From an optimization exercise on the open Yosys and OpenROAD flow, aimed at small area; shortcuts taken in it are not production practice.
RTL that was checked went through simulation tests only; none was proved equivalent to the original.
Not every run is shown, and edits may drop behaviour that the tests do not exercise.
Only the layout flow was run in runs 2 to 6; the RTL was not checked for function there.

Fig. 1: run 1, met1 routing
Supply wires on this layer in grey.
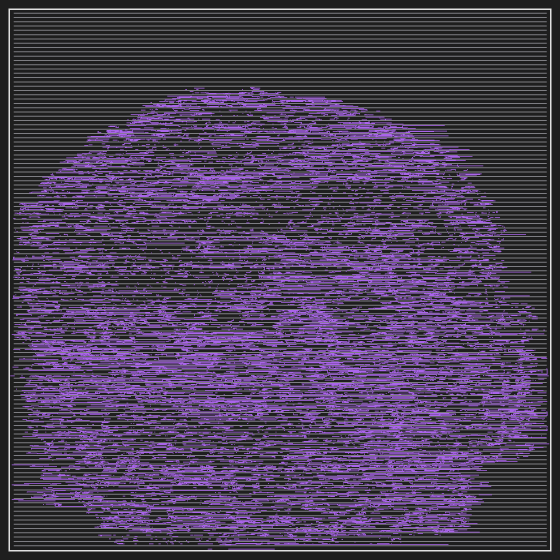
Fig. 2: run 1, met2 routing
Scale bar: 100 um.
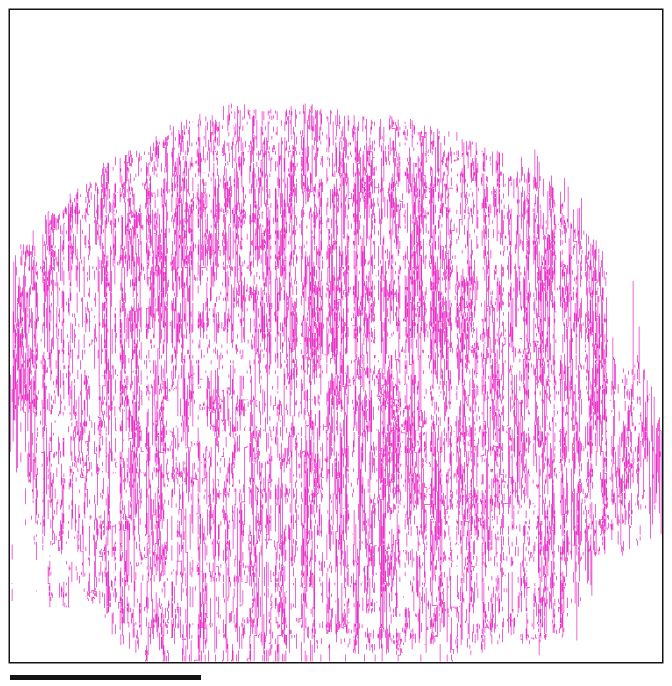
Fig. 3: run 1, met3 routing
Scale bar: 100 um.
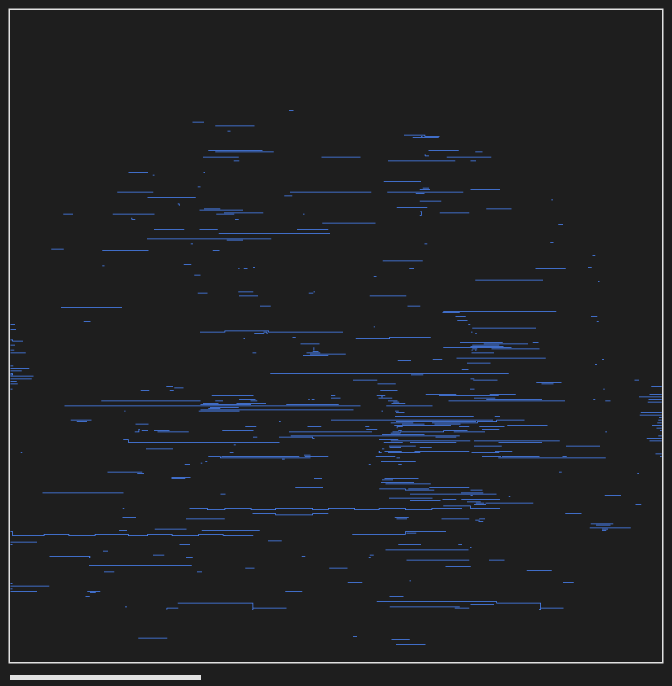
[flow/run.sh]
#!/bin/bash
# synth_recipe.tcl (not shown) runs the flow's synth.tcl, then flattens the netlist and writes it again
# the make line also repeats each setting of config.mk as NAME=value (left out here)
make -C /OpenROAD-flow-scripts/flow DESIGN_CONFIG=/design/flow/config.mk WORK_HOME=/design/flow/orfs CLKGATE_MAP_FILE= SYNTH_SCRIPT=/design/flow/synth_recipe.tcl finish
[flow/config.mk]
export PLATFORM = sky130hd
export DESIGN_NAME = lininterp
export DESIGN_NICKNAME = lininterp
export VERILOG_FILES = /design/flow/design.v
export SDC_FILE = /design/flow/constraint.sdc
export NUM_CORES = 4
export LEC_CHECK = 0
export CAP_MARGIN = 20
export CORE_MARGIN = 2
export CORE_UTILIZATION = 40
export SLEW_MARGIN = 20
[flow/constraint.sdc]
create_clock -name core_clock -period 10.0 [get_ports {i_clk}]
set_input_delay 2.0000 -clock core_clock [delete_from_list [all_inputs] [get_ports {i_clk}]]
set_output_delay 2.0000 -clock core_clock [all_outputs]
set_load 0.01 [all_outputs]
[flow/design.v]
`default_nettype none
module	lininterp #(
		parameter	INW   = 28,	 
				OWID  = 28,	 
				MPREC = 28,	 
				CTRBITS = 32	 
	) (
		input	wire			i_clk,
		input	wire			i_reset,
		input	wire			i_ce,
		input	wire	[(CTRBITS-1):0]	i_step,
		input	wire	[(INW-1):0]	i_data,
		output	wire			o_ce,
		output	wire	[(OWID-1):0]	o_data
	);
	localparam	FWID = MPREC+INW;
	reg				pre_ce;
	reg				r_ce, r_ovfl;
	reg	signed	[(INW-1):0]	r_next, r_last;
	reg	signed	[(INW):0]	r_slope;
	reg		[(CTRBITS-1):0]	r_counter;
	reg	signed	[(MPREC):0]	r_offset;
	wire	signed [(MPREC):0]	pre_offset;
	reg				x_ce;
	reg	[(INW-1):0]		x_base;
	reg	signed [(MPREC+INW+1):0] x_offset;
	reg	[(MPREC+INW-1):0]		pre_rounding;
	reg	[(FWID-1):0]	rounded_result;
	always @(posedge i_clk)
	if (i_reset)
	begin
		pre_ce <= 1'b0;
	end else
		pre_ce <= i_ce;
	always @(posedge i_clk)
	if (i_reset)
	begin
		r_next <= 0;
		r_last <= 0;
		r_slope <= 0;
	end else
	if (i_ce)
	begin
		r_next <= i_data;
		r_last <= r_next;
		r_slope <= { i_data[(INW-1)], i_data }
			- { r_next[(INW-1)], r_next };
	end
	always @(posedge i_clk)
	if (i_reset)
	begin
		r_ovfl <= 1'b1;
		r_counter <= 0;
	end else
	if (i_ce)
		{ r_ovfl, r_counter } <= r_counter + i_step;
	else if (!r_ovfl)
		{ r_ovfl, r_counter } <= r_counter + i_step;
	always @(posedge i_clk)
	if (i_reset)
	begin
		r_ce <= 1'b0;
	end else
		r_ce <= ((pre_ce)||(!r_ovfl));
	assign	pre_offset = { 1'b0, r_counter[(CTRBITS-1):(CTRBITS-MPREC)] };
	always @(posedge i_clk)
	if (i_reset)
	begin
		r_offset <= 0;
	end else
	if (r_ce)
		r_offset <= pre_offset;
	always @(posedge i_clk)
	if (i_reset)
	begin
		x_base <= 0;
		x_offset <= 0;
	end else
	if (r_ce)
	begin
		x_base   <= r_last;
		x_offset <= r_slope * r_offset;
	end
	always @(posedge i_clk)
	if (i_reset)
	begin
		x_ce <= 1'b0;
	end else
		x_ce <= r_ce;
	always @(posedge i_clk)
	if (i_reset)
	begin
		pre_rounding <= 0;
	end else
	if (x_ce)
		pre_rounding <= { x_base, {(MPREC){1'b0}} }
				+ x_offset[(MPREC+INW-1):0];
	always @(posedge i_clk)
	if (i_reset)
	begin
		rounded_result <= 0;
	end else
	if (x_ce)
		rounded_result <= pre_rounding
			+ { {(OWID){1'b0}},
				pre_rounding[(FWID-OWID)],
			{(FWID-OWID-1){!pre_rounding[(FWID-OWID)]}} };
	assign	o_ce = x_ce;
	assign	o_data = rounded_result[(FWID-1):(FWID-OWID)];
	/*verilator lint_off UNUSED*/
	wire	unused;
	assign	unused = &{ 1'b0, x_offset[(MPREC+INW+1):(MPREC+INW)],
			rounded_result[(FWID-OWID-1):0] };
	/*verilator lint_on UNUSED*/
endmodule
==> flow_summary.yaml, run 1 <==
placed_design:
  io_buffers: 91
  place.detailed.hpwl_mm: 98.13
  detailed_place.area_um2: 48160
global_route:
  grt_pass1_vias: 34570
  grt_pass1_wl_mm: 196.9
  grt_start_max_net_pins: 91
yosys:
  synth_top_area_frac: 0.3749
  synth_ff_type: "dfxtp_1"
  synth-edff-count: 0
  syn-mean-instance-area_um2: 9.154
  synthesis.yosys.warnings: 1
  synthesis.area_um2: 45700
  postSynthCellCount: 4993
worst_setup_path:
  regToRegSetupSlack_ns: 0.93
  worstReg2RegEnd: "x_offset[55]"
  critical_path.slowest_cell: "dfxtp_1"
  path_class: "reg2reg"
outcome:
  outcome: "finished clean"
finish:
  final_layout_size_suffix_gt1_frac: 0.03606
  post-route-cell-area_um2: 49330
worst_hold_path:
  worst_hold_startpoint: "r_ovfl"
routing:
  drt-initial-drc-count: 1963
  routedWlPerCell_um: 18.78
  detailed_routing_iteration_count_for_the_pre_antenna_repair_pass: 5
  detailroute.via_count: 32910
sta:
  post-route-period-util: 0.9068
  final_hold_viol_count: 0
  timing.fmax_ghz: 0.1103
clock_tree:
  cts.path.max_buffers: 3
  clockRootBuffer: "clkbuf_16"
  insertion_delay_ns: 0.55
floorplan:
  floorplan.io_pins: 92
  coreArea_um2: 113900
  die_x_um: 342.0
About Fig. 1:
nets with wire on the layer: 5,681
main direction: horizontal
share of all routed wire: 43%
longest straight run: 110 um
wire length on this layer: 52.8 mm

About Fig. 2:
longest straight run: 77.5 um
nets with wire on the layer: 5,212

About Fig. 3:
wire length on this layer: 5,450 um
main direction: horizontal
longest straight run: 155 um
nets with wire on the layer: 237
share of all routed wire: 4.5%

-- run 1: per-stage QoR --
| stage | std cells | hold slack [ns] |
|---|---|---|
| after floorplan | 4993 | 0.4153 |
| after global placement | 6417 | 0.4371 |
| after detailed placement | 6417 | 0.4416 |
| after CTS | 6476 | 0.4292 |
| after global routing | 6476 | 0.4582 |
| final | 6477 | 0.4449 |
-- run 1: registers in the layout, indices dropped and copies added (netlist names) --
| signal | cells |
|---|---|
| pre_ce | 1 |
| pre_rounding | 56 |
| r_ce | 1 |
| r_counter | 32 |
| r_last | 28 |
| r_next | 28 |
| r_offset | 28 |
| r_ovfl | 1 |
| r_slope | 29 |
| rounded_result | 28 |
| x_base | 28 |
| x_ce | 1 |
| x_offset | 56 |
-- run 1: worst max-delay path: cells and delay by family (launching register included) --
kind | cells | cell delay [ns]
buffers and inverters | 3 | 0.44
AO/OA/AOI/OAI | 8 | 1.76
AND/OR/NAND/NOR | 2 | 0.53
flip-flops | 1 | 0.94
adder cells (fa/ha/maj) | 9 | 5.02
multiplexers | 1 | 0.21
-- run 1: cell type report --
| cell class | count | area [um2] | area share |
|---|---|---|---|
| clock inverters | 13 | 209.0 | 0.004236 |
| flip-flops and latches | 317 | 6364 | 0.1290 |
| clock buffers | 46 | 955.9 | 0.01938 |
| well taps | 1512 | 1892 | 0.03835 |
| diodes | 1 | 2.502 | 0.00005073 |
| multi-input cells | 3473 | 34840 | 0.7063 |
| repair buffers | 173 | 1529 | 0.03100 |
| inverters | 942 | 3536 | 0.07168 |
-- run 1: cell families (layout without fill, tap and decap cells) --
logic type	count (synthesis)	count (layout)	synth area share
xor gates and xnor gates	156	156	0.02989
and+or+nand+nor	1462	1462	0.1592
AOI/OAI and AO/OA	505	505	0.07452
adders and majority gates	1139	1139	0.4524
other	0	1	0
muxes	211	211	0.04621
buffers and inverters	1203	1174	0.09891
DFF	317	317	0.1389
-- run 1: per-layer routing --
layer / track usage / share of wire
met5: 0 / 0
met4: 0.05035 / 0.028
met3: 0.02680 / 0.045
met2: 0.3694 / 0.49
met1: 0.2874 / 0.43
-- run 1: placed cells by master (no fill, tap or decap), drive strengths merged, types with 17 or more instances in the layout --
master,n
nor2b,25
and3,20
and2,523
clkdlybuf4s50,89
nor2,320
xor2,49
a21oi,135
xnor2,107
buf,84
inv,945
or3,17
nand2,414
nor3,35
a31oi,17
fa,856
o21ai,82
o21a,25
nand3,41
dfxtp,317
clkbuf,46
o211ai,21
ha,283
a21o,73
mux2i,211
a211oi,47
-- run 1: worst max-delay path by stage --
stage                   endpoint   startpoint  cells after the start  slack [ns]
global placement    x_offset[55]  r_offset[2]                     23        1.13
finish              x_offset[55]  r_offset[2]                     23        0.93
detailed placement  x_offset[55]  r_offset[2]                     23        0.93
global route        x_offset[55]  r_offset[2]                     23        0.40
CTS                 x_offset[55]  r_offset[2]                     23        0.88
floorplan           x_offset[55]  r_slope[28]                     26        2.01
--- run 2: outline of the changes from run 1 ---
flow/design.v: 115 -> 3745 lines; modules unchanged: 0
  lininterp: edited, 114 -> 3736 lines
  lininterp_fa: new, 4 lines
  lininterp_ha: new, 4 lines
==> module lininterp_ha as of run 2 <==
module lininterp_ha(input wire a, input wire b, output wire s, output wire co);
	assign s = a ^ b;
	assign co = a & b;
endmodule
==> module lininterp_fa as of run 2 <==
module lininterp_fa(input wire a, input wire b, input wire c, output wire s, output wire co);
	assign s = a ^ b ^ c;
	assign co = (a & b) | (c & (a ^ b));
endmodule
--- a/flow/config.mk
+++ b/flow/config.mk
@@ -6,6 +6,9 @@
 export NUM_CORES = 4
 export LEC_CHECK = 0
+export ABC_AREA = 1
 export CAP_MARGIN = 20
 export CORE_MARGIN = 2
 export CORE_UTILIZATION = 40
 export SLEW_MARGIN = 20
+export SYNTH_HIERARCHICAL = 1
+export SYNTH_MINIMUM_KEEP_SIZE = 0
Fig. 4: run 2, met4 routing
Scale bar: 100 um. Supply wires on this layer in grey. Cells faint in the background.
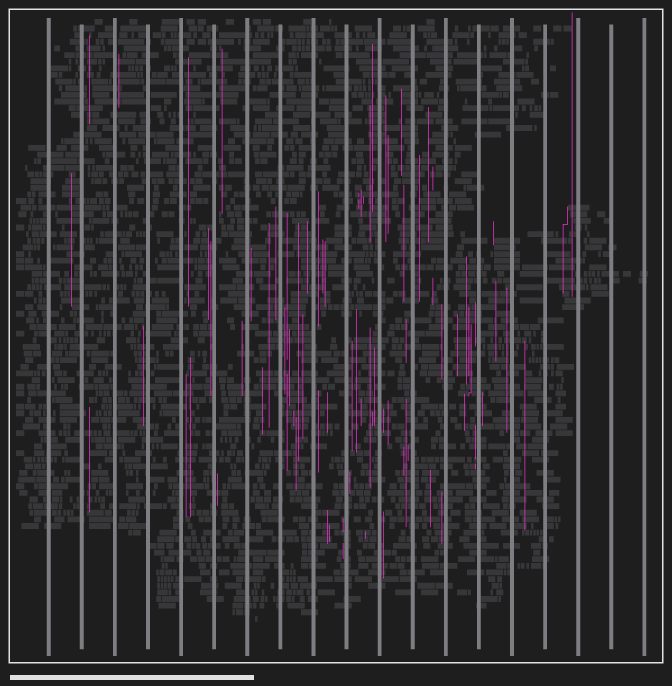
nets with wire on the layer: 64
share of all routed wire: 3.3%
main direction: vertical
wire length on this layer: 2,820 um

Fig. 5: run 2, cell placement
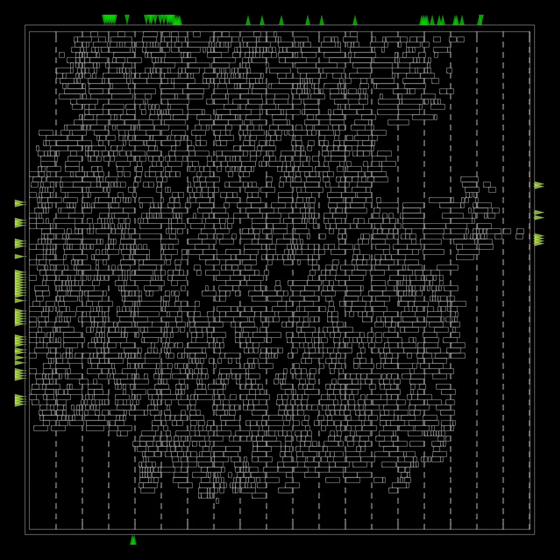
Placeable Area: 68,590 um2
sequential share of cell area: 0.1662

==> run 2 against run 1 <==
  * Sequential cell count down 111
  * Hold slack worse by 0.022 ns
  * Non-clock buffer count down 42
  * Highest routed layer unchanged
  * Still clean on timing, DRC and antenna
  * Wire length down 29%
  * Utilization up 0.50 points
  * First-iteration DRC count up 7.8%
  * Cell count down 43%
==> flow_summary.yaml, run 2 <==
clock_tree:
  insertion_delay_ns: 0.57
  postCtsHoldBufs: 0
  cts.path.max_buffers: 3
  cts_sinks: 206
  clockRootBuffer: "clkbuf_16"
yosys:
  syn-mean-instance-area_um2: 9.876
  synthesis.yosys.warnings: 7
  synth_top_area_frac: 0.3247
  synth-edff-count: 85
  synth_ff_type: "dfxtp_1"
  synth-async-reset-ratio: 0
  seq_area_frac_synth: 0.1793
  synthesis.area_um2: 27740
  postSynthCellCount: 2809
sta:
  period_needed_ns: 8.024
  setup_violations: 0
  finalHoldWorstSlack_ns: 0.4232
  post-route-period-util: 0.8024
  final_hold_viol_count: 0
  rsz0062_at_grt: "no"
  timing.fmax_ghz: 0.1246
worst_setup_path:
  path_class: "reg2reg"
  regToRegSetupSlack_ns: 1.98
  reg2regPathDepth: 24
  worstReg2RegEnd: "x_res[27]"
routing:
  detailroute.via_count: 21590
  routedWlPerCell_um: 23.17
  drt-initial-drc-count: 2117
  detailed_routing_iteration_count_for_the_pre_antenna_repair_pass: 6
  postRouteAntennaNets: 0
outcome:
  outcome: "finished clean"
finish:
  reg_top3: "r_counter (32), r_slope (29)"
  max_flop_register: "r_counter"
  largest_register_ffs: 32
  most_common_cell_after_layout_fill_and_taps_aside: "fa_1"
  mostFrequentLayoutCells: "fa_1 (450), xor2_1 (425), o22ai_1 (391)"
  n_antenna_cell: 0
  final_layout_size_suffix_gt1_frac: 0.07703
floorplan:
  floorplan.io_pins: 92
  die_x_um: 267.4
  placementRows: 96
global_route:
  grt_pass1_vias: 22730
  grt_pass1_wl_mm: 133.7
  grt_start_max_net_pins: 82
placed_design:
  io_buffers: 91
  place.detailed.hpwl_mm: 61.09
worst_hold_path:
  worst_hold_startpoint: "x_res[18]"
  timing.hold.worst_path_depth: 0
Fig. 6: run 2, met1 routing
Supply wires on this layer in grey.
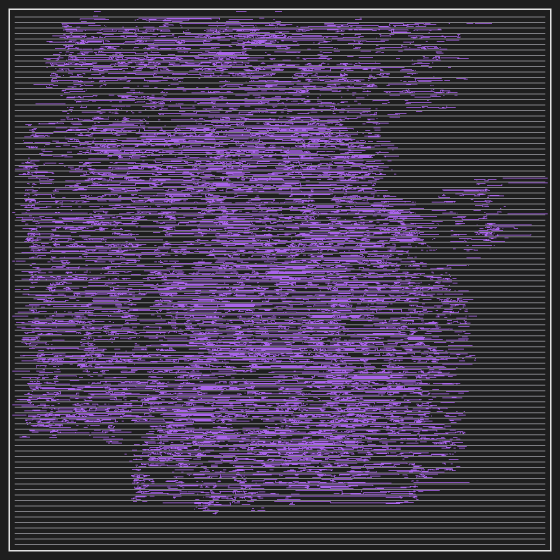
share of all routed wire: 43%
longest straight run: 94.8 um
wire length on this layer: 36.5 mm
main direction: horizontal
nets with wire on the layer: 3,176

## run 2: worst max-delay path by stage
| stage | slack (ns) | depth (start not counted) | start | end |
|---|---|---|---|---|
| after floorplan | 3.72 | 31 | r_offset[11] | x_res[19] |
| final | 1.98 | 24 | r_offset[11] | x_res[27] |
| after CTS | 2.09 | 22 | r_offset[11] | x_res[22] |
| after global placement | 1.85 | 27 | r_offset[11] | x_res[27] |
| after detailed placement | 2.11 | 24 | r_offset[11] | x_res[27] |
| after global routing | 1.71 | 27 | r_offset[11] | x_res[27] |
## run 2: critical path, stage by stage (launching register included)
cell     delay, ns
dfxtp_2       1.07
inv_1         0.28
o21ai_4       0.85
o22ai_1       0.17
xor2_1        0.21
fa_1          0.58
fa_1          0.45
fa_1          0.53
fa_1          0.52
fa_1          0.53
fa_1          0.54
ha_1          0.36
a21o_1        0.20
nor2_1        0.12
nand2_1       0.08
a21oi_2       0.16
nand2_4       0.12
nand2_2       0.08
nand2_2       0.11
nand2_2       0.09
nand2_2       0.07
nand2_2       0.07
nand2_2       0.05
fa_1          0.38
xnor2_1       0.13
## run 2: area by class of cell
type	instances	area, um2
tap	931	1165
sequential	206	4995
clock inverter	16	231.5
clock buffer	30	654.4
inverter	199	747.0
timing repair buffer	131	1206
multi-input combinational	2196	21050
fill	6454	38540
## run 2: Yosys stat by module, one instance, submodules excluded
module / flip-flops and latches / cell area (um2) / times used
lininterp: 206 / 19370 / 1
lininterp_fa: 0 / 20.02 / 393
lininterp_ha: 0 / 12.51 / 40
## run 2: metrics by stage
stage / area [um2] / std cells / setup WS (ns)
global placement: 29150 / 3663 / 1.854
global route: 30050 / 3709 / 1.712
floorplan: 27800 / 2824 / 3.719
detailed placement: 29160 / 3663 / 2.114
finish: 30050 / 3709 / 1.976
CTS: 30050 / 3709 / 2.086
## run 2: logic make-up after synthesis
group / Yosys count / share of synthesized area
flip-flops: 206 / 0.1793
adder cells (fa/ha/maj): 602 / 0.3933
AO/OA/AOI/OAI: 687 / 0.1514
other: 1 / 0.0001352
AND/OR/NAND/NOR: 434 / 0.06680
XOR/XNOR: 457 / 0.1443
buffers and inverters: 422 / 0.06477
## run 2: metal layers
metal | vias up | track usage | part of all wire
met5 | - | 0 | 0
met4 | 0 | 0.08017 | 0.033
met3 | 183 | 0.04423 | 0.084
met2 | 1133 | 0.3849 | 0.46
met1 | 10890 | 0.3341 | 0.43
li1 | 9385 | - | -
==> run 3: changes to the inputs <==
--- a/flow/design.v
+++ b/flow/design.v
@@ -3713,5 +3713,4 @@
 		r_offset <= r_counter[31:4];
 	always @(posedge i_clk)
-	if (r_ce)
 		x_res <= rres;
 	always @(posedge i_clk)
--- a/flow/config.mk
+++ b/flow/config.mk
@@ -10,4 +10,6 @@
 export CORE_MARGIN = 2
 export CORE_UTILIZATION = 40
+export CTS_BUF_LIST = sky130_fd_sc_hd__clkbuf_4
+export CTS_CLUSTER_SIZE = 20
 export SLEW_MARGIN = 20
 export SYNTH_HIERARCHICAL = 1
Fig. 7: run 3, clock routing
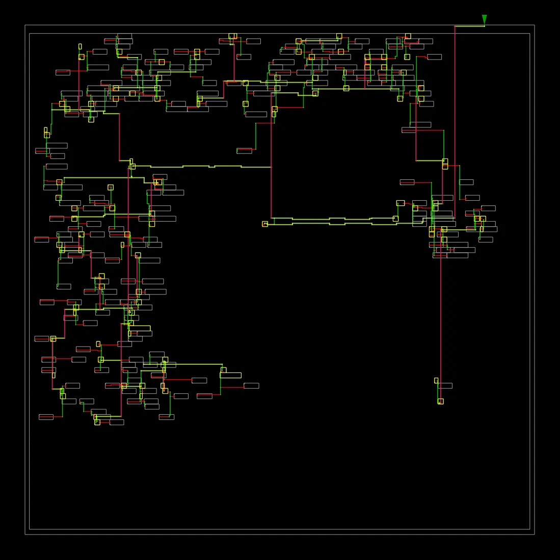
total clock buffers created by CTS: 59
worst clock skew: 0.1006 ns

Fig. 8: run 3, met2 routing
Scale bar: 100 um.
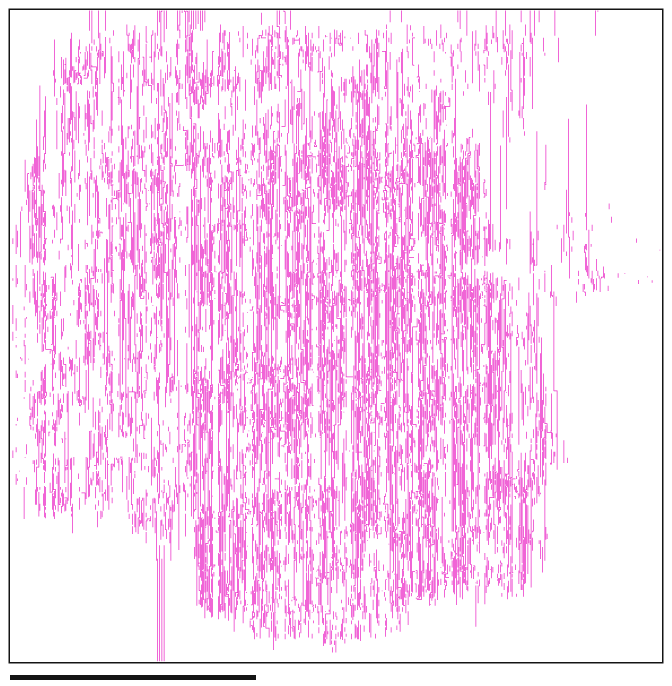
nets with wire on the layer: 2,909
main direction: vertical

==> run 3 against run 2 <==
  * Maximum frequency increased by 1.1%
  * Synthesized area decreased by 1.4%
  * Largest cell class unchanged
  * Sequential cell count unchanged
  * First-iteration DRC count increased by 1.8%
  * Global-route usage increased by 0.38 points
  * Count of clock-buffer cells in the layout increased by 56
  * Wire length increased by 0.99%
  * Register-to-register slack improved by 0.09 ns
  * Critical path type unchanged
==> flow_summary.yaml, run 3 <==
sta:
  period_needed_ns: 7.936
  setup_violations: 0
  post-route-period-util: 0.7936
finish:
  reg_top3: "r_counter (32), r_slope (29)"
  most_common_cell_after_layout_fill_and_taps_aside: "fa_1"
  final_layout_size_suffix_gt1_frac: 0.09397
  largest_register_ffs: 32
  fillCellCount: 6298
clock_tree:
  postCtsHoldBufs: 0
  insertion_delay_ns: 0.84
  cts_sinks: 206
  clockRootBuffer: "clkbuf_4"
worst_setup_path:
  worst_path_dominant_cell_family: "adder cells"
  path_class: "reg2reg"
  critical_path.slowest_cell: "nand2_1"
  cell_repeated_most_along_the_worst_path: "fa_1"
  regToRegSetupSlack_ns: 2.06
  critPathBufInv: 2
yosys:
  synth_top_area_frac: 0.3292
  postSynthCellCount: 2813
  synth-async-reset-ratio: 0
  synth_ff_type: "dfxtp_1"
  synthesis.yosys.warnings: 7
floorplan:
  coreArea_um2: 67400
  die_x_um: 265.5
  floorplan.io_pins: 92
global_route:
  grt_start_max_net_pins: 76
  grt_pass1_wl_mm: 133.3
placed_design:
  io_buffers: 91
  place.detailed.hpwl_mm: 60.76
  detailed_place.area_um2: 28760
outcome:
  outcome: "finished clean"
routing:
  routedWlPerCell_um: 23.29
  detailroute.via_count: 21880
Fig. 9: run 3, met3 routing
Scale bar: 100 um.
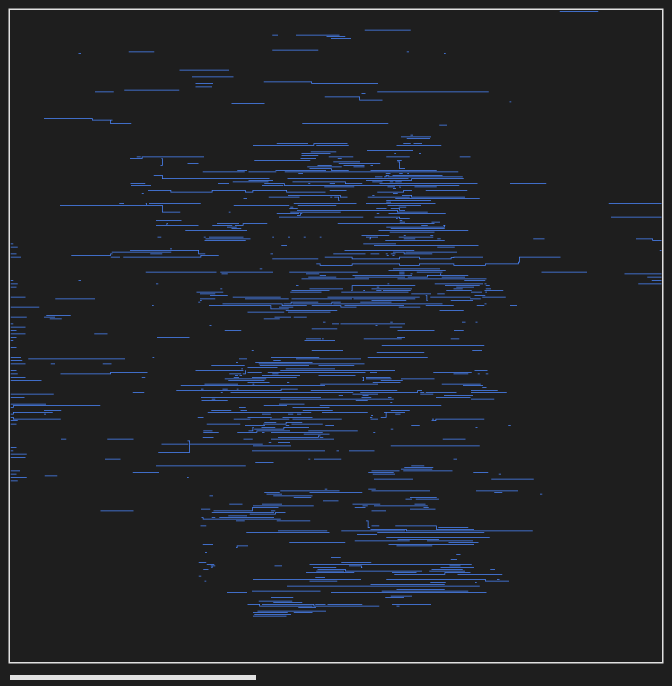
main direction: horizontal
longest straight run: 78.2 um
wire length on this layer: 8,100 um
share of all routed wire: 9.3%
nets with wire on the layer: 307

## run 3: cell types whose count changed after synthesis, moves of 5 or more
cell and delta:
nand2_1 +9, buf_4 -14, a21oi_4 -5, nand3_1 -5, buf_1 -12, o21ai_2 +5
buf_2 +15, dfxtp_1 +28, clkbuf_1 +11, edfxtp_1 -28, xor2_1 -5
## run 3: cell families after synthesis
| logic type | count (synthesis) | synth area share |
|---|---|---|
| buf+inv | 426 | 0.06498 |
| simple gates | 431 | 0.06621 |
| flops | 206 | 0.1716 |
| compound gates | 695 | 0.1537 |
| fa+ha+maj | 602 | 0.3987 |
| xor+xnor | 452 | 0.1447 |
| other cells | 1 | 0.0001370 |
## run 3: layout make-up
type | count | area (um2) | area share
diodes | 2 | 5.005 | 0.0001688
clock buffers | 86 | 645.6 | 0.02177
clock inverters | 25 | 163.9 | 0.005527
inverters | 203 | 762.0 | 0.02570
multi-input cells | 2196 | 20980 | 0.7075
flip-flops and latches | 206 | 4713 | 0.1589
well taps | 873 | 1092 | 0.03683
repair buffers | 136 | 1291 | 0.04354
## run 3: routing by layer
| metal | track usage | wire [um] |
|---|---|---|
| met5 | 0 | 0 |
| met3 | 0.05434 | 8099 |
| met4 | 0.09849 | 3634 |
| met2 | 0.3852 | 39050 |
| met1 | 0.3317 | 36020 |
## run 3: final timing paths
kind	from	to	cells past startpoint
max reg2reg	r_offset[17]	x_res[27]	26
min	x_res[7]	p_res[7]	0
max	r_offset[17]	x_res[27]	26
min reg2reg	x_res[7]	p_res[7]	0
## run 3: modules after synthesis, one instance, submodules excluded
module        cells inside  times used
lininterp             2380           1
lininterp_fa             1         393
lininterp_ha             1          40
## run 3: stage by stage
stage               worst slack, ns    util  std cells
floorplan                     3.845       -       2828
global placement              2.148  0.4266       3611
detailed placement            2.098  0.4268       3611
CTS                           2.042  0.4388       3722
global route                  1.855  0.4400       3727
finish                        2.064  0.4400       3727
==> run 4: changes to the inputs <==
--- a/flow/config.mk
+++ b/flow/config.mk
@@ -10,6 +10,6 @@
 export CORE_MARGIN = 2
 export CORE_UTILIZATION = 40
-export CTS_BUF_LIST = sky130_fd_sc_hd__clkbuf_4
-export CTS_CLUSTER_SIZE = 20
+export CTS_BUF_LIST = sky130_fd_sc_hd__clkbuf_8
+export CTS_CLUSTER_SIZE = 30
 export SLEW_MARGIN = 20
 export SYNTH_HIERARCHICAL = 1
Fig. 10: run 4, cell placement
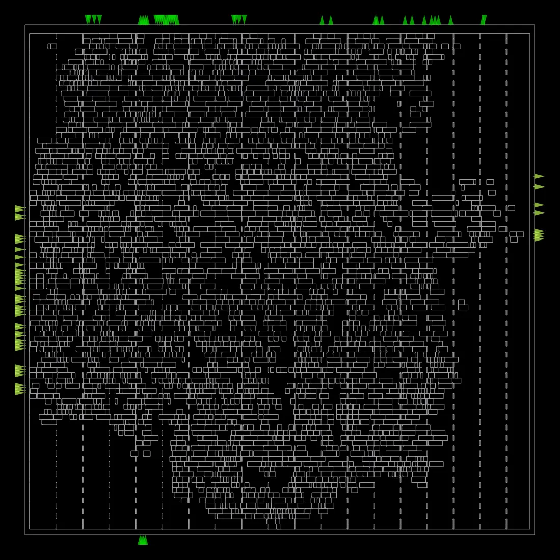
sequential cell count of the final layout: 206
share of the core filled with cells: 0.4392
post-route insts no fill: 3,681

Fig. 11: run 4, met4 routing
Scale bar: 100 um. Supply wires on this layer in grey. Cells faint in the background.
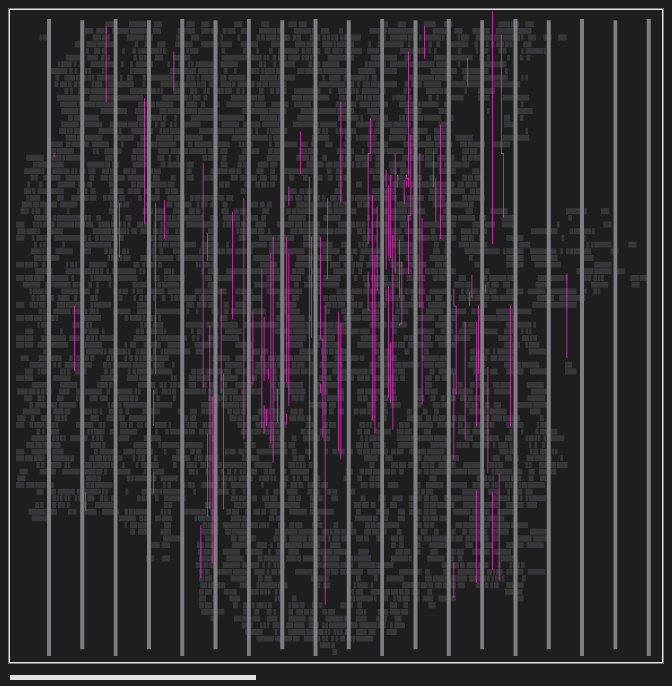
share of all routed wire: 4.0%
wire length on this layer: 3,440 um

==> run 4 against run 3 <==
  * Still clean
  * Die area did not move
  * First-iteration DRC count up 4.6%
  * Synthesized cell count is the same
  * Non-clock buffer count unchanged
  * Hold slack better by 0.0094 ns
  * Design area is 0.17% lower
  * Sequential share of layout area about the same
  * Worst setup slack better by 0.084 ns
  * Wire length shrank 0.35%
  * Register-to-register slack gained 0.08 ns
==> flow_summary.yaml, run 4 <==
sta:
  setup_violations: 0
  post-route-period-util: 0.7852
  final_hold_viol_count: 0
  period_needed_ns: 7.852
  timing.clock.skew_ns: 0.04762
worst_setup_path:
  worstReg2RegStart: "r_offset[17]"
  critical_path.endpoint: "x_res[27]"
  regToRegSetupSlack_ns: 2.15
  cell_repeated_most_along_the_worst_path: "fa_1"
  worstReg2RegEnd: "x_res[27]"
  worst_path_dominant_cell_family: "adder cells"
  critical_path.slowest_cell: "nand2_1"
  reg2regPathDepth: 26
  path_class: "reg2reg"
  critPathBufInv: 2
  critical_path_cell_count: 26
clock_tree:
  cts_buffers: 38
  insertion_delay_ns: 0.61
  cts_sinks: 206
finish:
  fillCellCount: 6281
  seqCellArea_um2: 4713
  largest_register_ffs: 32
  n_antenna_cell: 0
  final_layout_size_suffix_gt1_frac: 0.07977
yosys:
  synth-async-reset-ratio: 0
  synth_top_area_frac: 0.3292
  postSynthCellCount: 2813
  synth_ff_type: "dfxtp_1"
  synthesis.yosys.warnings: 7
placed_design:
  io_buffers: 91
  place.detailed.hpwl_mm: 60.76
outcome:
  outcome: "finished clean"
floorplan:
  coreArea_um2: 67400
  floorplan.io_pins: 92
  die_area_um2: 70510
  die_x_um: 265.5
routing:
  detail_route.vias_per_cell: 5.857
  routedWlPerCell_um: 23.50
  detailroute.via_count: 21560
global_route:
  grt_pass1_wl_mm: 132.6
  grt_start_max_net_pins: 76
Fig. 12: run 4, met1 routing
Supply wires on this layer in grey.
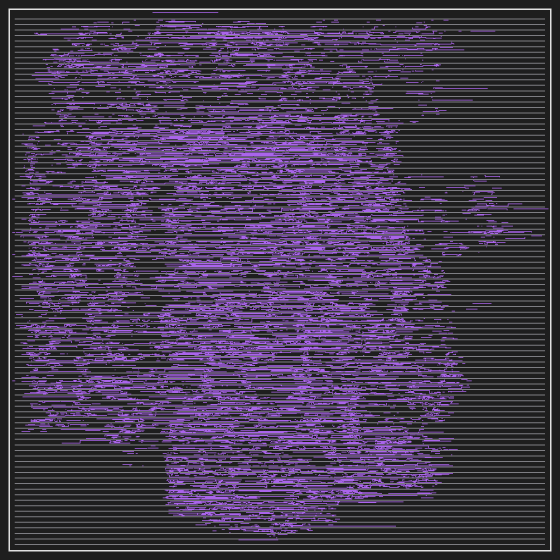
wire length on this layer: 35.8 mm
nets with wire on the layer: 3,187

run 4: Yosys stat by module (local to each module, per instance):
module        cell area, um2  cells inside  times used
lininterp_ha           12.51             1          40
lininterp_fa           20.02             1         393
lininterp              18990          2380           1
run 4: worst min path at each step:
stage / cells after the start / startpoint / endpoint / slack, ns
6_report: 0 / x_res[10] / p_res[10] / 0.40
5_1_grt: 0 / x_res[10] / p_res[10] / 0.40
4_1_cts: 0 / x_res[16] / p_res[16] / 0.40
3_5_place_dp: 0 / x_res[16] / p_res[16] / 0.39
3_3_place_gp: 0 / x_res[15] / p_res[15] / 0.39
2_1_floorplan: 0 / x_res[0] / p_res[0] / 0.39
run 4: cell type report:
class / instances / area share
clock buffers: 42 / 0.01953
clock inverters: 25 / 0.006255
well taps: 873 / 0.03690
repair buffers: 136 / 0.04362
flip-flops and latches: 206 / 0.1592
multi-input cells: 2196 / 0.7087
inverters: 203 / 0.02574
run 4: worst reg2reg max path, delay by kind of cell (launching register included):
kind / cells / cell delay (ns)
compound gates: 3 / 0.86
xor+xnor: 2 / 0.36
fa+ha+maj: 8 / 3.79
buf+inv: 2 / 0.70
flops: 1 / 0.33
simple gates: 11 / 1.70
run 4: through the flow:
| stage | std cells | instance area, um2 | utilization | worst slack [ns] |
|---|---|---|---|---|
| 2_1_floorplan | 2828 | 27420 | - | 3.845 |
| 3_3_place_gp | 3611 | 28750 | 0.4266 | 2.148 |
| 3_5_place_dp | 3611 | 28760 | 0.4268 | 2.098 |
| 4_1_cts | 3678 | 29530 | 0.4381 | 2.076 |
| 5_1_grt | 3681 | 29600 | 0.4392 | 1.870 |
| 6_report | 3681 | 29600 | 0.4392 | 2.148 |
run 4: per-layer routing:
metal	track usage	vias to the layer above	wire, um	share of wire
met4	0.09666	0	3440	0.040
met5	0	-	0	0
met1	0.3316	10780	35780	0.41
met2	0.3828	1156	39050	0.45
li1	-	9429	-	-
met3	0.05258	200	8229	0.095
run 4: cells by family after synthesis:
kind of cell | share of synthesized area
adders and majority gates | 0.3987
and+or+nand+nor | 0.06621
DFF | 0.1716
buffers and inverters | 0.06498
other | 0.0001370
xor gates and xnor gates | 0.1447
AOI/OAI and AO/OA | 0.1537
==> run 5: changes to the inputs <==
--- a/flow/config.mk
+++ b/flow/config.mk
@@ -9,7 +9,6 @@
 export CAP_MARGIN = 20
 export CORE_MARGIN = 2
-export CORE_UTILIZATION = 40
-export CTS_BUF_LIST = sky130_fd_sc_hd__clkbuf_8
-export CTS_CLUSTER_SIZE = 30
+export CORE_UTILIZATION = 70
+export PLACE_DENSITY = 0.8
 export SLEW_MARGIN = 20
 export SYNTH_HIERARCHICAL = 1
Fig. 13: run 5, met1 routing
Supply wires on this layer in grey.
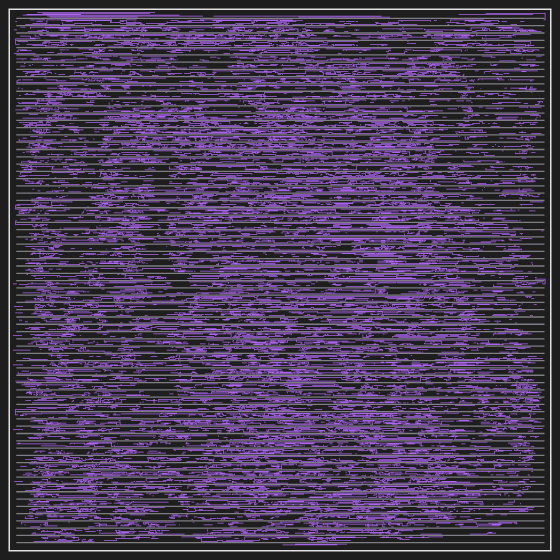
wire length on this layer: 31.4 mm
main direction: horizontal
share of all routed wire: 37%

Fig. 14: run 5, clock routing
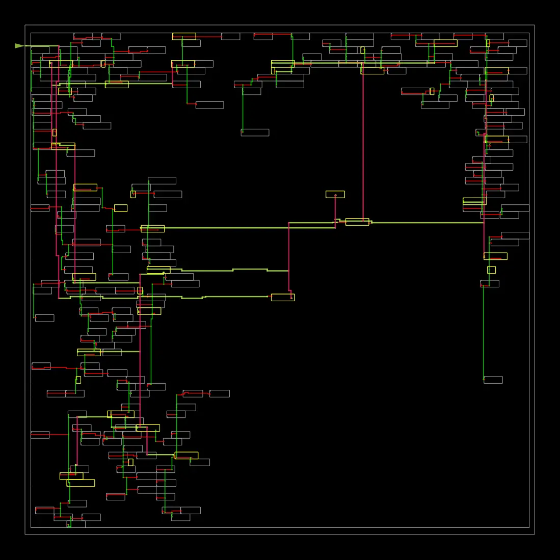
total clock buffers created by CTS: 23
worst clock skew: 0.02009 ns
insertion delay to the later sink of the worst-skew pair: 0.56 ns

==> run 5 against run 4 <==
  * Still clean on timing, DRC and antenna
  * Worst setup slack worse by 0.28 ns
  * Count of clock-buffer cells in the layout fell by 8
  * Global-route usage increased by 19 points
  * Cell count decreased by 10%
  * Sequential share of layout area grew 0.26 points
  * First-iteration DRC count up 21%
  * Synthesized cell count is the same
  * Critical path depth is the same
  * Design area shrank 1.6%
  * Highest routed layer is now met5
==> flow_summary.yaml, run 5 <==
routing:
  routedWlPerCell_um: 25.96
  detail_route.vias_per_cell: 6.829
  detailroute.via_count: 22590
clock_tree:
  cts_sinks: 206
finish:
  final_layout_size_suffix_gt1_frac: 0.07530
  n_antenna_cell: 0
  seqCellArea_um2: 4713
  post-route-util: 0.7536
  largest_register_ffs: 32
worst_setup_path:
  regToRegSetupSlack_ns: 1.87
  critical_path_cell_count: 26
  worstReg2RegEnd: "x_res[26]"
  critical_path.slowest_cell: "o21ai_2"
  cell_repeated_most_along_the_worst_path: "fa_1"
  path_class: "reg2reg"
  critical_path.endpoint: "x_res[26]"
  reg2regPathDepth: 26
sta:
  post-route-period-util: 0.8133
  setup_violations: 0
  final_hold_viol_count: 0
  period_needed_ns: 8.133
yosys:
  postSynthCellCount: 2813
  synth_ff_type: "dfxtp_1"
  synthesis.yosys.warnings: 7
  synth-async-reset-ratio: 0
global_route:
  top_usage_layer: "met2"
  use_met3: 0.1511
  grt_start_max_net_pins: 74
  globalRouteMet1Util: 0.5537
outcome:
  outcome: "finished clean"
placed_design:
  io_buffers: 91
  place.detailed.hpwl_mm: 60.50
job:
  maxCapViolations: 0
floorplan:
  die_area_um2: 40690
  die_x_um: 201.7
  floorplan.io_pins: 92
Fig. 15: run 5, cell placement
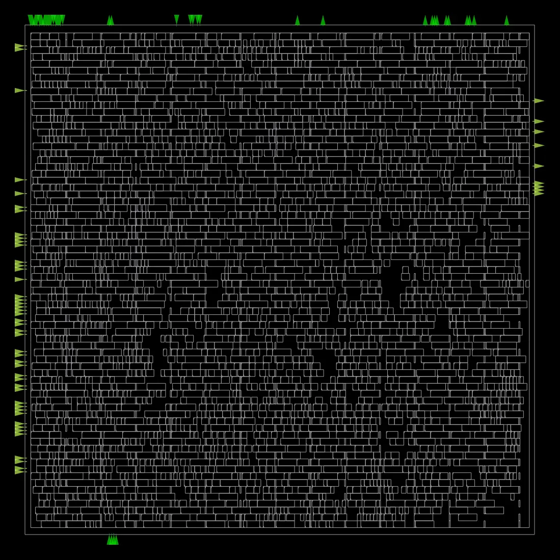
fill count: 2,651
Placeable Area: 38,650 um2
post-route insts no fill: 3,307
sequential share of cell area: 0.1618

[run 5: changes by cell type in the layout (fill, tap and decap cells not counted), moves of 3 or more]
cell / previous run / this run
buf_4: 42 / 51
clkbuf_1: 0 / 8
clkbuf_16: 0 / 24
clkbuf_8: 42 / 2
clkinv_1: 5 / 2
clkinvlp_4: 3 / 0
inv_1: 164 / 152
[run 5: kinds of logic (layout without fill, tap and decap cells)]
kind of cell,Yosys count,after routing,share of synthesized area
xor gates and xnor gates,452,452,0.1447
and+or+nand+nor,431,431,0.06621
buffers and inverters,426,387,0.06498
AOI/OAI and AO/OA,695,695,0.1537
other,1,16,0.0001370
DFF,206,206,0.1716
adders and majority gates,602,602,0.3987
[run 5: per-module statistics from Yosys, one instance, submodules excluded]
| module | copies in the design | flops+latches | cell area (um2) | cells inside |
|---|---|---|---|---|
| lininterp | 1 | 206 | 18990 | 2380 |
| lininterp_fa | 393 | 0 | 20.02 | 1 |
| lininterp_ha | 40 | 0 | 12.51 | 1 |
[run 5: how the worst min path moves through the flow]
stage                      to  depth (start not counted)  startpoint
detailed placement  p_res[12]                          0   x_res[12]
floorplan            p_res[0]                          0    x_res[0]
finish              p_res[16]                          0   x_res[16]
CTS                 p_res[16]                          0   x_res[16]
global route         p_res[6]                          0    x_res[6]
global placement    p_res[12]                          0   x_res[12]
[run 5: layout make-up]
cell class                 instances  share of cell area
multi-input combinational       2196              0.7197
sequential                       206              0.1618
timing repair buffer             143             0.04476
inverter                         203             0.02616
clock buffer                      34             0.02260
tap                              518             0.02225
clock inverter                     7            0.002706
[run 5: layer usage]
metal / up-vias / routed length (um) / part of all wire
met5: - / 9 / 0.00010
met4: 2 / 5009 / 0.058
met3: 411 / 12040 / 0.14
met2: 1758 / 37370 / 0.44
met1: 11000 / 31420 / 0.37
li1: 9412 / - / -
[run 5: stage by stage]
stage          worst slack (ns)  instances  cell area, um2  hold WS, ns
3_3_place_gp              2.211       3265           28370       0.3890
5_1_grt                   1.700       3307           29130       0.4040
3_5_place_dp              2.060       3265           28370       0.3887
4_1_cts                   2.037       3306           29110       0.4027
6_report                  1.867       3307           29130       0.4017
2_1_floorplan             3.845       2828           27420       0.3855
==> run 6: too many edits to list; what changed since run 5 <==
flow/design.v: 3744 -> 3335 lines; modules unchanged: 2
  lininterp: edited, 3735 -> 3326 lines
--- a/flow/config.mk
+++ b/flow/config.mk
@@ -10,4 +10,7 @@
 export CORE_MARGIN = 2
 export CORE_UTILIZATION = 70
+export CTS_BUF_LIST = sky130_fd_sc_hd__clkbuf_8
+export CTS_CLUSTER_DIAMETER = 100
+export CTS_CLUSTER_SIZE = 15
 export PLACE_DENSITY = 0.8
 export SLEW_MARGIN = 20
Fig. 16: run 6, met1 routing
Supply wires on this layer in grey.
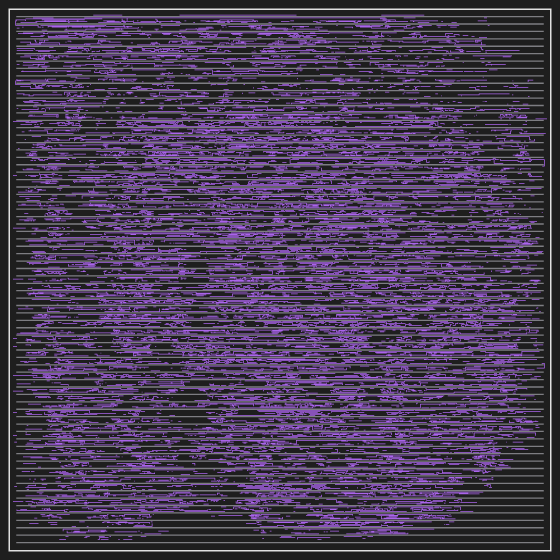
nets with wire on the layer: 3,048
longest straight run: 110 um

Fig. 17: run 6, met3 routing
Scale bar: 50 um.
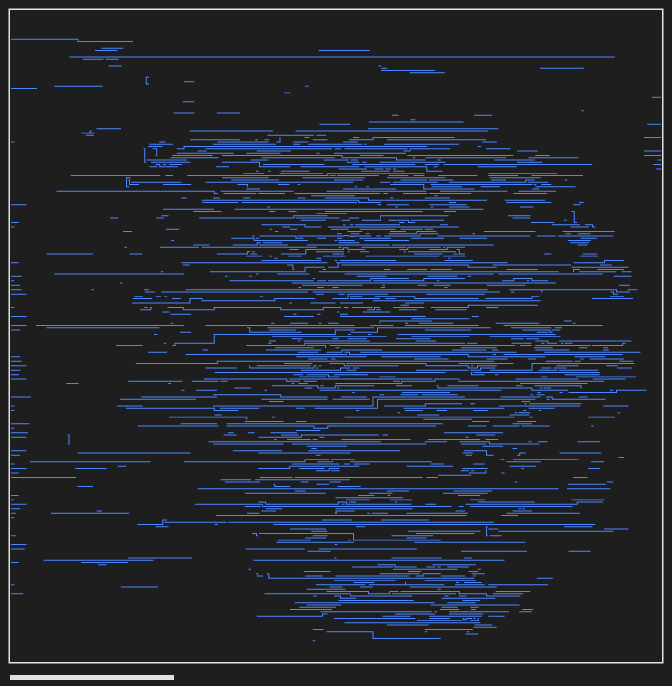
longest straight run: 166 um
main direction: horizontal
wire length on this layer: 11,500 um

==> run 6 against run 5 <==
  * Wire length fell by 8.2%
  * Sequential share of layout area rose by 0.58 points
  * Maximum frequency fell by 5.7%
  * Hold slack improved by 0.0055 ns
  * Synthesized cell count fell by 3.8%
  * Still clean on timing, DRC and antenna
  * Largest cell class unchanged
  * Sequential cell count did not move
  * Non-clock buffer count rose by 29
  * Clock skew rose by 0.050 ns
  * Count of clock-buffer cells in the layout fell by 16
==> flow_summary.yaml, run 6 <==
routing:
  detailroute.via_count: 21360
  routedWlPerCell_um: 24.68
worst_hold_path:
  min_to: "p_res[3]"
  timing.hold.worst_path_depth: 0
  worst_hold_startpoint: "x_res[3]"
placed_design:
  place.detailed.hpwl_mm: 57.90
  dp.cells: 3163
  io_buffers: 91
worst_setup_path:
  worstReg2RegEnd: "x_res[23]"
  cell_repeated_most_along_the_worst_path: "fa_1"
  path_class: "reg2reg"
  critical_path.slowest_cell: "dfxtp_2"
yosys:
  muxShareOfSynthArea: 0
  synthAdderAreaFrac: 0.4056
  synth-compound-area-share: 0.1443
  synth-async-reset-ratio: 0
  synth_ff_type: "dfxtp_1"
  postSynthCellCount: 2707
  yosys.area_share.simple: 0.07005
sta:
  final_hold_viol_count: 0
  finalHoldWorstSlack_ns: 0.4072
  timing.clock.skew_ns: 0.06962
  post-route-period-util: 0.8627
  setup_violations: 0
floorplan:
  die_x_um: 198.3
  floorplan.io_pins: 92
  die_area_um2: 39310
finish:
  largest_register_ffs: 32
  post_layout_nonfiller_instances: 3194
outcome:
  outcome: "finished clean"
global_route:
  grt_start_max_net_pins: 88
clock_tree:
  cts_sinks: 206
Fig. 18: run 6, met2 routing
Scale bar: 50 um.
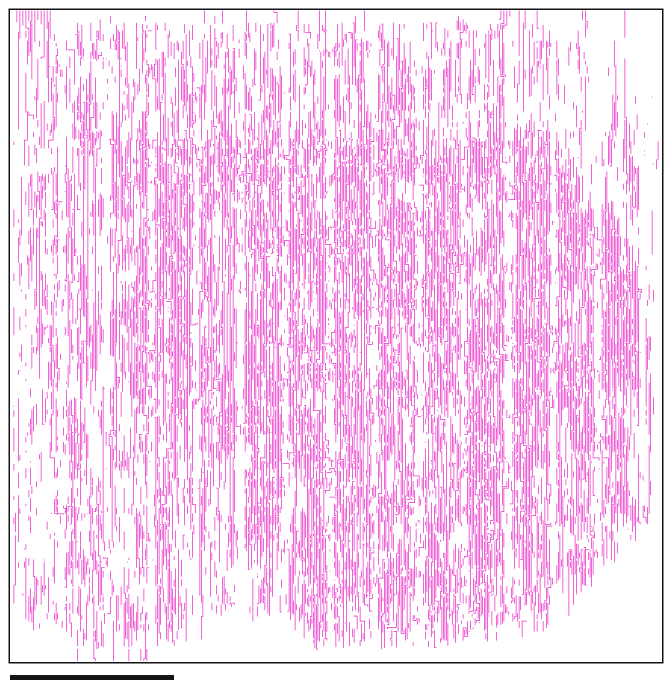
longest straight run: 92.6 um
wire length on this layer: 34.3 mm
nets with wire on the layer: 2,832

## run 6: stage by stage
stage / util / area, um2
2_1_floorplan: - / 26420
3_3_place_gp: 0.7424 / 27760
3_5_place_dp: 0.7424 / 27760
4_1_cts: 0.7510 / 28090
5_1_grt: 0.7517 / 28110
6_report: 0.7517 / 28110
## run 6: cell families after synthesis
kind of cell	Yosys count
AO/OA/AOI/OAI	651
adder cells (fa/ha/maj)	569
buffers and inverters	431
AND/OR/NAND/NOR	427
XOR/XNOR	422
flip-flops	206
other	1
## run 6: routing by layer
metal / GRT usage / part of all wire / up-vias
li1: - / - / 8928
met1: 0.5190 / 0.35 / 10330
met2: 0.6192 / 0.43 / 1676
met3: 0.1543 / 0.15 / 422
met4: 0.2297 / 0.069 / 2
met5: 0 / 0.00019 / -
## run 6: worst max-delay path: cells and delay by family, from the launching register on
kind	cells	cell delay (ns)
fa+ha+maj	11	4.65
simple gates	13	1.26
flops	1	0.99
compound gates	2	0.71
buf+inv	3	0.59
xor+xnor	2	0.36
## run 6: per-module statistics from Yosys (local to each module, per instance)
module / copies in the design / flip-flops and latches / cells inside / area [um2]
lininterp_fa: 479 / 0 / 1 / 20.02
lininterp_ha: 55 / 0 / 1 / 12.51
lininterp: 1 / 206 / 2173 / 16140
## run 6: area by class of cell
cell class / count / area (um2)
clock inverters: 12 / 75.07
inverters: 205 / 772.0
clock buffers: 18 / 247.7
multi-input cells: 2070 / 20130
repair buffers: 172 / 1539
fillers: 2621 / 9285
flip-flops and latches: 206 / 4712
well taps: 511 / 639.4
## run 6: how the worst max path moves through the flow
stage / slack, ns / end / cells after the start
floorplan: 2.46 / x_res[23] / 31
global placement: 1.64 / x_res[23] / 31
detailed placement: 1.42 / x_res[23] / 31
CTS: 1.45 / x_res[23] / 31
global route: 1.00 / x_res[23] / 31
finish: 1.37 / x_res[23] / 31
==> run 7: changes to the inputs <==
--- a/flow/design.v
+++ b/flow/design.v
@@ -14,5 +14,5 @@
 		output	wire	[(OWID-1):0]	o_data
 	);
-	reg			pre_ce, r_ce, r_ovfl, x_ce, p_valid;
+	reg			pre_ce, r_ce, r_ovfl, x_ce, p_valid, r_first;
 	reg	[27:0]		r_next;
 	reg	[28:0]		r_slope;
@@ -3124,33 +3124,33 @@
 	assign ao1717 = s1710 & s1712;
 	assign bc1718 = c1713 | (bc1709 & ao1717);
-	assign nn1719 = ~r_next[0];
-	assign nn1720 = ~r_next[1];
-	assign nn1721 = ~r_next[2];
-	assign nn1722 = ~r_next[3];
-	assign nn1723 = ~r_next[4];
-	assign nn1724 = ~r_next[5];
-	assign nn1725 = ~r_next[6];
-	assign nn1726 = ~r_next[7];
-	assign nn1727 = ~r_next[8];
-	assign nn1728 = ~r_next[9];
-	assign nn1729 = ~r_next[10];
-	assign nn1730 = ~r_next[11];
-	assign nn1731 = ~r_next[12];
-	assign nn1732 = ~r_next[13];
-	assign nn1733 = ~r_next[14];
-	assign nn1734 = ~r_next[15];
-	assign nn1735 = ~r_next[16];
-	assign nn1736 = ~r_next[17];
-	assign nn1737 = ~r_next[18];
-	assign nn1738 = ~r_next[19];
-	assign nn1739 = ~r_next[20];
-	assign nn1740 = ~r_next[21];
-	assign nn1741 = ~r_next[22];
-	assign nn1742 = ~r_next[23];
-	assign nn1743 = ~r_next[24];
-	assign nn1744 = ~r_next[25];
-	assign nn1745 = ~r_next[26];
-	assign nn1746 = ~r_next[27];
-	assign nn1747 = ~r_next[27];
+	assign nn1719 = ~(r_next[0] & !r_first);
+	assign nn1720 = ~(r_next[1] & !r_first);
+	assign nn1721 = ~(r_next[2] & !r_first);
+	assign nn1722 = ~(r_next[3] & !r_first);
+	assign nn1723 = ~(r_next[4] & !r_first);
+	assign nn1724 = ~(r_next[5] & !r_first);
+	assign nn1725 = ~(r_next[6] & !r_first);
+	assign nn1726 = ~(r_next[7] & !r_first);
+	assign nn1727 = ~(r_next[8] & !r_first);
+	assign nn1728 = ~(r_next[9] & !r_first);
+	assign nn1729 = ~(r_next[10] & !r_first);
+	assign nn1730 = ~(r_next[11] & !r_first);
+	assign nn1731 = ~(r_next[12] & !r_first);
+	assign nn1732 = ~(r_next[13] & !r_first);
+	assign nn1733 = ~(r_next[14] & !r_first);
+	assign nn1734 = ~(r_next[15] & !r_first);
+	assign nn1735 = ~(r_next[16] & !r_first);
+	assign nn1736 = ~(r_next[17] & !r_first);
+	assign nn1737 = ~(r_next[18] & !r_first);
+	assign nn1738 = ~(r_next[19] & !r_first);
+	assign nn1739 = ~(r_next[20] & !r_first);
+	assign nn1740 = ~(r_next[21] & !r_first);
+	assign nn1741 = ~(r_next[22] & !r_first);
+	assign nn1742 = ~(r_next[23] & !r_first);
+	assign nn1743 = ~(r_next[24] & !r_first);
+	assign nn1744 = ~(r_next[25] & !r_first);
+	assign nn1745 = ~(r_next[26] & !r_first);
+	assign nn1746 = ~(r_next[27] & !r_first);
+	assign nn1747 = ~(r_next[27] & !r_first);
 	lininterp_ha u_s1748 (i_data[0], nn1719, s1748, c1749);
 	lininterp_fa u_s1750 (i_data[1], nn1720, c1749, s1750, c1751);
@@ -3279,8 +3279,11 @@
 		pre_ce <= i_ce;
 	always @(posedge i_clk)
+	if (i_ce)
+		r_next <= i_data;
+	always @(posedge i_clk)
 	if (i_reset)
-		r_next <= 0;
+		r_first <= 1'b1;
 	else if (i_ce)
-		r_next <= i_data;
+		r_first <= 1'b0;
 	always @(posedge i_clk)
 	if (i_ce)
--- a/flow/config.mk
+++ b/flow/config.mk
@@ -9,9 +9,9 @@
 export CAP_MARGIN = 20
 export CORE_MARGIN = 2
-export CORE_UTILIZATION = 70
+export CORE_UTILIZATION = 65
 export CTS_BUF_LIST = sky130_fd_sc_hd__clkbuf_8
 export CTS_CLUSTER_DIAMETER = 100
-export CTS_CLUSTER_SIZE = 15
-export PLACE_DENSITY = 0.8
+export CTS_CLUSTER_SIZE = 12
+export PLACE_DENSITY = 0.75
 export SLEW_MARGIN = 20
 export SYNTH_HIERARCHICAL = 1
Fig. 19: run 7, met1 routing
Supply wires on this layer in grey.
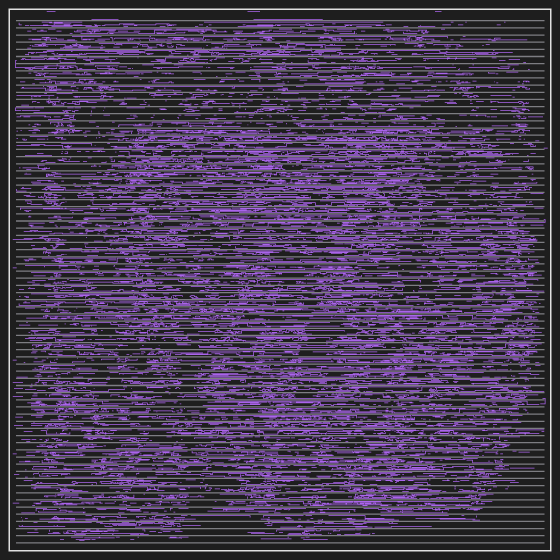
nets with wire on the layer: 3,018
share of all routed wire: 37%
wire length on this layer: 28.8 mm

Fig. 20: run 7, cell placement
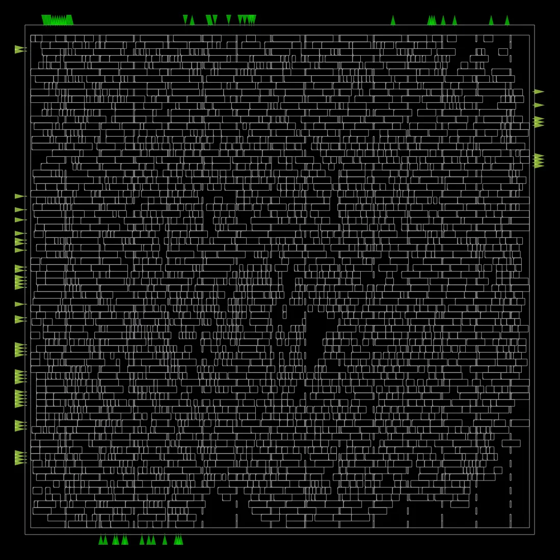
fill count: 2,987
number of core rows: 73
sequential share of cell area: 0.1777
n_taps: 525
share of the core filled with cells: 0.7067

==> run 7 against run 6 <==
  * Clock skew shrank 0.038 ns
  * Cell count decreased by 0.59%
  * Maximum frequency is 0.72% lower
  * Utilization fell by 4.5 points
  * Critical path type unchanged
  * Highest routed layer is now met4
==> flow_summary.yaml, run 7 <==
outcome:
  outcome: "finished clean"
global_route:
  grt.total_usage: 0.3785
  grt_start_max_net_pins: 61
sta:
  final_hold_viol_count: 0
  slew_margin_rel: 0.2607
  setup_tns_ns: 0
  finalHoldWorstSlack_ns: 0.4028
  timing.final.max_slew_violations: 0
  post-route-period-util: 0.8689
  setup_violations: 0
placed_design:
  io_buffers: 91
  dpl_worst_slack_ns: 1.453
  place.detailed.hpwl_mm: 57.54
routing:
  routedWlPerCell_um: 24.30
  detailroute.via_count: 20860
  drt-initial-drc-count: 2633
worst_setup_path:
  critical_path.slowest_cell: "dfxtp_2"
  worst_path_dominant_cell_family: "adder cells"
  path_class: "reg2reg"
  worst-endpoint-arrival_ns: 9.20
  critPathBufInv: 2
  crit_path_start_kind: "register"
  cell_repeated_most_along_the_worst_path: "nand2_2"
finish:
  mostFrequentLayoutCells: "fa_1 (479), xor2_1 (410), o22ai_1 (365)"
  syn_to_final_growth_pct: 7.026
  largest_register_ffs: 32
  final_net_count: 3268
yosys:
  synth_ff_type: "dfxtp_1"
  synth-async-reset-ratio: 0
  postSynthCellCount: 2657
  post_synth_main_area_contributors: "fa_1 (36%), xor2_1 (14%), edfxtp_1 (9.7%)"
floorplan:
  floorplan.io_pins: 92
  die_area_um2: 42170
  die_x_um: 205.4
clock_tree:
  clockRootBuffer: "clkbuf_8"
  cts_post_setup_buffers_inserted: 0
  postCtsHoldBufs: 0
  cts_sinks: 207
Fig. 21: run 7, clock routing
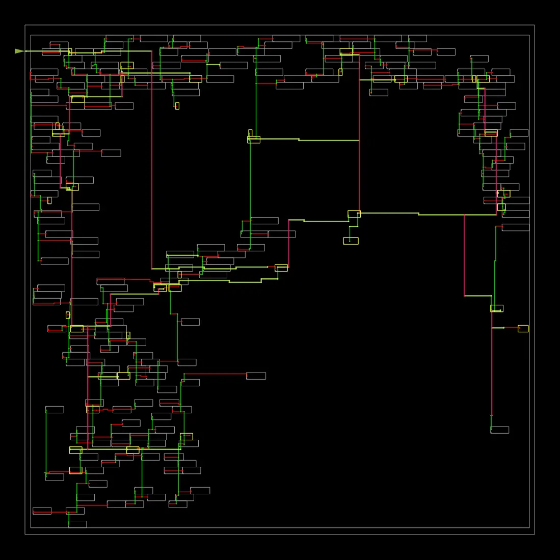
insertion delay to the later sink of the worst-skew pair: 0.59 ns
worst clock skew: 0.03167 ns
total clock buffers created by CTS: 22
sequential cell count of the final layout: 207

==> run 7: cell count changes after synthesis, moves of 5 or more <==
cell,before,now
nand2_1,177,208
edfxtp_1,57,85
o21ai_0,115,87
dfxtp_1,149,122
a21oi_1,126,100
buf_2,20,2
inv_1,173,156
clkbuf_1,187,198
xnor2_1,11,6
==> run 7: cell type report <==
cell class | count | area, um2
antenna | 1 | 2.502
sequential | 207 | 5012
timing repair buffer | 176 | 1564
clock buffer | 23 | 316.6
tap | 525 | 656.9
inverter | 187 | 701.9
clock inverter | 14 | 77.57
multi-input combinational | 2042 | 19880
fill | 2987 | 11710
==> run 7: through the flow <==
| step | area, um2 | utilization | instances |
|---|---|---|---|
| final | 28210 | 0.7067 | 3175 |
| after global routing | 28210 | 0.7067 | 3174 |
| after CTS | 28190 | 0.7063 | 3173 |
| after detailed placement | 27800 | 0.6964 | 3136 |
| after global placement | 27800 | 0.6964 | 3136 |
| after floorplan | 26360 | - | 2657 |
==> run 7: kinds of logic (layout without fill, tap and decap cells) <==
family,after synthesis,in the layout,synth area share
compound gates,600,600,0.1344
xor+xnor,416,416,0.1382
fa+ha+maj,569,569,0.4066
buf+inv,408,400,0.05849
flops,207,207,0.1895
other cells,1,2,0.0001423
simple gates,456,456,0.07268
==> run 7: routing by layer <==
layer | up-vias | part of all wire | GRT usage
met5 | - | 0 | 0
met4 | 0 | 0.058 | 0.1811
met3 | 325 | 0.12 | 0.1077
met2 | 1413 | 0.45 | 0.5893
met1 | 10320 | 0.37 | 0.4912
li1 | 8809 | - | -
==> run 7: modules after synthesis (local to each module, per instance) <==
module / times used / flip-flops and latches / area, um2
lininterp: 1 / 207 / 16080
lininterp_fa: 479 / 0 / 20.02
lininterp_ha: 55 / 0 / 12.51
==> run 7: path summary, 6_finish.rpt <==
path | startpoint | end | slack, ns | cells after the start
worst min register to register | x_res[1] | p_res[1] | 0.40 | 0
worst max register to register | r_offset[3] | x_res[23] | 1.31 | 33
worst max-delay path | r_offset[3] | x_res[23] | 1.31 | 33
worst min-delay path | x_res[1] | p_res[1] | 0.40 | 0
==> run 8: changes to the inputs <==
==> flow/flow/run.sh (new file) <==
#!/bin/bash
# Layout flow: the standard flow (standard.sh, unchanged synthesis and
# steps), except that the input and output port buffers are made from the
# smallest buffer cell, sky130_fd_sc_hd__buf_1, instead of the cell that
# buffer_ports picks by default. Every port still gets its own buffer.
set -euo pipefail
export BUFFER_PORTS_ARGS="-buffer_cell sky130_fd_sc_hd__buf_1"
bash standard.sh finish > standard_flow.log 2>&1
==> flow/standard.sh (new file) <==
#!/bin/bash
# synth_recipe.tcl (not shown) runs the flow's synth.tcl, then flattens the netlist and writes it again
# the make line also repeats each setting of config.mk as NAME=value (left out here)
make -C /OpenROAD-flow-scripts/flow DESIGN_CONFIG=/design/flow/config.mk WORK_HOME=/design/flow/orfs CLKGATE_MAP_FILE= SYNTH_SCRIPT=/design/flow/synth_recipe.tcl "${@:-finish}"
removed: flow/run.sh
Fig. 22: run 8, cell placement
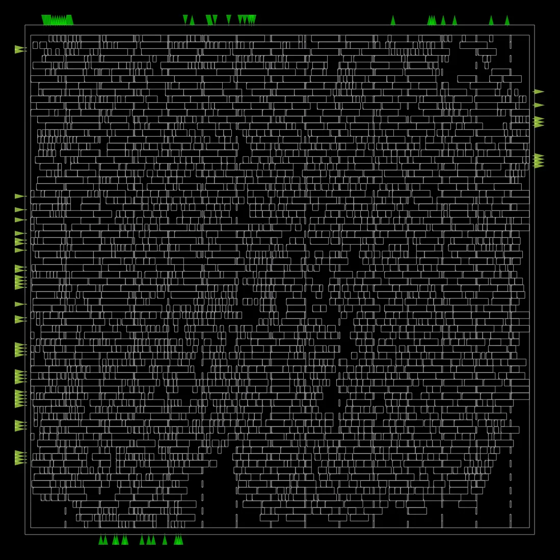
post-route insts no fill: 3,178
Placeable Area: 39,910 um2

Fig. 23: run 8, clock routing
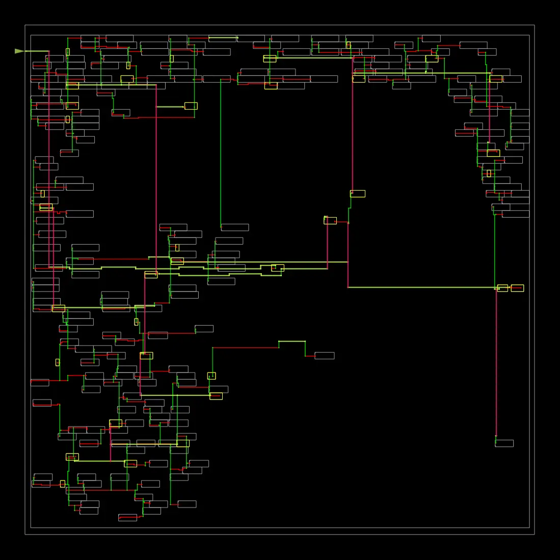
clk sinks: 207
worst clock skew: 0.02160 ns
clkbuf count: 23

==> run 8 against run 7 <==
  * Still clean on timing, DRC and antenna
  * Synthesized cell count unchanged
  * Critical path depth unchanged
  * Sequential share of layout area increased by 0.34 points
  * Non-clock buffer count increased by 3
  * Wire length increased by 3.2%
  * Sequential cell count unchanged
  * Cell count about the same
  * Critical endpoint unchanged
==> flow_summary.yaml, run 8 <==
floorplan:
  die_area_um2: 42170
  die_x_um: 205.4
sta:
  setup_violations: 0
  timing.final.max_slew_violations: 0
  post-route-period-util: 0.8781
  final_hold_viol_count: 0
  setup_tns_ns: 0
yosys:
  synth-xor-area-share: 0.1382
  postSynthCellCount: 2657
  synthAdderAreaFrac: 0.4066
  muxShareOfSynthArea: 0
clock_tree:
  insertion_delay_ns: 0.60
  postCtsHoldBufs: 0
  cts_post_setup_buffers_inserted: 0
  cts_buffers: 22
  clockRootBuffer: "clkbuf_8"
worst_hold_path:
  min_to: "p_res[17]"
  timing.hold.worst_path_depth: 0
finish:
  multi_input_area_um2: 19880
  largest_register_ffs: 32
  seqCellArea_um2: 5012
  syn_to_final_growth_pct: 5.008
  final_net_count: 3271
routing:
  routedWlPerCell_um: 25.05
  drt-initial-drc-count: 2676
worst_setup_path:
  worst-endpoint-arrival_ns: 9.30
  reg2regPathDepth: 33
  critical_path.slowest_cell: "dfxtp_2"
  worstReg2RegEnd: "x_res[23]"
  cell_repeated_most_along_the_worst_path: "nand2_2"
placed_design:
  place.detailed.hpwl_mm: 57.97
outcome:
  outcome: "finished clean"
Fig. 24: run 8, met4 routing
Scale bar: 50 um. Supply wires on this layer in grey. Cells faint in the background.
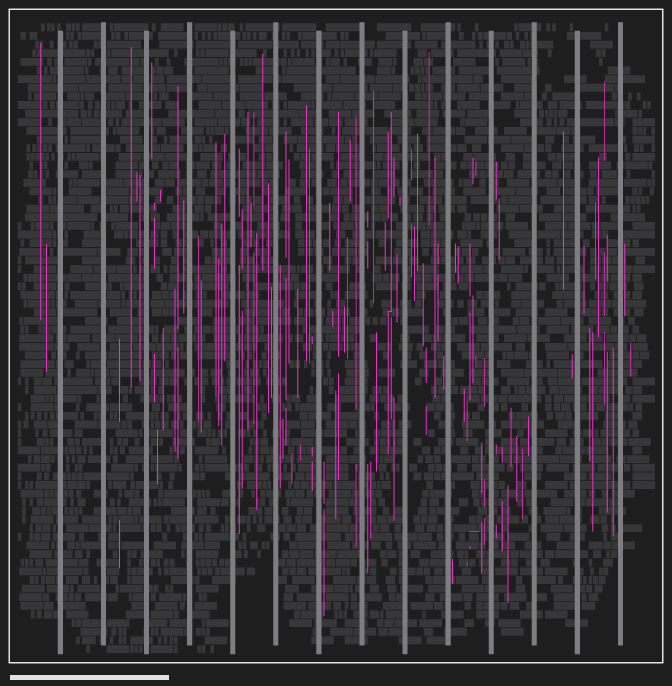
nets with wire on the layer: 109
longest straight run: 107 um
wire length on this layer: 4,130 um
main direction: vertical

## run 8: cell counts after synthesis
Identical to the previous run, type by type.
## run 8: layout make-up
| class | instances | share of cell area |
|---|---|---|
| well taps | 525 | 0.02373 |
| clock inverters | 14 | 0.002848 |
| clock buffers | 23 | 0.01144 |
| repair buffers | 179 | 0.03698 |
| flip-flops and latches | 207 | 0.1811 |
| multi-input cells | 2042 | 0.7184 |
| inverters | 187 | 0.02536 |
| diodes | 1 | 0.00009042 |
## run 8: per-layer routing
metal | track usage | part of all wire | wire (um)
met3 | 0.1246 | 0.13 | 10270
met1 | 0.5029 | 0.37 | 29630
met2 | 0.5946 | 0.45 | 35570
met4 | 0.1853 | 0.052 | 4133
met5 | 0.005952 | 0.00016 | 13
## run 8: Yosys stat by module, one instance, submodules excluded
module | copies in the design | area, um2 | cells | flops+latches
lininterp_ha | 55 | 12.51 | 1 | 0
lininterp_fa | 479 | 20.02 | 1 | 0
lininterp | 1 | 16080 | 2123 | 207
## run 8: worst max-delay path: cells and delay by family (launching register included)
kind / cells / cell delay [ns]
adders and majority gates: 11 / 4.59
and+or+nand+nor: 16 / 1.58
DFF: 1 / 1.00
AOI/OAI and AO/OA: 2 / 0.67
buffers and inverters: 2 / 0.52
xor gates and xnor gates: 2 / 0.32
## run 8: cells by family (layout without fill, tap and decap cells)
group                      Yosys count  after routing
adders and majority gates          569            569
DFF                                207            207
AOI/OAI and AO/OA                  600            600
other                                1              2
and+or+nand+nor                    456            456
xor gates and xnor gates           416            416
buffers and inverters              408            403
## run 8: through the flow
stage	std cells	hold slack (ns)	utilization	cell area (um2)
after global placement	3139	0.3854	0.6825	27240
after CTS	3176	0.4086	0.6925	27640
final	3178	0.4060	0.6934	27680
after detailed placement	3139	0.3902	0.6825	27240
after global routing	3177	0.4120	0.6933	27670
after floorplan	2657	0.3855	-	26360
## run 8: worst max-delay path by stage
stage | depth (start not counted) | from | end | slack (ns)
floorplan | 29 | r_offset[13] | x_res[23] | 2.38
global placement | 31 | r_offset[3] | x_res[23] | 1.57
detailed placement | 31 | r_offset[3] | x_res[23] | 1.34
CTS | 33 | r_offset[3] | x_res[23] | 1.33
global route | 31 | r_offset[3] | x_res[23] | 0.79
finish | 33 | r_offset[3] | x_res[23] | 1.22
==> run 9: changes to the inputs <==
==> flow/flow/run.sh (replaced) <==
#!/bin/bash
# Layout flow: the standard flow (standard.sh: the standard synthesis and
# ORFS steps, unchanged), run with these settings:
#  - the input and output port buffers use the smallest buffer cell,
#    sky130_fd_sc_hd__buf_1 (every port still gets its own buffer);
#  - synthesis buffers are removed at floorplan, and placement is not
#    timing driven, so no buffers are kept from virtual repair runs;
#  - clock tree: clkbuf_8 buffers, sink clusters of up to 12, and no
#    dummy loads.
set -euo pipefail
export BUFFER_PORTS_ARGS="-buffer_cell sky130_fd_sc_hd__buf_1"
export REMOVE_ABC_BUFFERS=1
export CTS_ARGS="-sink_clustering_enable -repair_clock_nets -sink_clustering_size 12 -sink_clustering_max_diameter 100 -buf_list sky130_fd_sc_hd__clkbuf_8 -dont_use_dummy_load"
bash standard.sh finish > standard_flow.log 2>&1
--- a/flow/config.mk
+++ b/flow/config.mk
@@ -10,7 +10,5 @@
 export CORE_MARGIN = 2
 export CORE_UTILIZATION = 65
-export CTS_BUF_LIST = sky130_fd_sc_hd__clkbuf_8
-export CTS_CLUSTER_DIAMETER = 100
-export CTS_CLUSTER_SIZE = 12
+export GPL_TIMING_DRIVEN = 0
 export PLACE_DENSITY = 0.75
 export SLEW_MARGIN = 20
Fig. 25: run 9, clock routing
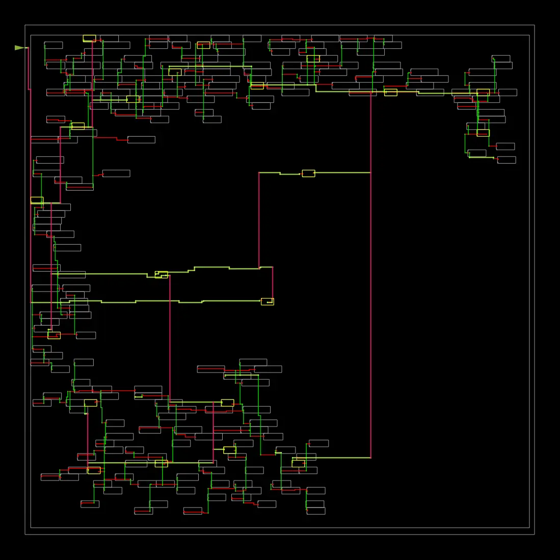
worst clock skew: 0.05296 ns
insertion delay to the later sink of the worst-skew pair: 0.60 ns
total clock buffers created by CTS: 21

Fig. 26: run 9, met2 routing
Scale bar: 50 um.
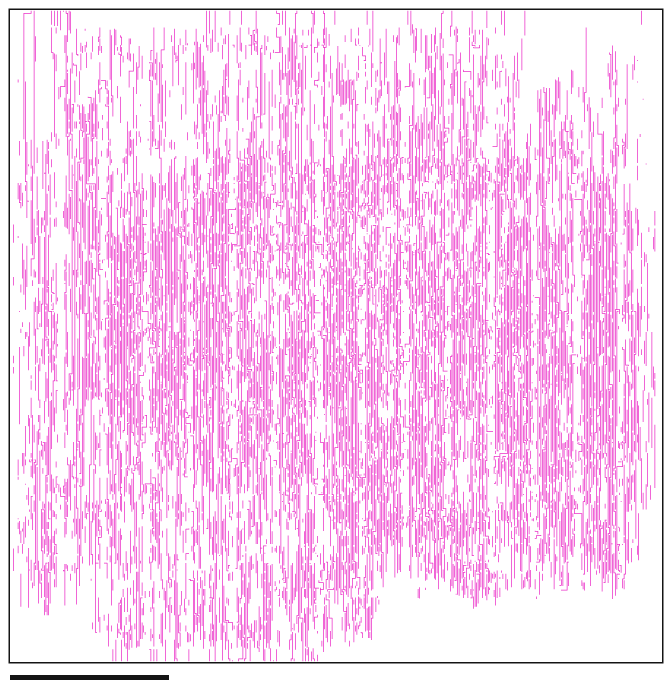
main direction: vertical
nets with wire on the layer: 2,813
wire length on this layer: 37.1 mm

==> run 9 against run 8 <==
  * Still clean
  * Largest cell class unchanged
  * Via count is 2.8% higher
  * Worst setup slack worse by 0.059 ns
  * Hold slack worse by 0.038 ns
==> flow_summary.yaml, run 9 <==
sta:
  timing.final.max_slew_violations: 0
  post-route-period-util: 0.8839
  timing.fmax_ghz: 0.1131
  final_hold_viol_count: 0
  rsz0062_at_grt: "no"
  setup_violations: 0
  slew_margin_rel: 0.2336
  timing_worst_slew_pin_value_ns: 1.143
yosys:
  post_synth_num_cell_types: 42
  synthesis.area_um2: 26360
  synth_top_area_frac: 0.3638
  synth-async-reset-ratio: 0
  postSynthCellCount: 2657
  number_of_synthesized_register_bits: 207
  synthDominantAreaCellType: "fa_1"
  synth_commonest_cells: "fa_1 (479), xor2_1 (410), o22ai_1 (365), nand2_1 (208), clkbuf_1 (198)"
clock_tree:
  cts_sinks: 207
  clockRootBuffer: "clkbuf_8"
  postCtsHoldBufs: 0
  cts_post_setup_buffers_inserted: 0
  cts.path.max_buffers: 3
finish:
  post-route-util: 0.6964
  max_flop_register: "r_counter"
  final_net_count: 3215
  largest_register_ffs: 32
  syn_to_final_growth_pct: 5.469
floorplan:
  coreArea_um2: 39910
  die_x_um: 205.4
  initial_core_utilization: 0.6603
  die_area_um2: 42170
worst_setup_path:
  critical_path.slowest_cell: "dfxtp_2"
  worst_path_dominant_cell_family: "adder cells"
  path_class: "reg2reg"
  regToRegSetupSlack_ns: 1.16
  cell_repeated_most_along_the_worst_path: "fa_1"
  critical_path_cell_count: 29
  worstSetupEndpointType: "register"
  worst-endpoint-arrival_ns: 9.37
  reg2regPathDepth: 29
  critPathBufInv: 2
routing:
  routedWlPerCell_um: 26.07
  drt-initial-drc-count: 2765
  postRouteAntennaNets: 0
  detailroute.via_count: 21540
worst_hold_path:
  timing.hold.worst_path_depth: 0
  min_delay_worst_type: "reg2reg"
outcome:
  outcome: "finished clean"
global_route:
  grt_pass1_vias: 22910
placed_design:
  place.detailed.hpwl_mm: 55.97
Fig. 27: run 9, met3 routing
Scale bar: 50 um.
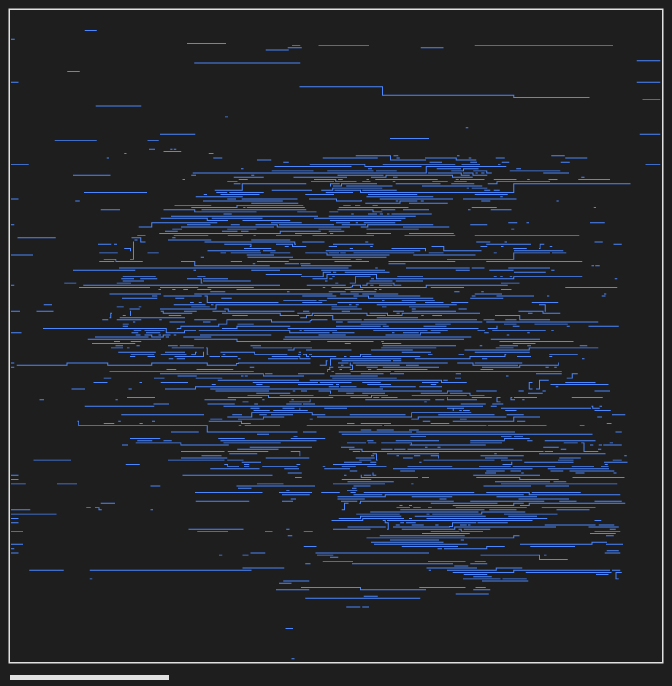
main direction: horizontal
longest straight run: 81.4 um
share of all routed wire: 13%
nets with wire on the layer: 399

[run 9: cell count changes in the layout (fill, tap and decap cells not counted), sizes merged]
| cell | change |
|---|---|
| buf | -54 |
| clkinv | -8 |
| inv | -6 |
| clkbuf | -3 |
[run 9: routing by layer]
layer / wire length (um) / global-route usage / up-vias
met1: 27500 / 0.4820 / 10540
li1: - / - / 8707
met2: 37150 / 0.6225 / 1774
met4: 5830 / 0.2485 / 0
met5: 0 / 0 / -
met3: 10520 / 0.1109 / 527
[run 9: worst paths after layout]
| path | end | start |
|---|---|---|
| setup / recovery | x_res[23] | r_offset[9] |
| hold / removal | p_res[1] | x_res[1] |
| setup reg to reg | x_res[23] | r_offset[9] |
| hold reg to reg | p_res[1] | x_res[1] |
[run 9: through the flow]
| stage | cell area, um2 | setup slack [ns] | hold WS (ns) | setup TNS, ns | instances |
|---|---|---|---|---|---|
| 6_report | 27800 | 1.161 | 0.3676 | 0 | 3107 |
| 5_1_grt | 27800 | 0.8905 | 0.3734 | 0 | 3107 |
| 4_1_cts | 27710 | 0.9231 | 0.3676 | 0 | 3103 |
| 3_5_place_dp | 27420 | 0.9678 | 0.3905 | 0 | 3082 |
| 3_3_place_gp | 26520 | -1.602 | 0.3864 | -31.78 | 3052 |
| 2_1_floorplan | 25520 | 1.094 | 0.3855 | 0 | 2436 |
[run 9: cell type report]
cell class	count	area, um2
repair buffers	124	1124
well taps	525	656.9
flip-flops and latches	207	5027
multi-input cells	2042	20000
clock buffers	21	289.0
fillers	2951	12120
diodes	1	2.502
inverters	187	701.9
[run 9: worst reg2reg max path, delay by kind of cell, from the launching register on]
kind	cells	cell delay, ns
compound gates	1	0.44
xor+xnor	2	0.35
fa+ha+maj	12	5.20
buf+inv	2	0.36
flops	1	0.80
simple gates	12	1.65
[run 9: kinds of logic after synthesis]
kind of cell | Yosys count | share of synthesized area
compound gates | 600 | 0.1344
xor+xnor | 416 | 0.1382
fa+ha+maj | 569 | 0.4066
buf+inv | 408 | 0.05849
flops | 207 | 0.1895
other cells | 1 | 0.0001423
simple gates | 456 | 0.07268
[run 9: per-module statistics from Yosys, one instance, submodules excluded]
module | area [um2] | cells
lininterp_fa | 20.02 | 1
lininterp_ha | 12.51 | 1
lininterp | 16080 | 2123
==> run 10: changes to the inputs <==
--- a/flow/flow/run.sh
+++ b/flow/flow/run.sh
@@ -10,5 +10,5 @@
 set -euo pipefail
 export BUFFER_PORTS_ARGS="-buffer_cell sky130_fd_sc_hd__buf_1"
-export REMOVE_ABC_BUFFERS=1
+
 export CTS_ARGS="-sink_clustering_enable -repair_clock_nets -sink_clustering_size 12 -sink_clustering_max_diameter 100 -buf_list sky130_fd_sc_hd__clkbuf_8 -dont_use_dummy_load"
 bash standard.sh finish > standard_flow.log 2>&1
--- a/flow/config.mk
+++ b/flow/config.mk
@@ -10,5 +10,4 @@
 export CORE_MARGIN = 2
 export CORE_UTILIZATION = 65
-export GPL_TIMING_DRIVEN = 0
 export PLACE_DENSITY = 0.75
 export SLEW_MARGIN = 20
Fig. 28: run 10, clock routing
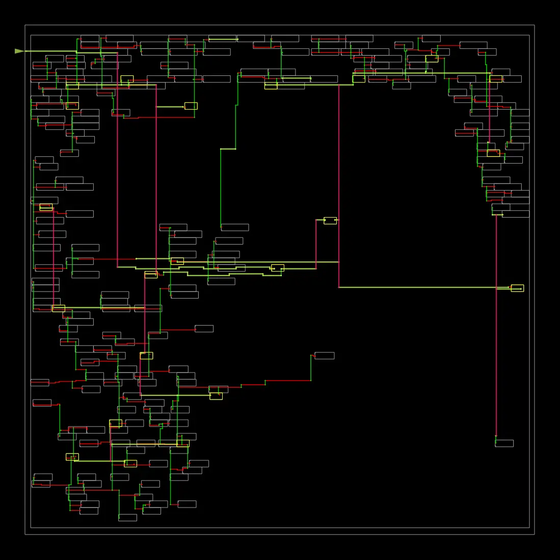
total clock buffers created by CTS: 22
clkbuf count: 22
worst clock skew: 0.06603 ns

Fig. 29: run 10, met2 routing
Scale bar: 50 um.
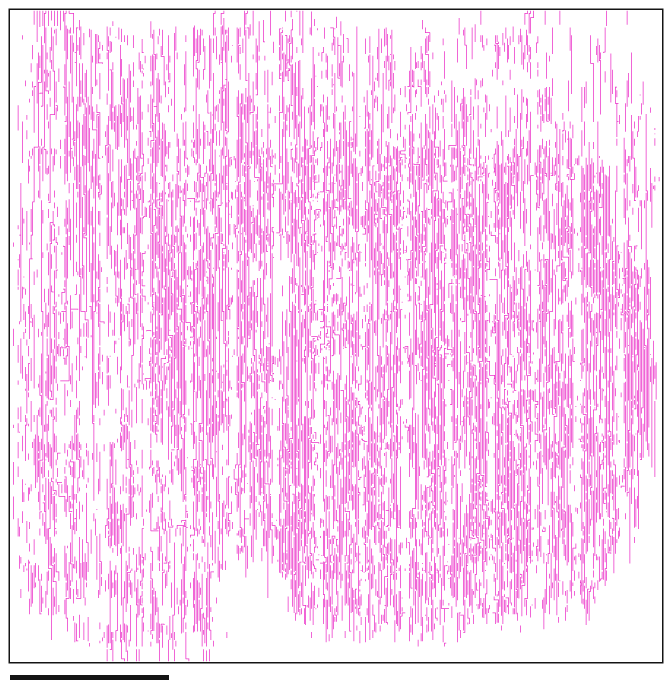
share of all routed wire: 44%
nets with wire on the layer: 2,813
main direction: vertical
wire length on this layer: 35.3 mm

==> run 10 against run 9 <==
  * Synthesized cell count stayed put
  * Sequential share of layout area up 0.086 points
  * Clock skew increased by 0.013 ns
  * Wire length fell by 2.0%
  * Still clean
  * Largest cell class unchanged
  * Critical path depth decreased by 2
  * Highest routed layer is now met5
  * Cell count is 1.8% higher
  * Worst setup slack improved by 0.081 ns
  * Via count fell by 3.2%
  * First-iteration DRC count is 12% lower
  * Global-route usage is 0.72 points lower
==> flow_summary.yaml, run 10 <==
finish:
  max_flop_register: "r_counter"
  fillCellCount: 3040
  largest_register_ffs: 32
  seqCellArea_um2: 5012
  post_layout_nonfiller_instances: 3163
placed_design:
  dpl_worst_slack_ns: 1.341
  place.detailed.hpwl_mm: 57.97
floorplan:
  die_x_um: 205.4
  coreArea_um2: 39910
  initial_core_utilization: 0.6603
  die_area_um2: 42170
sta:
  rsz0062_at_grt: "no"
  final_hold_viol_count: 0
  timing.final.max_slew_violations: 0
  setup_slack_ns: 1.242
  post-route-period-util: 0.8758
  slew_margin_rel: 0.2346
  setup_violations: 0
  timing_worst_slew_pin_value_ns: 1.148
worst_hold_path:
  min_to: "p_res[2]"
  worst_hold_startpoint: "x_res[2]"
  min_delay_worst_type: "reg2reg"
  timing.hold.worst_path_depth: 0
routing:
  routedWlPerCell_um: 25.09
  postRouteAntennaNets: 0
  drt-initial-drc-count: 2431
yosys:
  synth-xor-area-share: 0.1382
  number_of_synthesized_register_bits: 207
  synth_top_family_by_area: "adder cells"
  post_synth_num_cell_types: 42
  synth_top_area_frac: 0.3638
  synthesis.area_um2: 26360
  postSynthCellCount: 2657
  synth_commonest_cells: "fa_1 (479), xor2_1 (410), o22ai_1 (365), nand2_1 (208), clkbuf_1 (198)"
  synthAdderAreaFrac: 0.4066
  muxShareOfSynthArea: 0
worst_setup_path:
  cell_repeated_most_along_the_worst_path: "fa_1"
  critical_path.slowest_cell: "dfxtp_2"
  reg2regPathDepth: 27
  path_class: "reg2reg"
  worst-endpoint-arrival_ns: 9.28
  regToRegSetupSlack_ns: 1.24
  worstReg2RegStart: "r_offset[3]"
  worstSetupEndpointType: "register"
outcome:
  outcome: "finished clean"
clock_tree:
  clockRootBuffer: "clkbuf_8"
  cts_post_setup_buffers_inserted: 0
  postCtsHoldBufs: 0
  insertion_delay_ns: 0.60
  cts_sinks: 207
global_route:
  grt_pass1_vias: 21860
Fig. 30: run 10, met1 routing
Supply wires on this layer in grey.
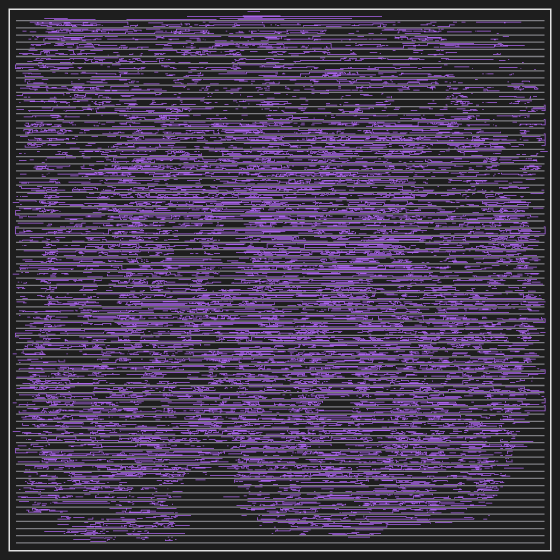
longest straight run: 74.1 um
nets with wire on the layer: 3,004
main direction: horizontal

## run 10: stage by stage
step	hold slack, ns
after detailed placement	0.3902
final	0.3873
after floorplan	0.3855
after CTS	0.3898
after global placement	0.3854
after global routing	0.3968
## run 10: final cells by class
| cell class | count | area share |
|---|---|---|
| Multi-Input combinational cell | 2042 | 0.7209 |
| Clock buffer | 22 | 0.01098 |
| Timing Repair Buffer | 179 | 0.03710 |
| Antenna cell | 1 | 0.00009072 |
| Sequential cell | 207 | 0.1817 |
| Tap cell | 525 | 0.02381 |
| Inverter | 187 | 0.02545 |
## run 10: worst max-delay path, delay by kind of cell, from the launching register on
kind	cells	cell delay, ns
adder cells (fa/ha/maj)	12	5.16
flip-flops	1	1.01
AND/OR/NAND/NOR	11	1.30
XOR/XNOR	2	0.33
AO/OA/AOI/OAI	2	0.88
## run 10: modules after synthesis, one instance, submodules excluded
module        cells inside  flops+latches  cell area (um2)  copies in the design
lininterp             2123            207            16080                     1
lininterp_fa             1              0            20.02                   479
lininterp_ha             1              0            12.51                    55
## run 10: worst max-delay path by stage
stage,slack (ns),start,endpoint
floorplan,2.38,r_offset[13],x_res[23]
global placement,1.57,r_offset[3],x_res[23]
detailed placement,1.34,r_offset[3],x_res[23]
CTS,1.35,r_offset[3],x_res[23]
global route,0.81,r_offset[3],x_res[23]
finish,1.24,r_offset[3],x_res[23]
## run 10: cell families after synthesis
kind of cell	count (synthesis)
XOR/XNOR	416
AND/OR/NAND/NOR	456
AO/OA/AOI/OAI	600
buffers and inverters	408
adder cells (fa/ha/maj)	569
flip-flops	207
other	1
## run 10: routing by layer
layer / wire length (um) / up-vias / track usage
met3: 10030 / 288 / 0.1262
li1: - / 8801 / -
met5: 13 / - / 0.005952
met4: 4185 / 2 / 0.1860
met2: 35260 / 1461 / 0.5925
met1: 29880 / 10310 / 0.5019
==> run 11: changes to the inputs <==
--- a/flow/config.mk
+++ b/flow/config.mk
@@ -7,9 +7,9 @@
 export LEC_CHECK = 0
 export ABC_AREA = 1
-export CAP_MARGIN = 20
+export CAP_MARGIN = 5
 export CORE_MARGIN = 2
 export CORE_UTILIZATION = 65
 export PLACE_DENSITY = 0.75
-export SLEW_MARGIN = 20
+export SLEW_MARGIN = 5
 export SYNTH_HIERARCHICAL = 1
 export SYNTH_MINIMUM_KEEP_SIZE = 0
Fig. 31: run 11, clock routing
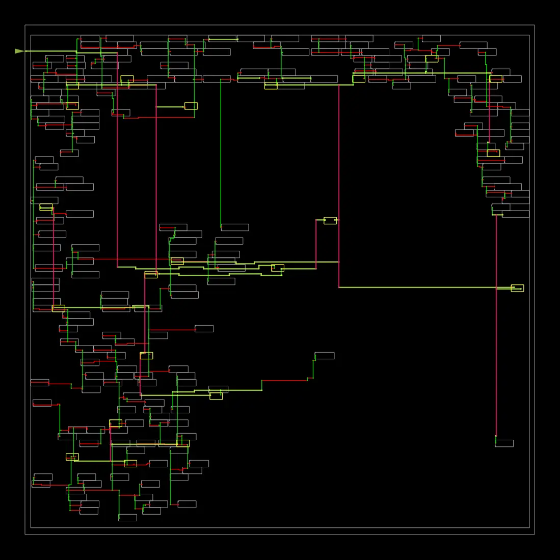
worst clock skew: 0.06651 ns

Fig. 32: run 11, met2 routing
Scale bar: 50 um.
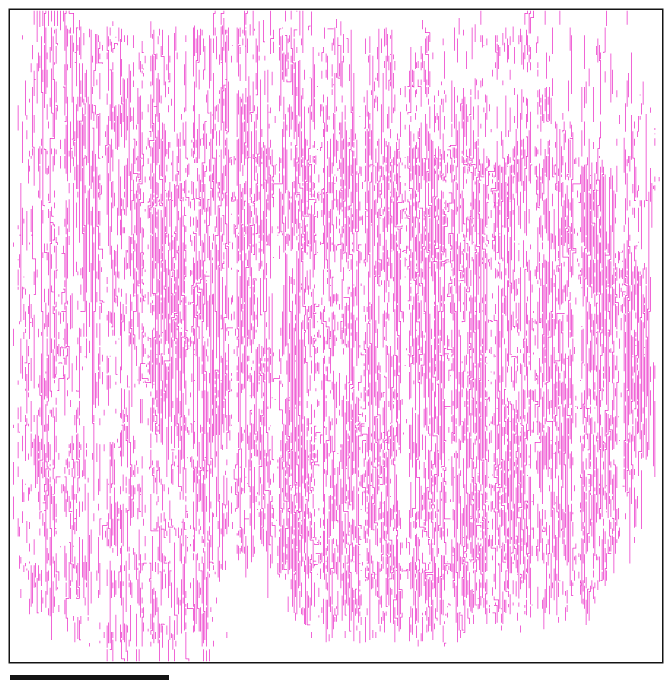
share of all routed wire: 44%
wire length on this layer: 35.1 mm
main direction: vertical
nets with wire on the layer: 2,811

==> run 11 against run 10 <==
  * Worst setup slack improved by 0.0095 ns
  * Cell count hardly changed
  * Utilization down 0.088 points
==> flow_summary.yaml, run 11 <==
routing:
  postRouteAntennaNets: 0
  routedWlPerCell_um: 25.09
yosys:
  postSynthCellCount: 2657
  synth_top_area_frac: 0.3638
  synth_commonest_cells: "fa_1 (479), xor2_1 (410), o22ai_1 (365), nand2_1 (208), clkbuf_1 (198)"
  post_synth_num_cell_types: 42
  muxShareOfSynthArea: 0
  synthesis.area_um2: 26360
  synthAdderAreaFrac: 0.4066
sta:
  final_hold_viol_count: 0
  slew_margin_rel: 0.07887
  timing_worst_slew_pin_value_ns: 1.382
  setup_violations: 0
  timing.final.max_slew_violations: 0
placed_design:
  place.detailed.hpwl_mm: 57.97
worst_setup_path:
  worstReg2RegStart: "r_offset[3]"
  critical_path.slowest_cell: "dfxtp_2"
  critical_path.startpoint: "r_offset[3]"
  worstSetupEndpointType: "register"
  path_class: "reg2reg"
  cell_repeated_most_along_the_worst_path: "nand2_2"
worst_hold_path:
  worst_hold_startpoint: "x_res[2]"
finish:
  fillCellCount: 3042
  max_flop_register: "r_counter"
outcome:
  outcome: "finished clean"
clock_tree:
  clockRootBuffer: "clkbuf_8"
  postCtsHoldBufs: 0
  cts_sinks: 207
  cts_buffers: 22
  cts_post_setup_buffers_inserted: 0
  insertion_delay_ns: 0.60
floorplan:
  die_area_um2: 42170
  die_x_um: 205.4
global_route:
  grt_pass1_vias: 21860
Fig. 33: run 11, met4 routing
Scale bar: 50 um. Supply wires on this layer in grey. Cells faint in the background.
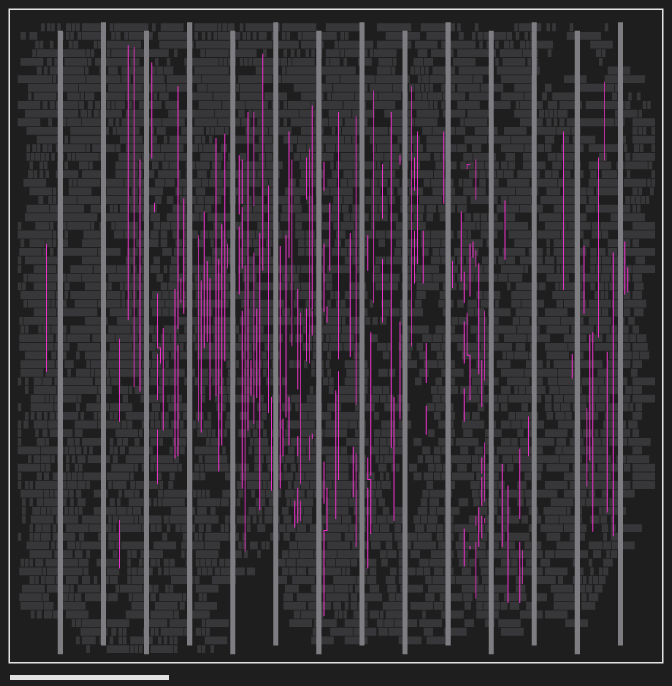
longest straight run: 107 um
wire length on this layer: 4,340 um
nets with wire on the layer: 110
share of all routed wire: 5.5%

[run 11: stage by stage]
| stage | setup slack [ns] | cell area [um2] |
|---|---|---|
| 4_1_cts | 1.348 | 27550 |
| 6_report | 1.252 | 27550 |
| 3_5_place_dp | 1.341 | 27240 |
| 5_1_grt | 0.8138 | 27550 |
| 2_1_floorplan | 2.380 | 26360 |
| 3_3_place_gp | 1.574 | 27240 |
[run 11: kinds of logic after synthesis]
kind of cell    count (synthesis)
buf+inv                       408
xor+xnor                      416
flops                         207
simple gates                  456
compound gates                600
fa+ha+maj                     569
other cells                     1
[run 11: worst max-delay path: cells and delay by family, from the launching register on]
| family | cells | cell delay (ns) |
|---|---|---|
| buffers and inverters | 2 | 0.53 |
| AOI/OAI and AO/OA | 2 | 0.67 |
| xor gates and xnor gates | 2 | 0.32 |
| adders and majority gates | 11 | 4.57 |
| DFF | 1 | 0.98 |
| and+or+nand+nor | 16 | 1.61 |
[run 11: routing by layer]
layer,track usage,share of wire
met5,0.005952,0.00016
met4,0.1860,0.055
met3,0.1262,0.12
met2,0.5925,0.44
met1,0.5019,0.38
[run 11: area by class of cell]
| cell class | count | area [um2] | area share |
|---|---|---|---|
| Inverter | 187 | 701.9 | 0.02548 |
| Clock buffer | 22 | 302.8 | 0.01099 |
| Antenna cell | 1 | 2.502 | 0.00009083 |
| Timing Repair Buffer | 178 | 996.0 | 0.03615 |
| Tap cell | 525 | 656.9 | 0.02384 |
| Multi-Input combinational cell | 2042 | 19880 | 0.7215 |
| Sequential cell | 207 | 5012 | 0.1819 |
[run 11: path summary, 6_finish.rpt]
check / end / slack (ns) / cells after the start
hold reg to reg: p_res[2] / 0.39 / 0
hold / removal: p_res[2] / 0.39 / 0
setup / recovery: x_res[23] / 1.25 / 33
setup reg to reg: x_res[23] / 1.25 / 33
[run 11: Yosys stat by module, one instance, submodules excluded]
module	flops+latches	cells inside	area, um2	times used
lininterp_ha	0	1	12.51	55
lininterp_fa	0	1	20.02	479
lininterp	207	2123	16080	1
## Run 12: large edit since run 11, in outline
flow/design.v: 3338 -> 3351 lines; modules unchanged: 2
  lininterp: edited, 3329 -> 3339 lines
  lininterp_bsel: new, 3 lines
==> module lininterp_bsel as of run 12 <==
module lininterp_bsel(input wire one, input wire two, input wire neg, input wire s1, input wire s0, output wire pp);
	assign pp = ((one & s1) | (two & s0)) ^ neg;
endmodule
==> flow/flow/run.sh (replaced) <==
#!/bin/bash
set -euo pipefail
export BUFFER_PORTS_ARGS="-buffer_cell sky130_fd_sc_hd__buf_1"
export CTS_ARGS="-sink_clustering_enable -repair_clock_nets -sink_clustering_size 16 -sink_clustering_max_diameter 100 -buf_list sky130_fd_sc_hd__clkbuf_8 -dont_use_dummy_load"
bash standard.sh finish > standard_flow.log 2>&1
--- a/flow/config.mk
+++ b/flow/config.mk
@@ -9,6 +9,6 @@
 export CAP_MARGIN = 5
 export CORE_MARGIN = 2
-export CORE_UTILIZATION = 65
-export PLACE_DENSITY = 0.75
+export CORE_UTILIZATION = 70
+export PLACE_DENSITY = 0.78
 export SLEW_MARGIN = 5
 export SYNTH_HIERARCHICAL = 1
Fig. 34: run 12, met4 routing
Scale bar: 50 um. Supply wires on this layer in grey. Cells faint in the background.
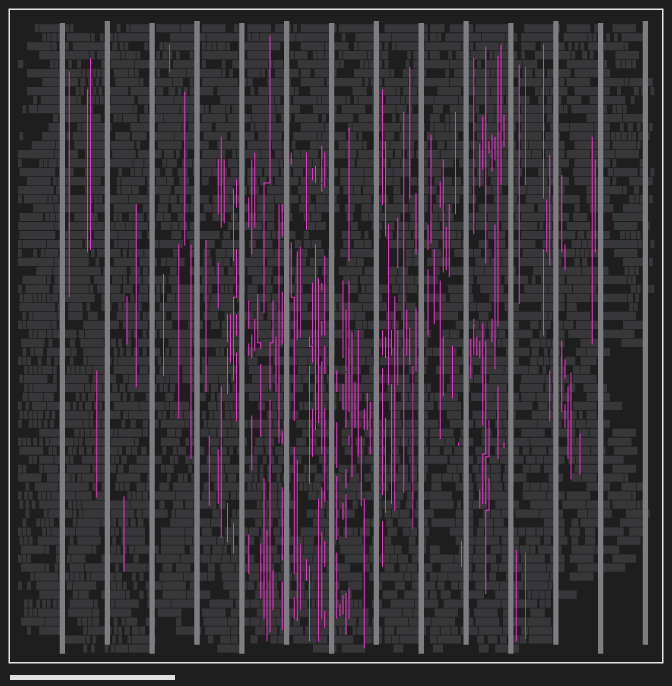
main direction: vertical
wire length on this layer: 4,530 um

Fig. 35: run 12, cell placement
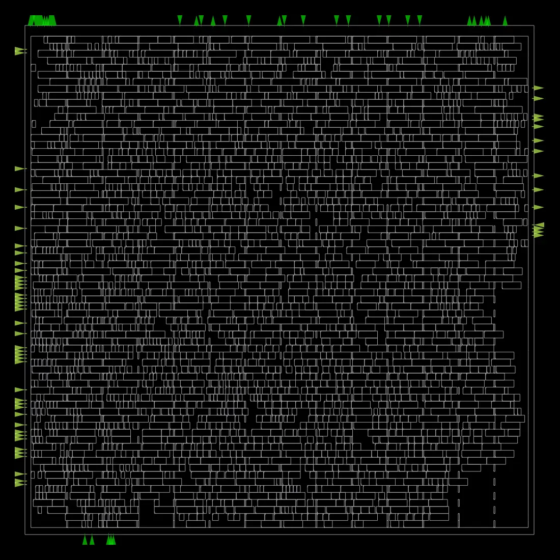
number of core rows: 70
n_taps: 468
fill count: 2,648
Placeable Area: 36,700 um2
sequential share of cell area: 0.1857

==> run 12 against run 11 <==
  * Clock skew up 0.010 ns
  * Count of clock-buffer cells in the layout is 5 lower
  * Maximum frequency decreased by 3.4%
  * First-iteration DRC count is 3.3% higher
  * Non-clock buffer count shrank 29
  * Largest cell class unchanged
  * Critical path depth shrank 7
==> flow_summary.yaml, run 12 <==
placed_design:
  place.detailed.hpwl_mm: 53.78
sta:
  final_hold_viol_count: 0
  setup_violations: 0
  timing_worst_slew_pin_value_ns: 1.256
  setup_slack_ns: 0.9421
  slew_margin_rel: 0.1625
  timing.final.max_slew_violations: 0
worst_setup_path:
  worstSetupEndpointType: "register"
  worstReg2RegStart: "r_offset[3]"
  regToRegSetupSlack_ns: 0.94
  critical_path.startpoint: "r_offset[3]"
  worstReg2RegEnd: "x_res[22]"
  path_class: "reg2reg"
yosys:
  postSynthCellCount: 2594
  post_synth_num_cell_types: 39
  synth_top_area_frac: 0.3659
  synthesis.area_um2: 26150
clock_tree:
  clockRootBuffer: "clkbuf_8"
  cts_sinks: 207
  insertion_delay_ns: 0.56
  cts_post_setup_buffers_inserted: 0
  postCtsHoldBufs: 0
floorplan:
  die_area_um2: 38920
  die_x_um: 197.3
outcome:
  outcome: "finished clean"
finish:
  max_flop_register: "r_counter"
  n_antenna_cell: 0
worst_hold_path:
  min_to: "p_res[2]"
global_route:
  grt_pass1_vias: 21680
Fig. 36: run 12, clock routing
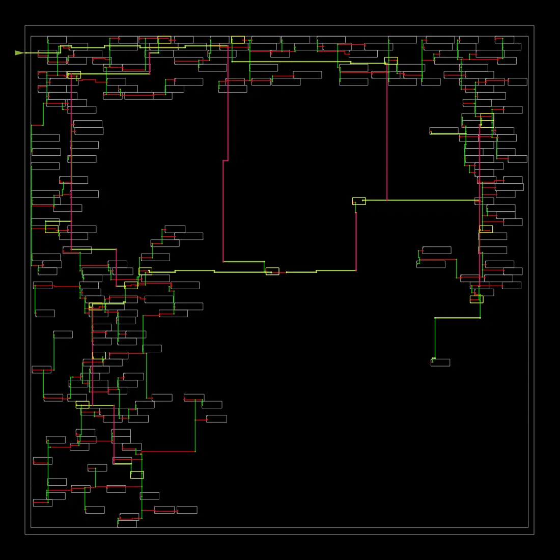
worst clock skew: 0.07675 ns
total clock buffers created by CTS: 17
clkbuf count: 17

[run 12: cell count changes in the layout (fill, tap and decap cells not counted), moves of 20 or more]
cell      delta
a21oi_1     -25
inv_2       +20
o21ai_0     -42
clkinv_1    -20
inv_1       +29
nand2_1     -33
o22ai_1     +26
xor2_1      +21
buf_4       -29
[run 12: layout make-up]
| cell class | count | area [um2] | share of cell area |
|---|---|---|---|
| Multi-Input combinational cell | 1952 | 19560 | 0.7250 |
| Sequential cell | 207 | 5012 | 0.1857 |
| Inverter | 216 | 810.8 | 0.03005 |
| Timing Repair Buffer | 149 | 778.2 | 0.02884 |
| Tap cell | 468 | 585.6 | 0.02170 |
| Clock buffer | 17 | 234.0 | 0.008671 |
[run 12: worst max-delay path by stage]
| stage | end | cells past startpoint | slack [ns] |
|---|---|---|---|
| 5_1_grt | x_res[22] | 26 | 0.54 |
| 6_report | x_res[22] | 26 | 0.94 |
| 3_5_place_dp | x_res[22] | 28 | 1.12 |
| 2_1_floorplan | x_res[22] | 32 | 2.40 |
| 4_1_cts | x_res[22] | 28 | 1.09 |
| 3_3_place_gp | x_res[22] | 26 | 1.38 |
[run 12: kinds of logic after synthesis]
logic type,Yosys count,synth area share
AO/OA/AOI/OAI,543,0.1250
XOR/XNOR,439,0.1470
adder cells (fa/ha/maj),564,0.4071
buffers and inverters,435,0.06354
flip-flops,207,0.1910
other,1,0.0001434
AND/OR/NAND/NOR,405,0.06617
[run 12: metal layers]
layer / GRT usage / share of wire / wire length [um] / vias up
met5: 0.01022 / 0.00086 / 64 / -
met4: 0.2019 / 0.061 / 4533 / 4
met3: 0.1274 / 0.14 / 10120 / 406
met2: 0.6047 / 0.44 / 32660 / 1626
met1: 0.5167 / 0.36 / 27000 / 10060
li1: - / - / - / 8471
[run 12: metrics by stage]
| step | std cells | hold slack, ns | util | instance area, um2 |
|---|---|---|---|---|
| floorplan | 2594 | 0.3855 | - | 26150 |
| global placement | 2992 | 0.3867 | 0.7289 | 26750 |
| detailed placement | 2992 | 0.3902 | 0.7289 | 26750 |
| CTS | 3009 | 0.3543 | 0.7353 | 26980 |
| global route | 3009 | 0.3766 | 0.7353 | 26980 |
| finish | 3009 | 0.3542 | 0.7353 | 26980 |
[run 12: worst max-delay path, stage by stage (launching register included)]
cell,delay (ns)
dfxtp_2,1.00
nor2_1,0.24
o21ai_2,0.77
buf_4,0.29
o22ai_1,0.09
xor2_1,0.20
fa_1,0.53
fa_1,0.52
fa_1,0.53
fa_1,0.54
fa_1,0.55
fa_1,0.53
ha_1,0.24
fa_1,0.42
fa_1,0.40
fa_1,0.39
fa_1,0.52
nand3_1,0.08
nor2_1,0.17
nand2_2,0.09
nand2_4,0.08
nand2_2,0.07
nand2_4,0.13
nand2_2,0.06
nand2_2,0.17
ha_1,0.20
xor2_1,0.14
[run 12: Yosys stat by module, one instance, submodules excluded]
module,copies in the design,flip-flops and latches
lininterp,1,207
lininterp_fa,478,0
lininterp_ha,54,0
==> run 13: changes to the inputs <==
==> flow/flow/run.sh (replaced) <==
#!/bin/bash
set -euo pipefail
export BUFFER_PORTS_ARGS="-buffer_cell sky130_fd_sc_hd__buf_1"
export CTS_ARGS="-sink_clustering_enable -repair_clock_nets -sink_clustering_size 12 -sink_clustering_max_diameter 100 -buf_list sky130_fd_sc_hd__clkbuf_8 -dont_use_dummy_load"
bash standard.sh finish > standard_flow.log 2>&1
--- a/flow/config.mk
+++ b/flow/config.mk
@@ -9,6 +9,6 @@
 export CAP_MARGIN = 5
 export CORE_MARGIN = 2
-export CORE_UTILIZATION = 70
-export PLACE_DENSITY = 0.78
+export CORE_UTILIZATION = 65
+export PLACE_DENSITY = 0.75
 export SLEW_MARGIN = 5
 export SYNTH_HIERARCHICAL = 1
Fig. 37: run 13, met2 routing
Scale bar: 50 um.
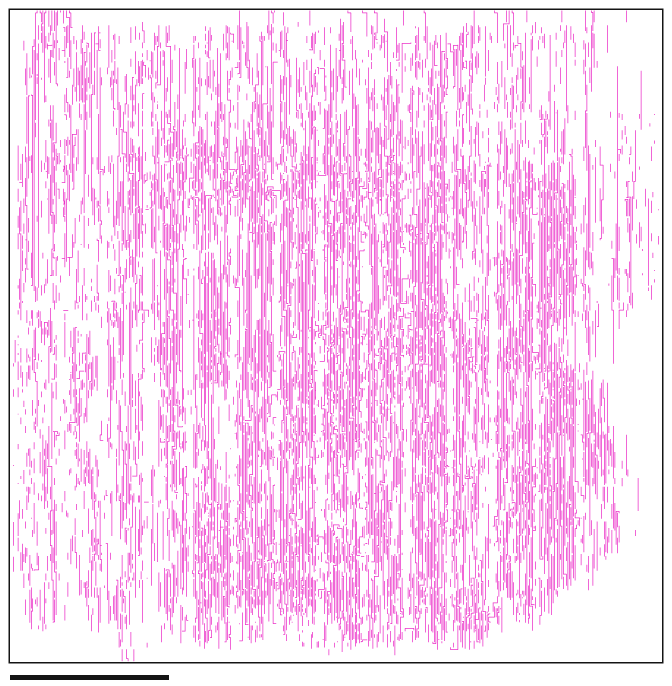
nets with wire on the layer: 2,745
share of all routed wire: 45%
longest straight run: 76.5 um
main direction: vertical
wire length on this layer: 33.3 mm

Fig. 38: run 13, cell placement
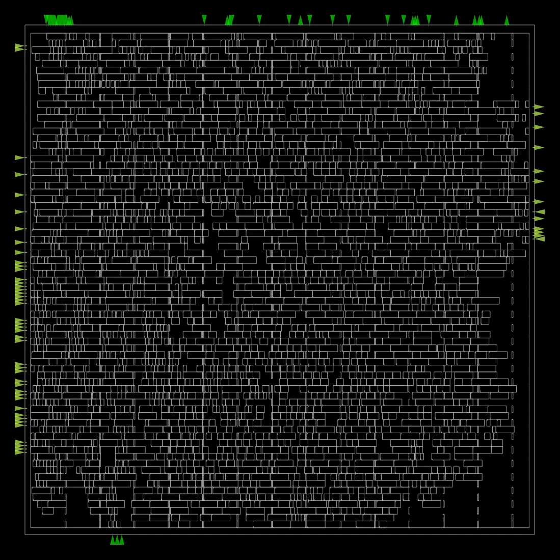
fill count: 3,064
Placeable Area: 39,730 um2
share of the core filled with cells: 0.6829

==> run 13 against run 12 <==
  * Synthesized area unchanged
  * Critical path type unchanged
  * Global-route usage fell by 2.8 points
  * Count of clock-buffer cells in the layout increased by 4
  * Cell count is 2.2% higher
==> flow_summary.yaml, run 13 <==
sta:
  setup_violations: 0
  slew_margin_rel: 0.08552
  setup_slack_ns: 1.262
  timing.final.max_slew_violations: 0
  timing.clock.skew_ns: 0.05996
  final_hold_viol_count: 0
routing:
  detailed_routing_iteration_count_for_the_pre_antenna_repair_pass: 6
worst_setup_path:
  worst_path_dominant_cell_family: "adder cells"
  cell_repeated_most_along_the_worst_path: "fa_1"
  path_class: "reg2reg"
  critical_path.slowest_cell: "nand2_1"
  critPathBufInv: 1
  worstSetupEndpointType: "register"
  critPathMaxStageDelay_ns: 0.69
placed_design:
  place.detailed.hpwl_mm: 54.15
  io_buffers: 91
yosys:
  syn-mean-instance-area_um2: 10.08
  synthesis.area_um2: 26150
  synth_top_area_frac: 0.3659
  post_synth_num_cell_types: 39
  postSynthCellCount: 2594
finish:
  final_layout_size_suffix_gt1_frac: 0.06860
  n_antenna_cell: 0
  max_flop_register: "r_counter"
outcome:
  outcome: "finished clean"
global_route:
  grt_pass1_vias: 20940
  antenna_found_initial: 0
floorplan:
  placementRows: 73
  die_area_um2: 41850
  die_x_um: 204.6
clock_tree:
  cts_post_setup_buffers_inserted: 0
  postCtsHoldBufs: 0
  insertion_delay_ns: 0.57
  htree_num_levels: 1
  cts_sinks: 207
Fig. 39: run 13, met4 routing
Scale bar: 50 um. Supply wires on this layer in grey. Cells faint in the background.
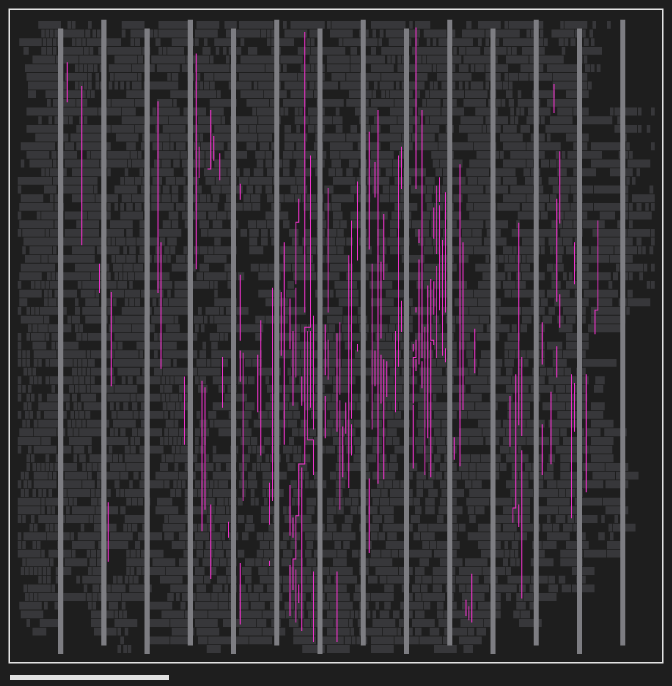
nets with wire on the layer: 90
wire length on this layer: 3,470 um
share of all routed wire: 4.6%
longest straight run: 117 um

## run 13: cell counts after synthesis
Identical to the previous run, type by type.
## run 13: stage by stage
stage          hold WS [ns]  instance area [um2]    util  instances
2_1_floorplan        0.3855                26150       -       2594
3_3_place_gp         0.3872                26840  0.6756       3055
3_5_place_dp         0.3887                26840  0.6756       3055
4_1_cts              0.3783                27130  0.6829       3076
5_1_grt              0.3750                27130  0.6829       3076
6_report             0.3801                27130  0.6829       3076
## run 13: final cells by class
type	count	area, um2	share of cell area
inverters	216	810.8	0.02988
repair buffers	155	823.3	0.03034
clock buffers	21	289.0	0.01065
well taps	525	656.9	0.02421
multi-input cells	1952	19540	0.7202
flip-flops and latches	207	5012	0.1847
## run 13: path summary, 6_finish.rpt
check                                  from         to  slack (ns)  cells past startpoint
worst min-delay path               x_res[1]   p_res[1]        0.38                      0
worst min register to register     x_res[1]   p_res[1]        0.38                      0
worst max-delay path            r_offset[7]  x_res[22]        1.26                     25
worst max register to register  r_offset[7]  x_res[22]        1.26                     25
## run 13: logic make-up after synthesis
logic type,count (synthesis),synth area share
compound gates,543,0.1250
xor+xnor,439,0.1470
fa+ha+maj,564,0.4071
buf+inv,435,0.06354
flops,207,0.1910
other cells,1,0.0001434
simple gates,405,0.06617
## run 13: worst reg2reg max path, stage by stage (launching register included)
cell	delay [ns]
dfxtp_2	0.60
nor2_1	0.17
inv_1	0.08
nand2_1	0.69
o22ai_1	0.56
xor2_1	0.29
fa_1	0.50
fa_1	0.52
fa_1	0.48
fa_1	0.59
fa_1	0.45
fa_1	0.43
ha_1	0.21
fa_1	0.38
fa_1	0.39
fa_1	0.38
fa_1	0.39
fa_1	0.51
nand3_1	0.08
nor3_1	0.18
nand2_2	0.10
nand2_4	0.12
nand2_2	0.07
nand2_2	0.17
ha_1	0.20
xor2_1	0.14
## run 13: per-module statistics from Yosys (local to each module, per instance)
module	cell area [um2]	times used	cells	flip-flops and latches
lininterp_ha	12.51	54	1	0
lininterp_fa	20.02	478	1	0
lininterp	15910	1	2062	207
## run 13: per-layer routing
metal,vias to the layer above,share of wire,global-route usage
met5,-,0,0
met4,0,0.046,0.1511
met3,276,0.13,0.1083
met2,1401,0.45,0.5646
met1,9943,0.38,0.4975
li1,8498,-,-
==> run 14: too many edits to list; what changed since run 13 <==
flow/design.v: 3351 -> 3176 lines; modules unchanged: 3
  lininterp: edited, 3339 -> 3164 lines
==> flow/flow/run.sh (replaced) <==
#!/bin/bash
set -euo pipefail
export BUFFER_PORTS_ARGS="-buffer_cell sky130_fd_sc_hd__buf_1"
export CTS_ARGS="-sink_clustering_enable -repair_clock_nets -sink_clustering_size 8 -sink_clustering_max_diameter 60 -buf_list sky130_fd_sc_hd__clkbuf_4 -dont_use_dummy_load"
bash standard.sh finish > standard_flow.log 2>&1
Fig. 40: run 14, met3 routing
Scale bar: 50 um.
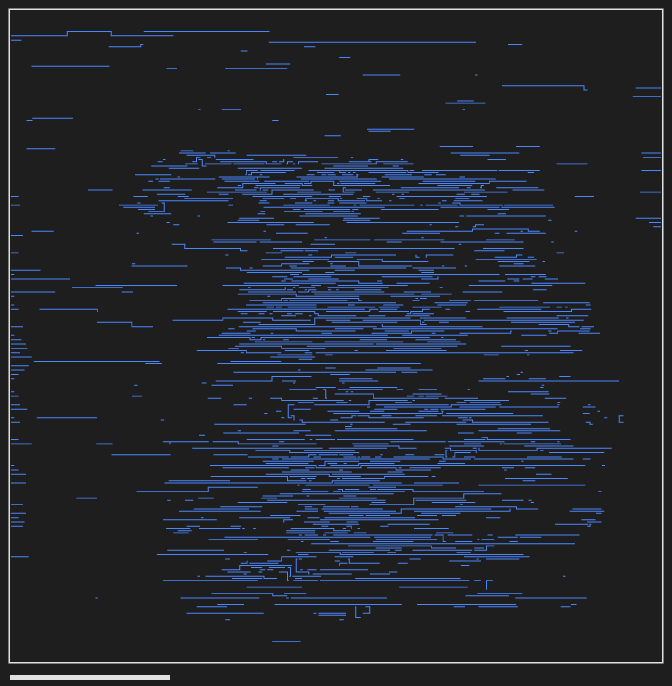
share of all routed wire: 13%
wire length on this layer: 9,670 um
longest straight run: 82.3 um
nets with wire on the layer: 418

Fig. 41: run 14, met4 routing
Scale bar: 50 um. Supply wires on this layer in grey. Cells faint in the background.
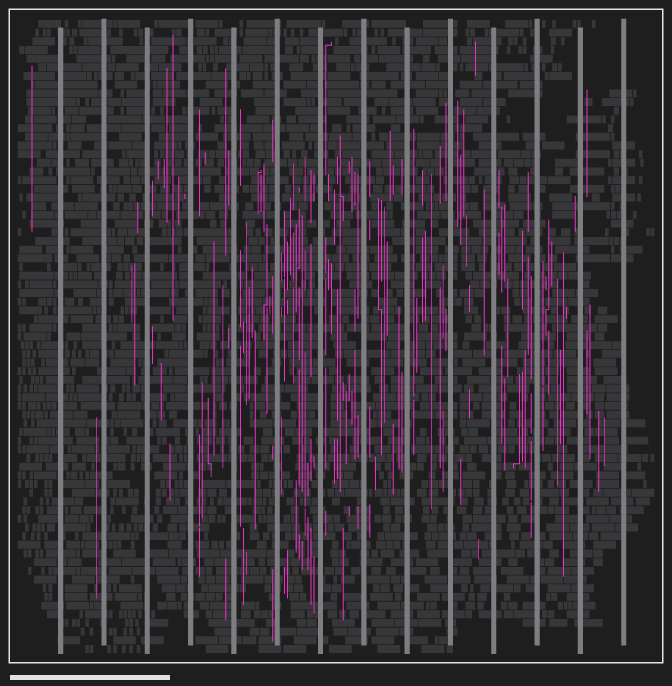
wire length on this layer: 4,510 um
main direction: vertical

==> run 14 against run 13 <==
  * Synthesized area shrank 0.30%
  * Utilization about the same
  * Highest routed layer is now met5
  * Cell count is 1.8% lower
  * Worst setup slack improved by 0.064 ns
  * Design area fell by 0.26%
  * Register-to-register slack improved by 0.06 ns
  * Still clean on timing, DRC and antenna
  * Hold slack better by 0.024 ns
  * First-iteration DRC count up 1.6%
  * Largest cell class unchanged
  * Global-route usage up 0.61 points
==> flow_summary.yaml, run 14 <==
finish:
  seqCellArea_um2: 5012
  max_flop_register: "r_counter"
  multi_input_area_um2: 19530
floorplan:
  die_area_um2: 41730
  placementRows: 73
  die_x_um: 204.3
  coreArea_um2: 39640
yosys:
  synthesis.area_um2: 26070
  postSynthCellCount: 2516
  post_synth_num_cell_types: 34
  syn-mean-instance-area_um2: 10.36
  synth_top_area_frac: 0.3655
worst_setup_path:
  critical_path.slowest_cell: "dfxtp_2"
  critPathBufInv: 1
  path_class: "reg2reg"
  reg2regPathDepth: 40
  regToRegSetupSlack_ns: 1.33
  critPathMaxStageDelay_ns: 0.66
  worstSetupEndpointType: "register"
worst_hold_path:
  timing.hold.worst_path_depth: 0
  worst_hold_startpoint: "x_res[11]"
outcome:
  outcome: "finished clean"
sta:
  slew_margin_rel: 0.2141
  setup_violations: 0
global_route:
  antenna_found_initial: 3
placed_design:
  io_buffers: 91
routing:
  detailed_routing_iteration_count_for_the_pre_antenna_repair_pass: 8
clock_tree:
  postCtsHoldBufs: 0
  cts_sinks: 207
Fig. 42: run 14, clock routing
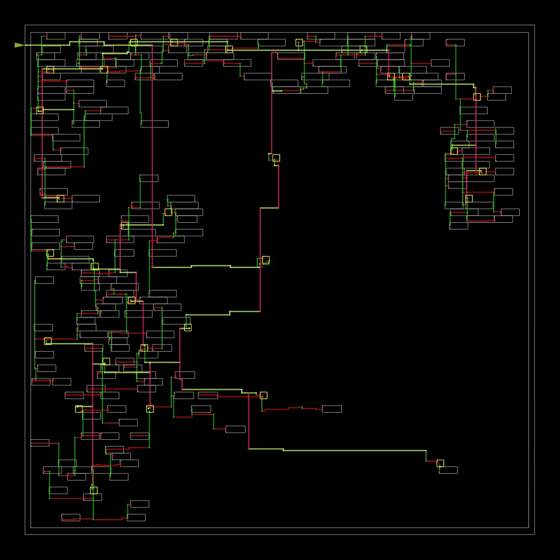
total clock buffers created by CTS: 31
worst clock skew: 0.08688 ns
clkbuf count: 31
insertion delay to the later sink of the worst-skew pair: 0.78 ns

## run 14: cell count changes in the layout (fill, tap and decap cells not counted), moves of 13 or more
cell      change
xor2_1       -13
clkbuf_4     +31
clkbuf_8     -21
ha_1         +48
inv_1        -19
nand3_1      -16
a21oi_1      -16
nand2_1      -22
## run 14: worst max path at each step
| stage | startpoint | to | slack, ns | cells past startpoint |
|---|---|---|---|---|
| after floorplan | i_ce | r_counter[31] | 2.06 | 25 |
| after global placement | r_offset[3] | x_res[27] | 1.69 | 38 |
| after detailed placement | r_offset[3] | x_res[27] | 1.47 | 38 |
| after CTS | r_offset[3] | x_res[27] | 1.49 | 38 |
| after global routing | r_offset[3] | x_res[27] | 0.98 | 40 |
| final | r_offset[3] | x_res[27] | 1.33 | 40 |
## run 14: final cells by class
cell class | instances | area share
Antenna cell | 2 | 0.0001850
Inverter | 194 | 0.02691
Sequential cell | 207 | 0.1852
Timing Repair Buffer | 165 | 0.03320
Multi-Input combinational cell | 1897 | 0.7216
Clock buffer | 31 | 0.008600
Tap cell | 525 | 0.02428
## run 14: kinds of logic after synthesis
family,synth area share
buffers and inverters,0.06191
XOR/XNOR,0.1421
AO/OA/AOI/OAI,0.1202
AND/OR/NAND/NOR,0.05428
flip-flops,0.1916
other,0.0001438
adder cells (fa/ha/maj),0.4298
## run 14: Yosys stat by module, one instance, submodules excluded
module,cell area (um2),flip-flops and latches,cells inside
lininterp,15030,207,1919
lininterp_fa,20.02,0,1
lininterp_ha,12.51,0,1
## run 14: per-stage QoR
stage	hold WS [ns]	instance area [um2]	cells	setup slack [ns]
final	0.4038	27060	3021	1.326
after global routing	0.4092	27060	3020	0.9838
after CTS	0.4042	27050	3019	1.487
after detailed placement	0.3887	26820	2988	1.473
after global placement	0.3885	26820	2988	1.686
after floorplan	0.3855	26070	2516	2.058
## run 14: layer usage
metal,share of wire,GRT usage,up-vias
li1,-,-,8356
met1,0.37,0.4811,9902
met2,0.45,0.5763,1574
met3,0.13,0.1180,397
met4,0.059,0.1946,2
met5,0.00017,0,-

-- re-timing with driven ports --
Ports are ideal in the flow. The routed layouts listed here were re-timed in OpenROAD.
Step 1 (the two cells are an assumption about what drives the block):
set clk [get_ports {i_clk}]
set_driving_cell -lib_cell sky130_fd_sc_hd__clkbuf_16 $clk
set_driving_cell -lib_cell sky130_fd_sc_hd__buf_2 [delete_from_list [all_inputs] $clk]
Step 2 adds t to the input delays and takes it off the output delays; t is the mean of the earliest and latest rising clock arrival at the registers after step 1. Input paths then give back, and output paths get back, about the clock's delay inside the block.
a / b / c = ideal ports / drivers / drivers and shift; a / b = the first two.
run | shift t [ns] | setup slack, ns | clock arrival spread, ns | worst data-port slew with drivers (ns)
run 1 | 0.592 | 0.932 / 0.932 / 0.932 | 0.031 / 0.032 | 0.07
run 2 | 0.613 | 1.976 / 1.976 / 1.976 | 0.033 / 0.033 | 0.07
run 3 | 0.849 | 2.064 / 2.064 / 2.064 | 0.103 / 0.103 | 0.05
run 4 | 0.638 | 2.148 / 2.148 / 2.148 | 0.048 / 0.048 | 0.05
run 5 | 0.609 | 1.867 / 1.867 / 1.867 | 0.021 / 0.021 | 0.09
run 6 | 0.631 | 1.373 / 1.373 / 1.373 | 0.070 / 0.070 | 0.06
run 7 | 0.631 | 1.311 / 1.311 / 1.311 | 0.032 / 0.032 | 0.06
run 8 | 0.646 | 1.219 / 1.219 / 1.219 | 0.022 / 0.022 | 0.06
run 9 | 0.627 | 1.161 / 1.161 / 1.161 | 0.053 / 0.053 | 0.07
run 10 | 0.620 | 1.242 / 1.242 / 1.242 | 0.066 / 0.066 | 0.06
run 11 | 0.622 | 1.252 / 1.252 / 1.252 | 0.066 / 0.066 | 0.06
run 12 | 0.579 | 0.942 / 0.942 / 0.942 | 0.077 / 0.076 | 0.05
run 13 | 0.598 | 1.262 / 1.262 / 1.262 | 0.060 / 0.060 | 0.06
run 14 | 0.793 | 1.326 / 1.326 / 1.326 | 0.087 / 0.087 | 0.04
After both steps setup and hold are still met in every run listed.
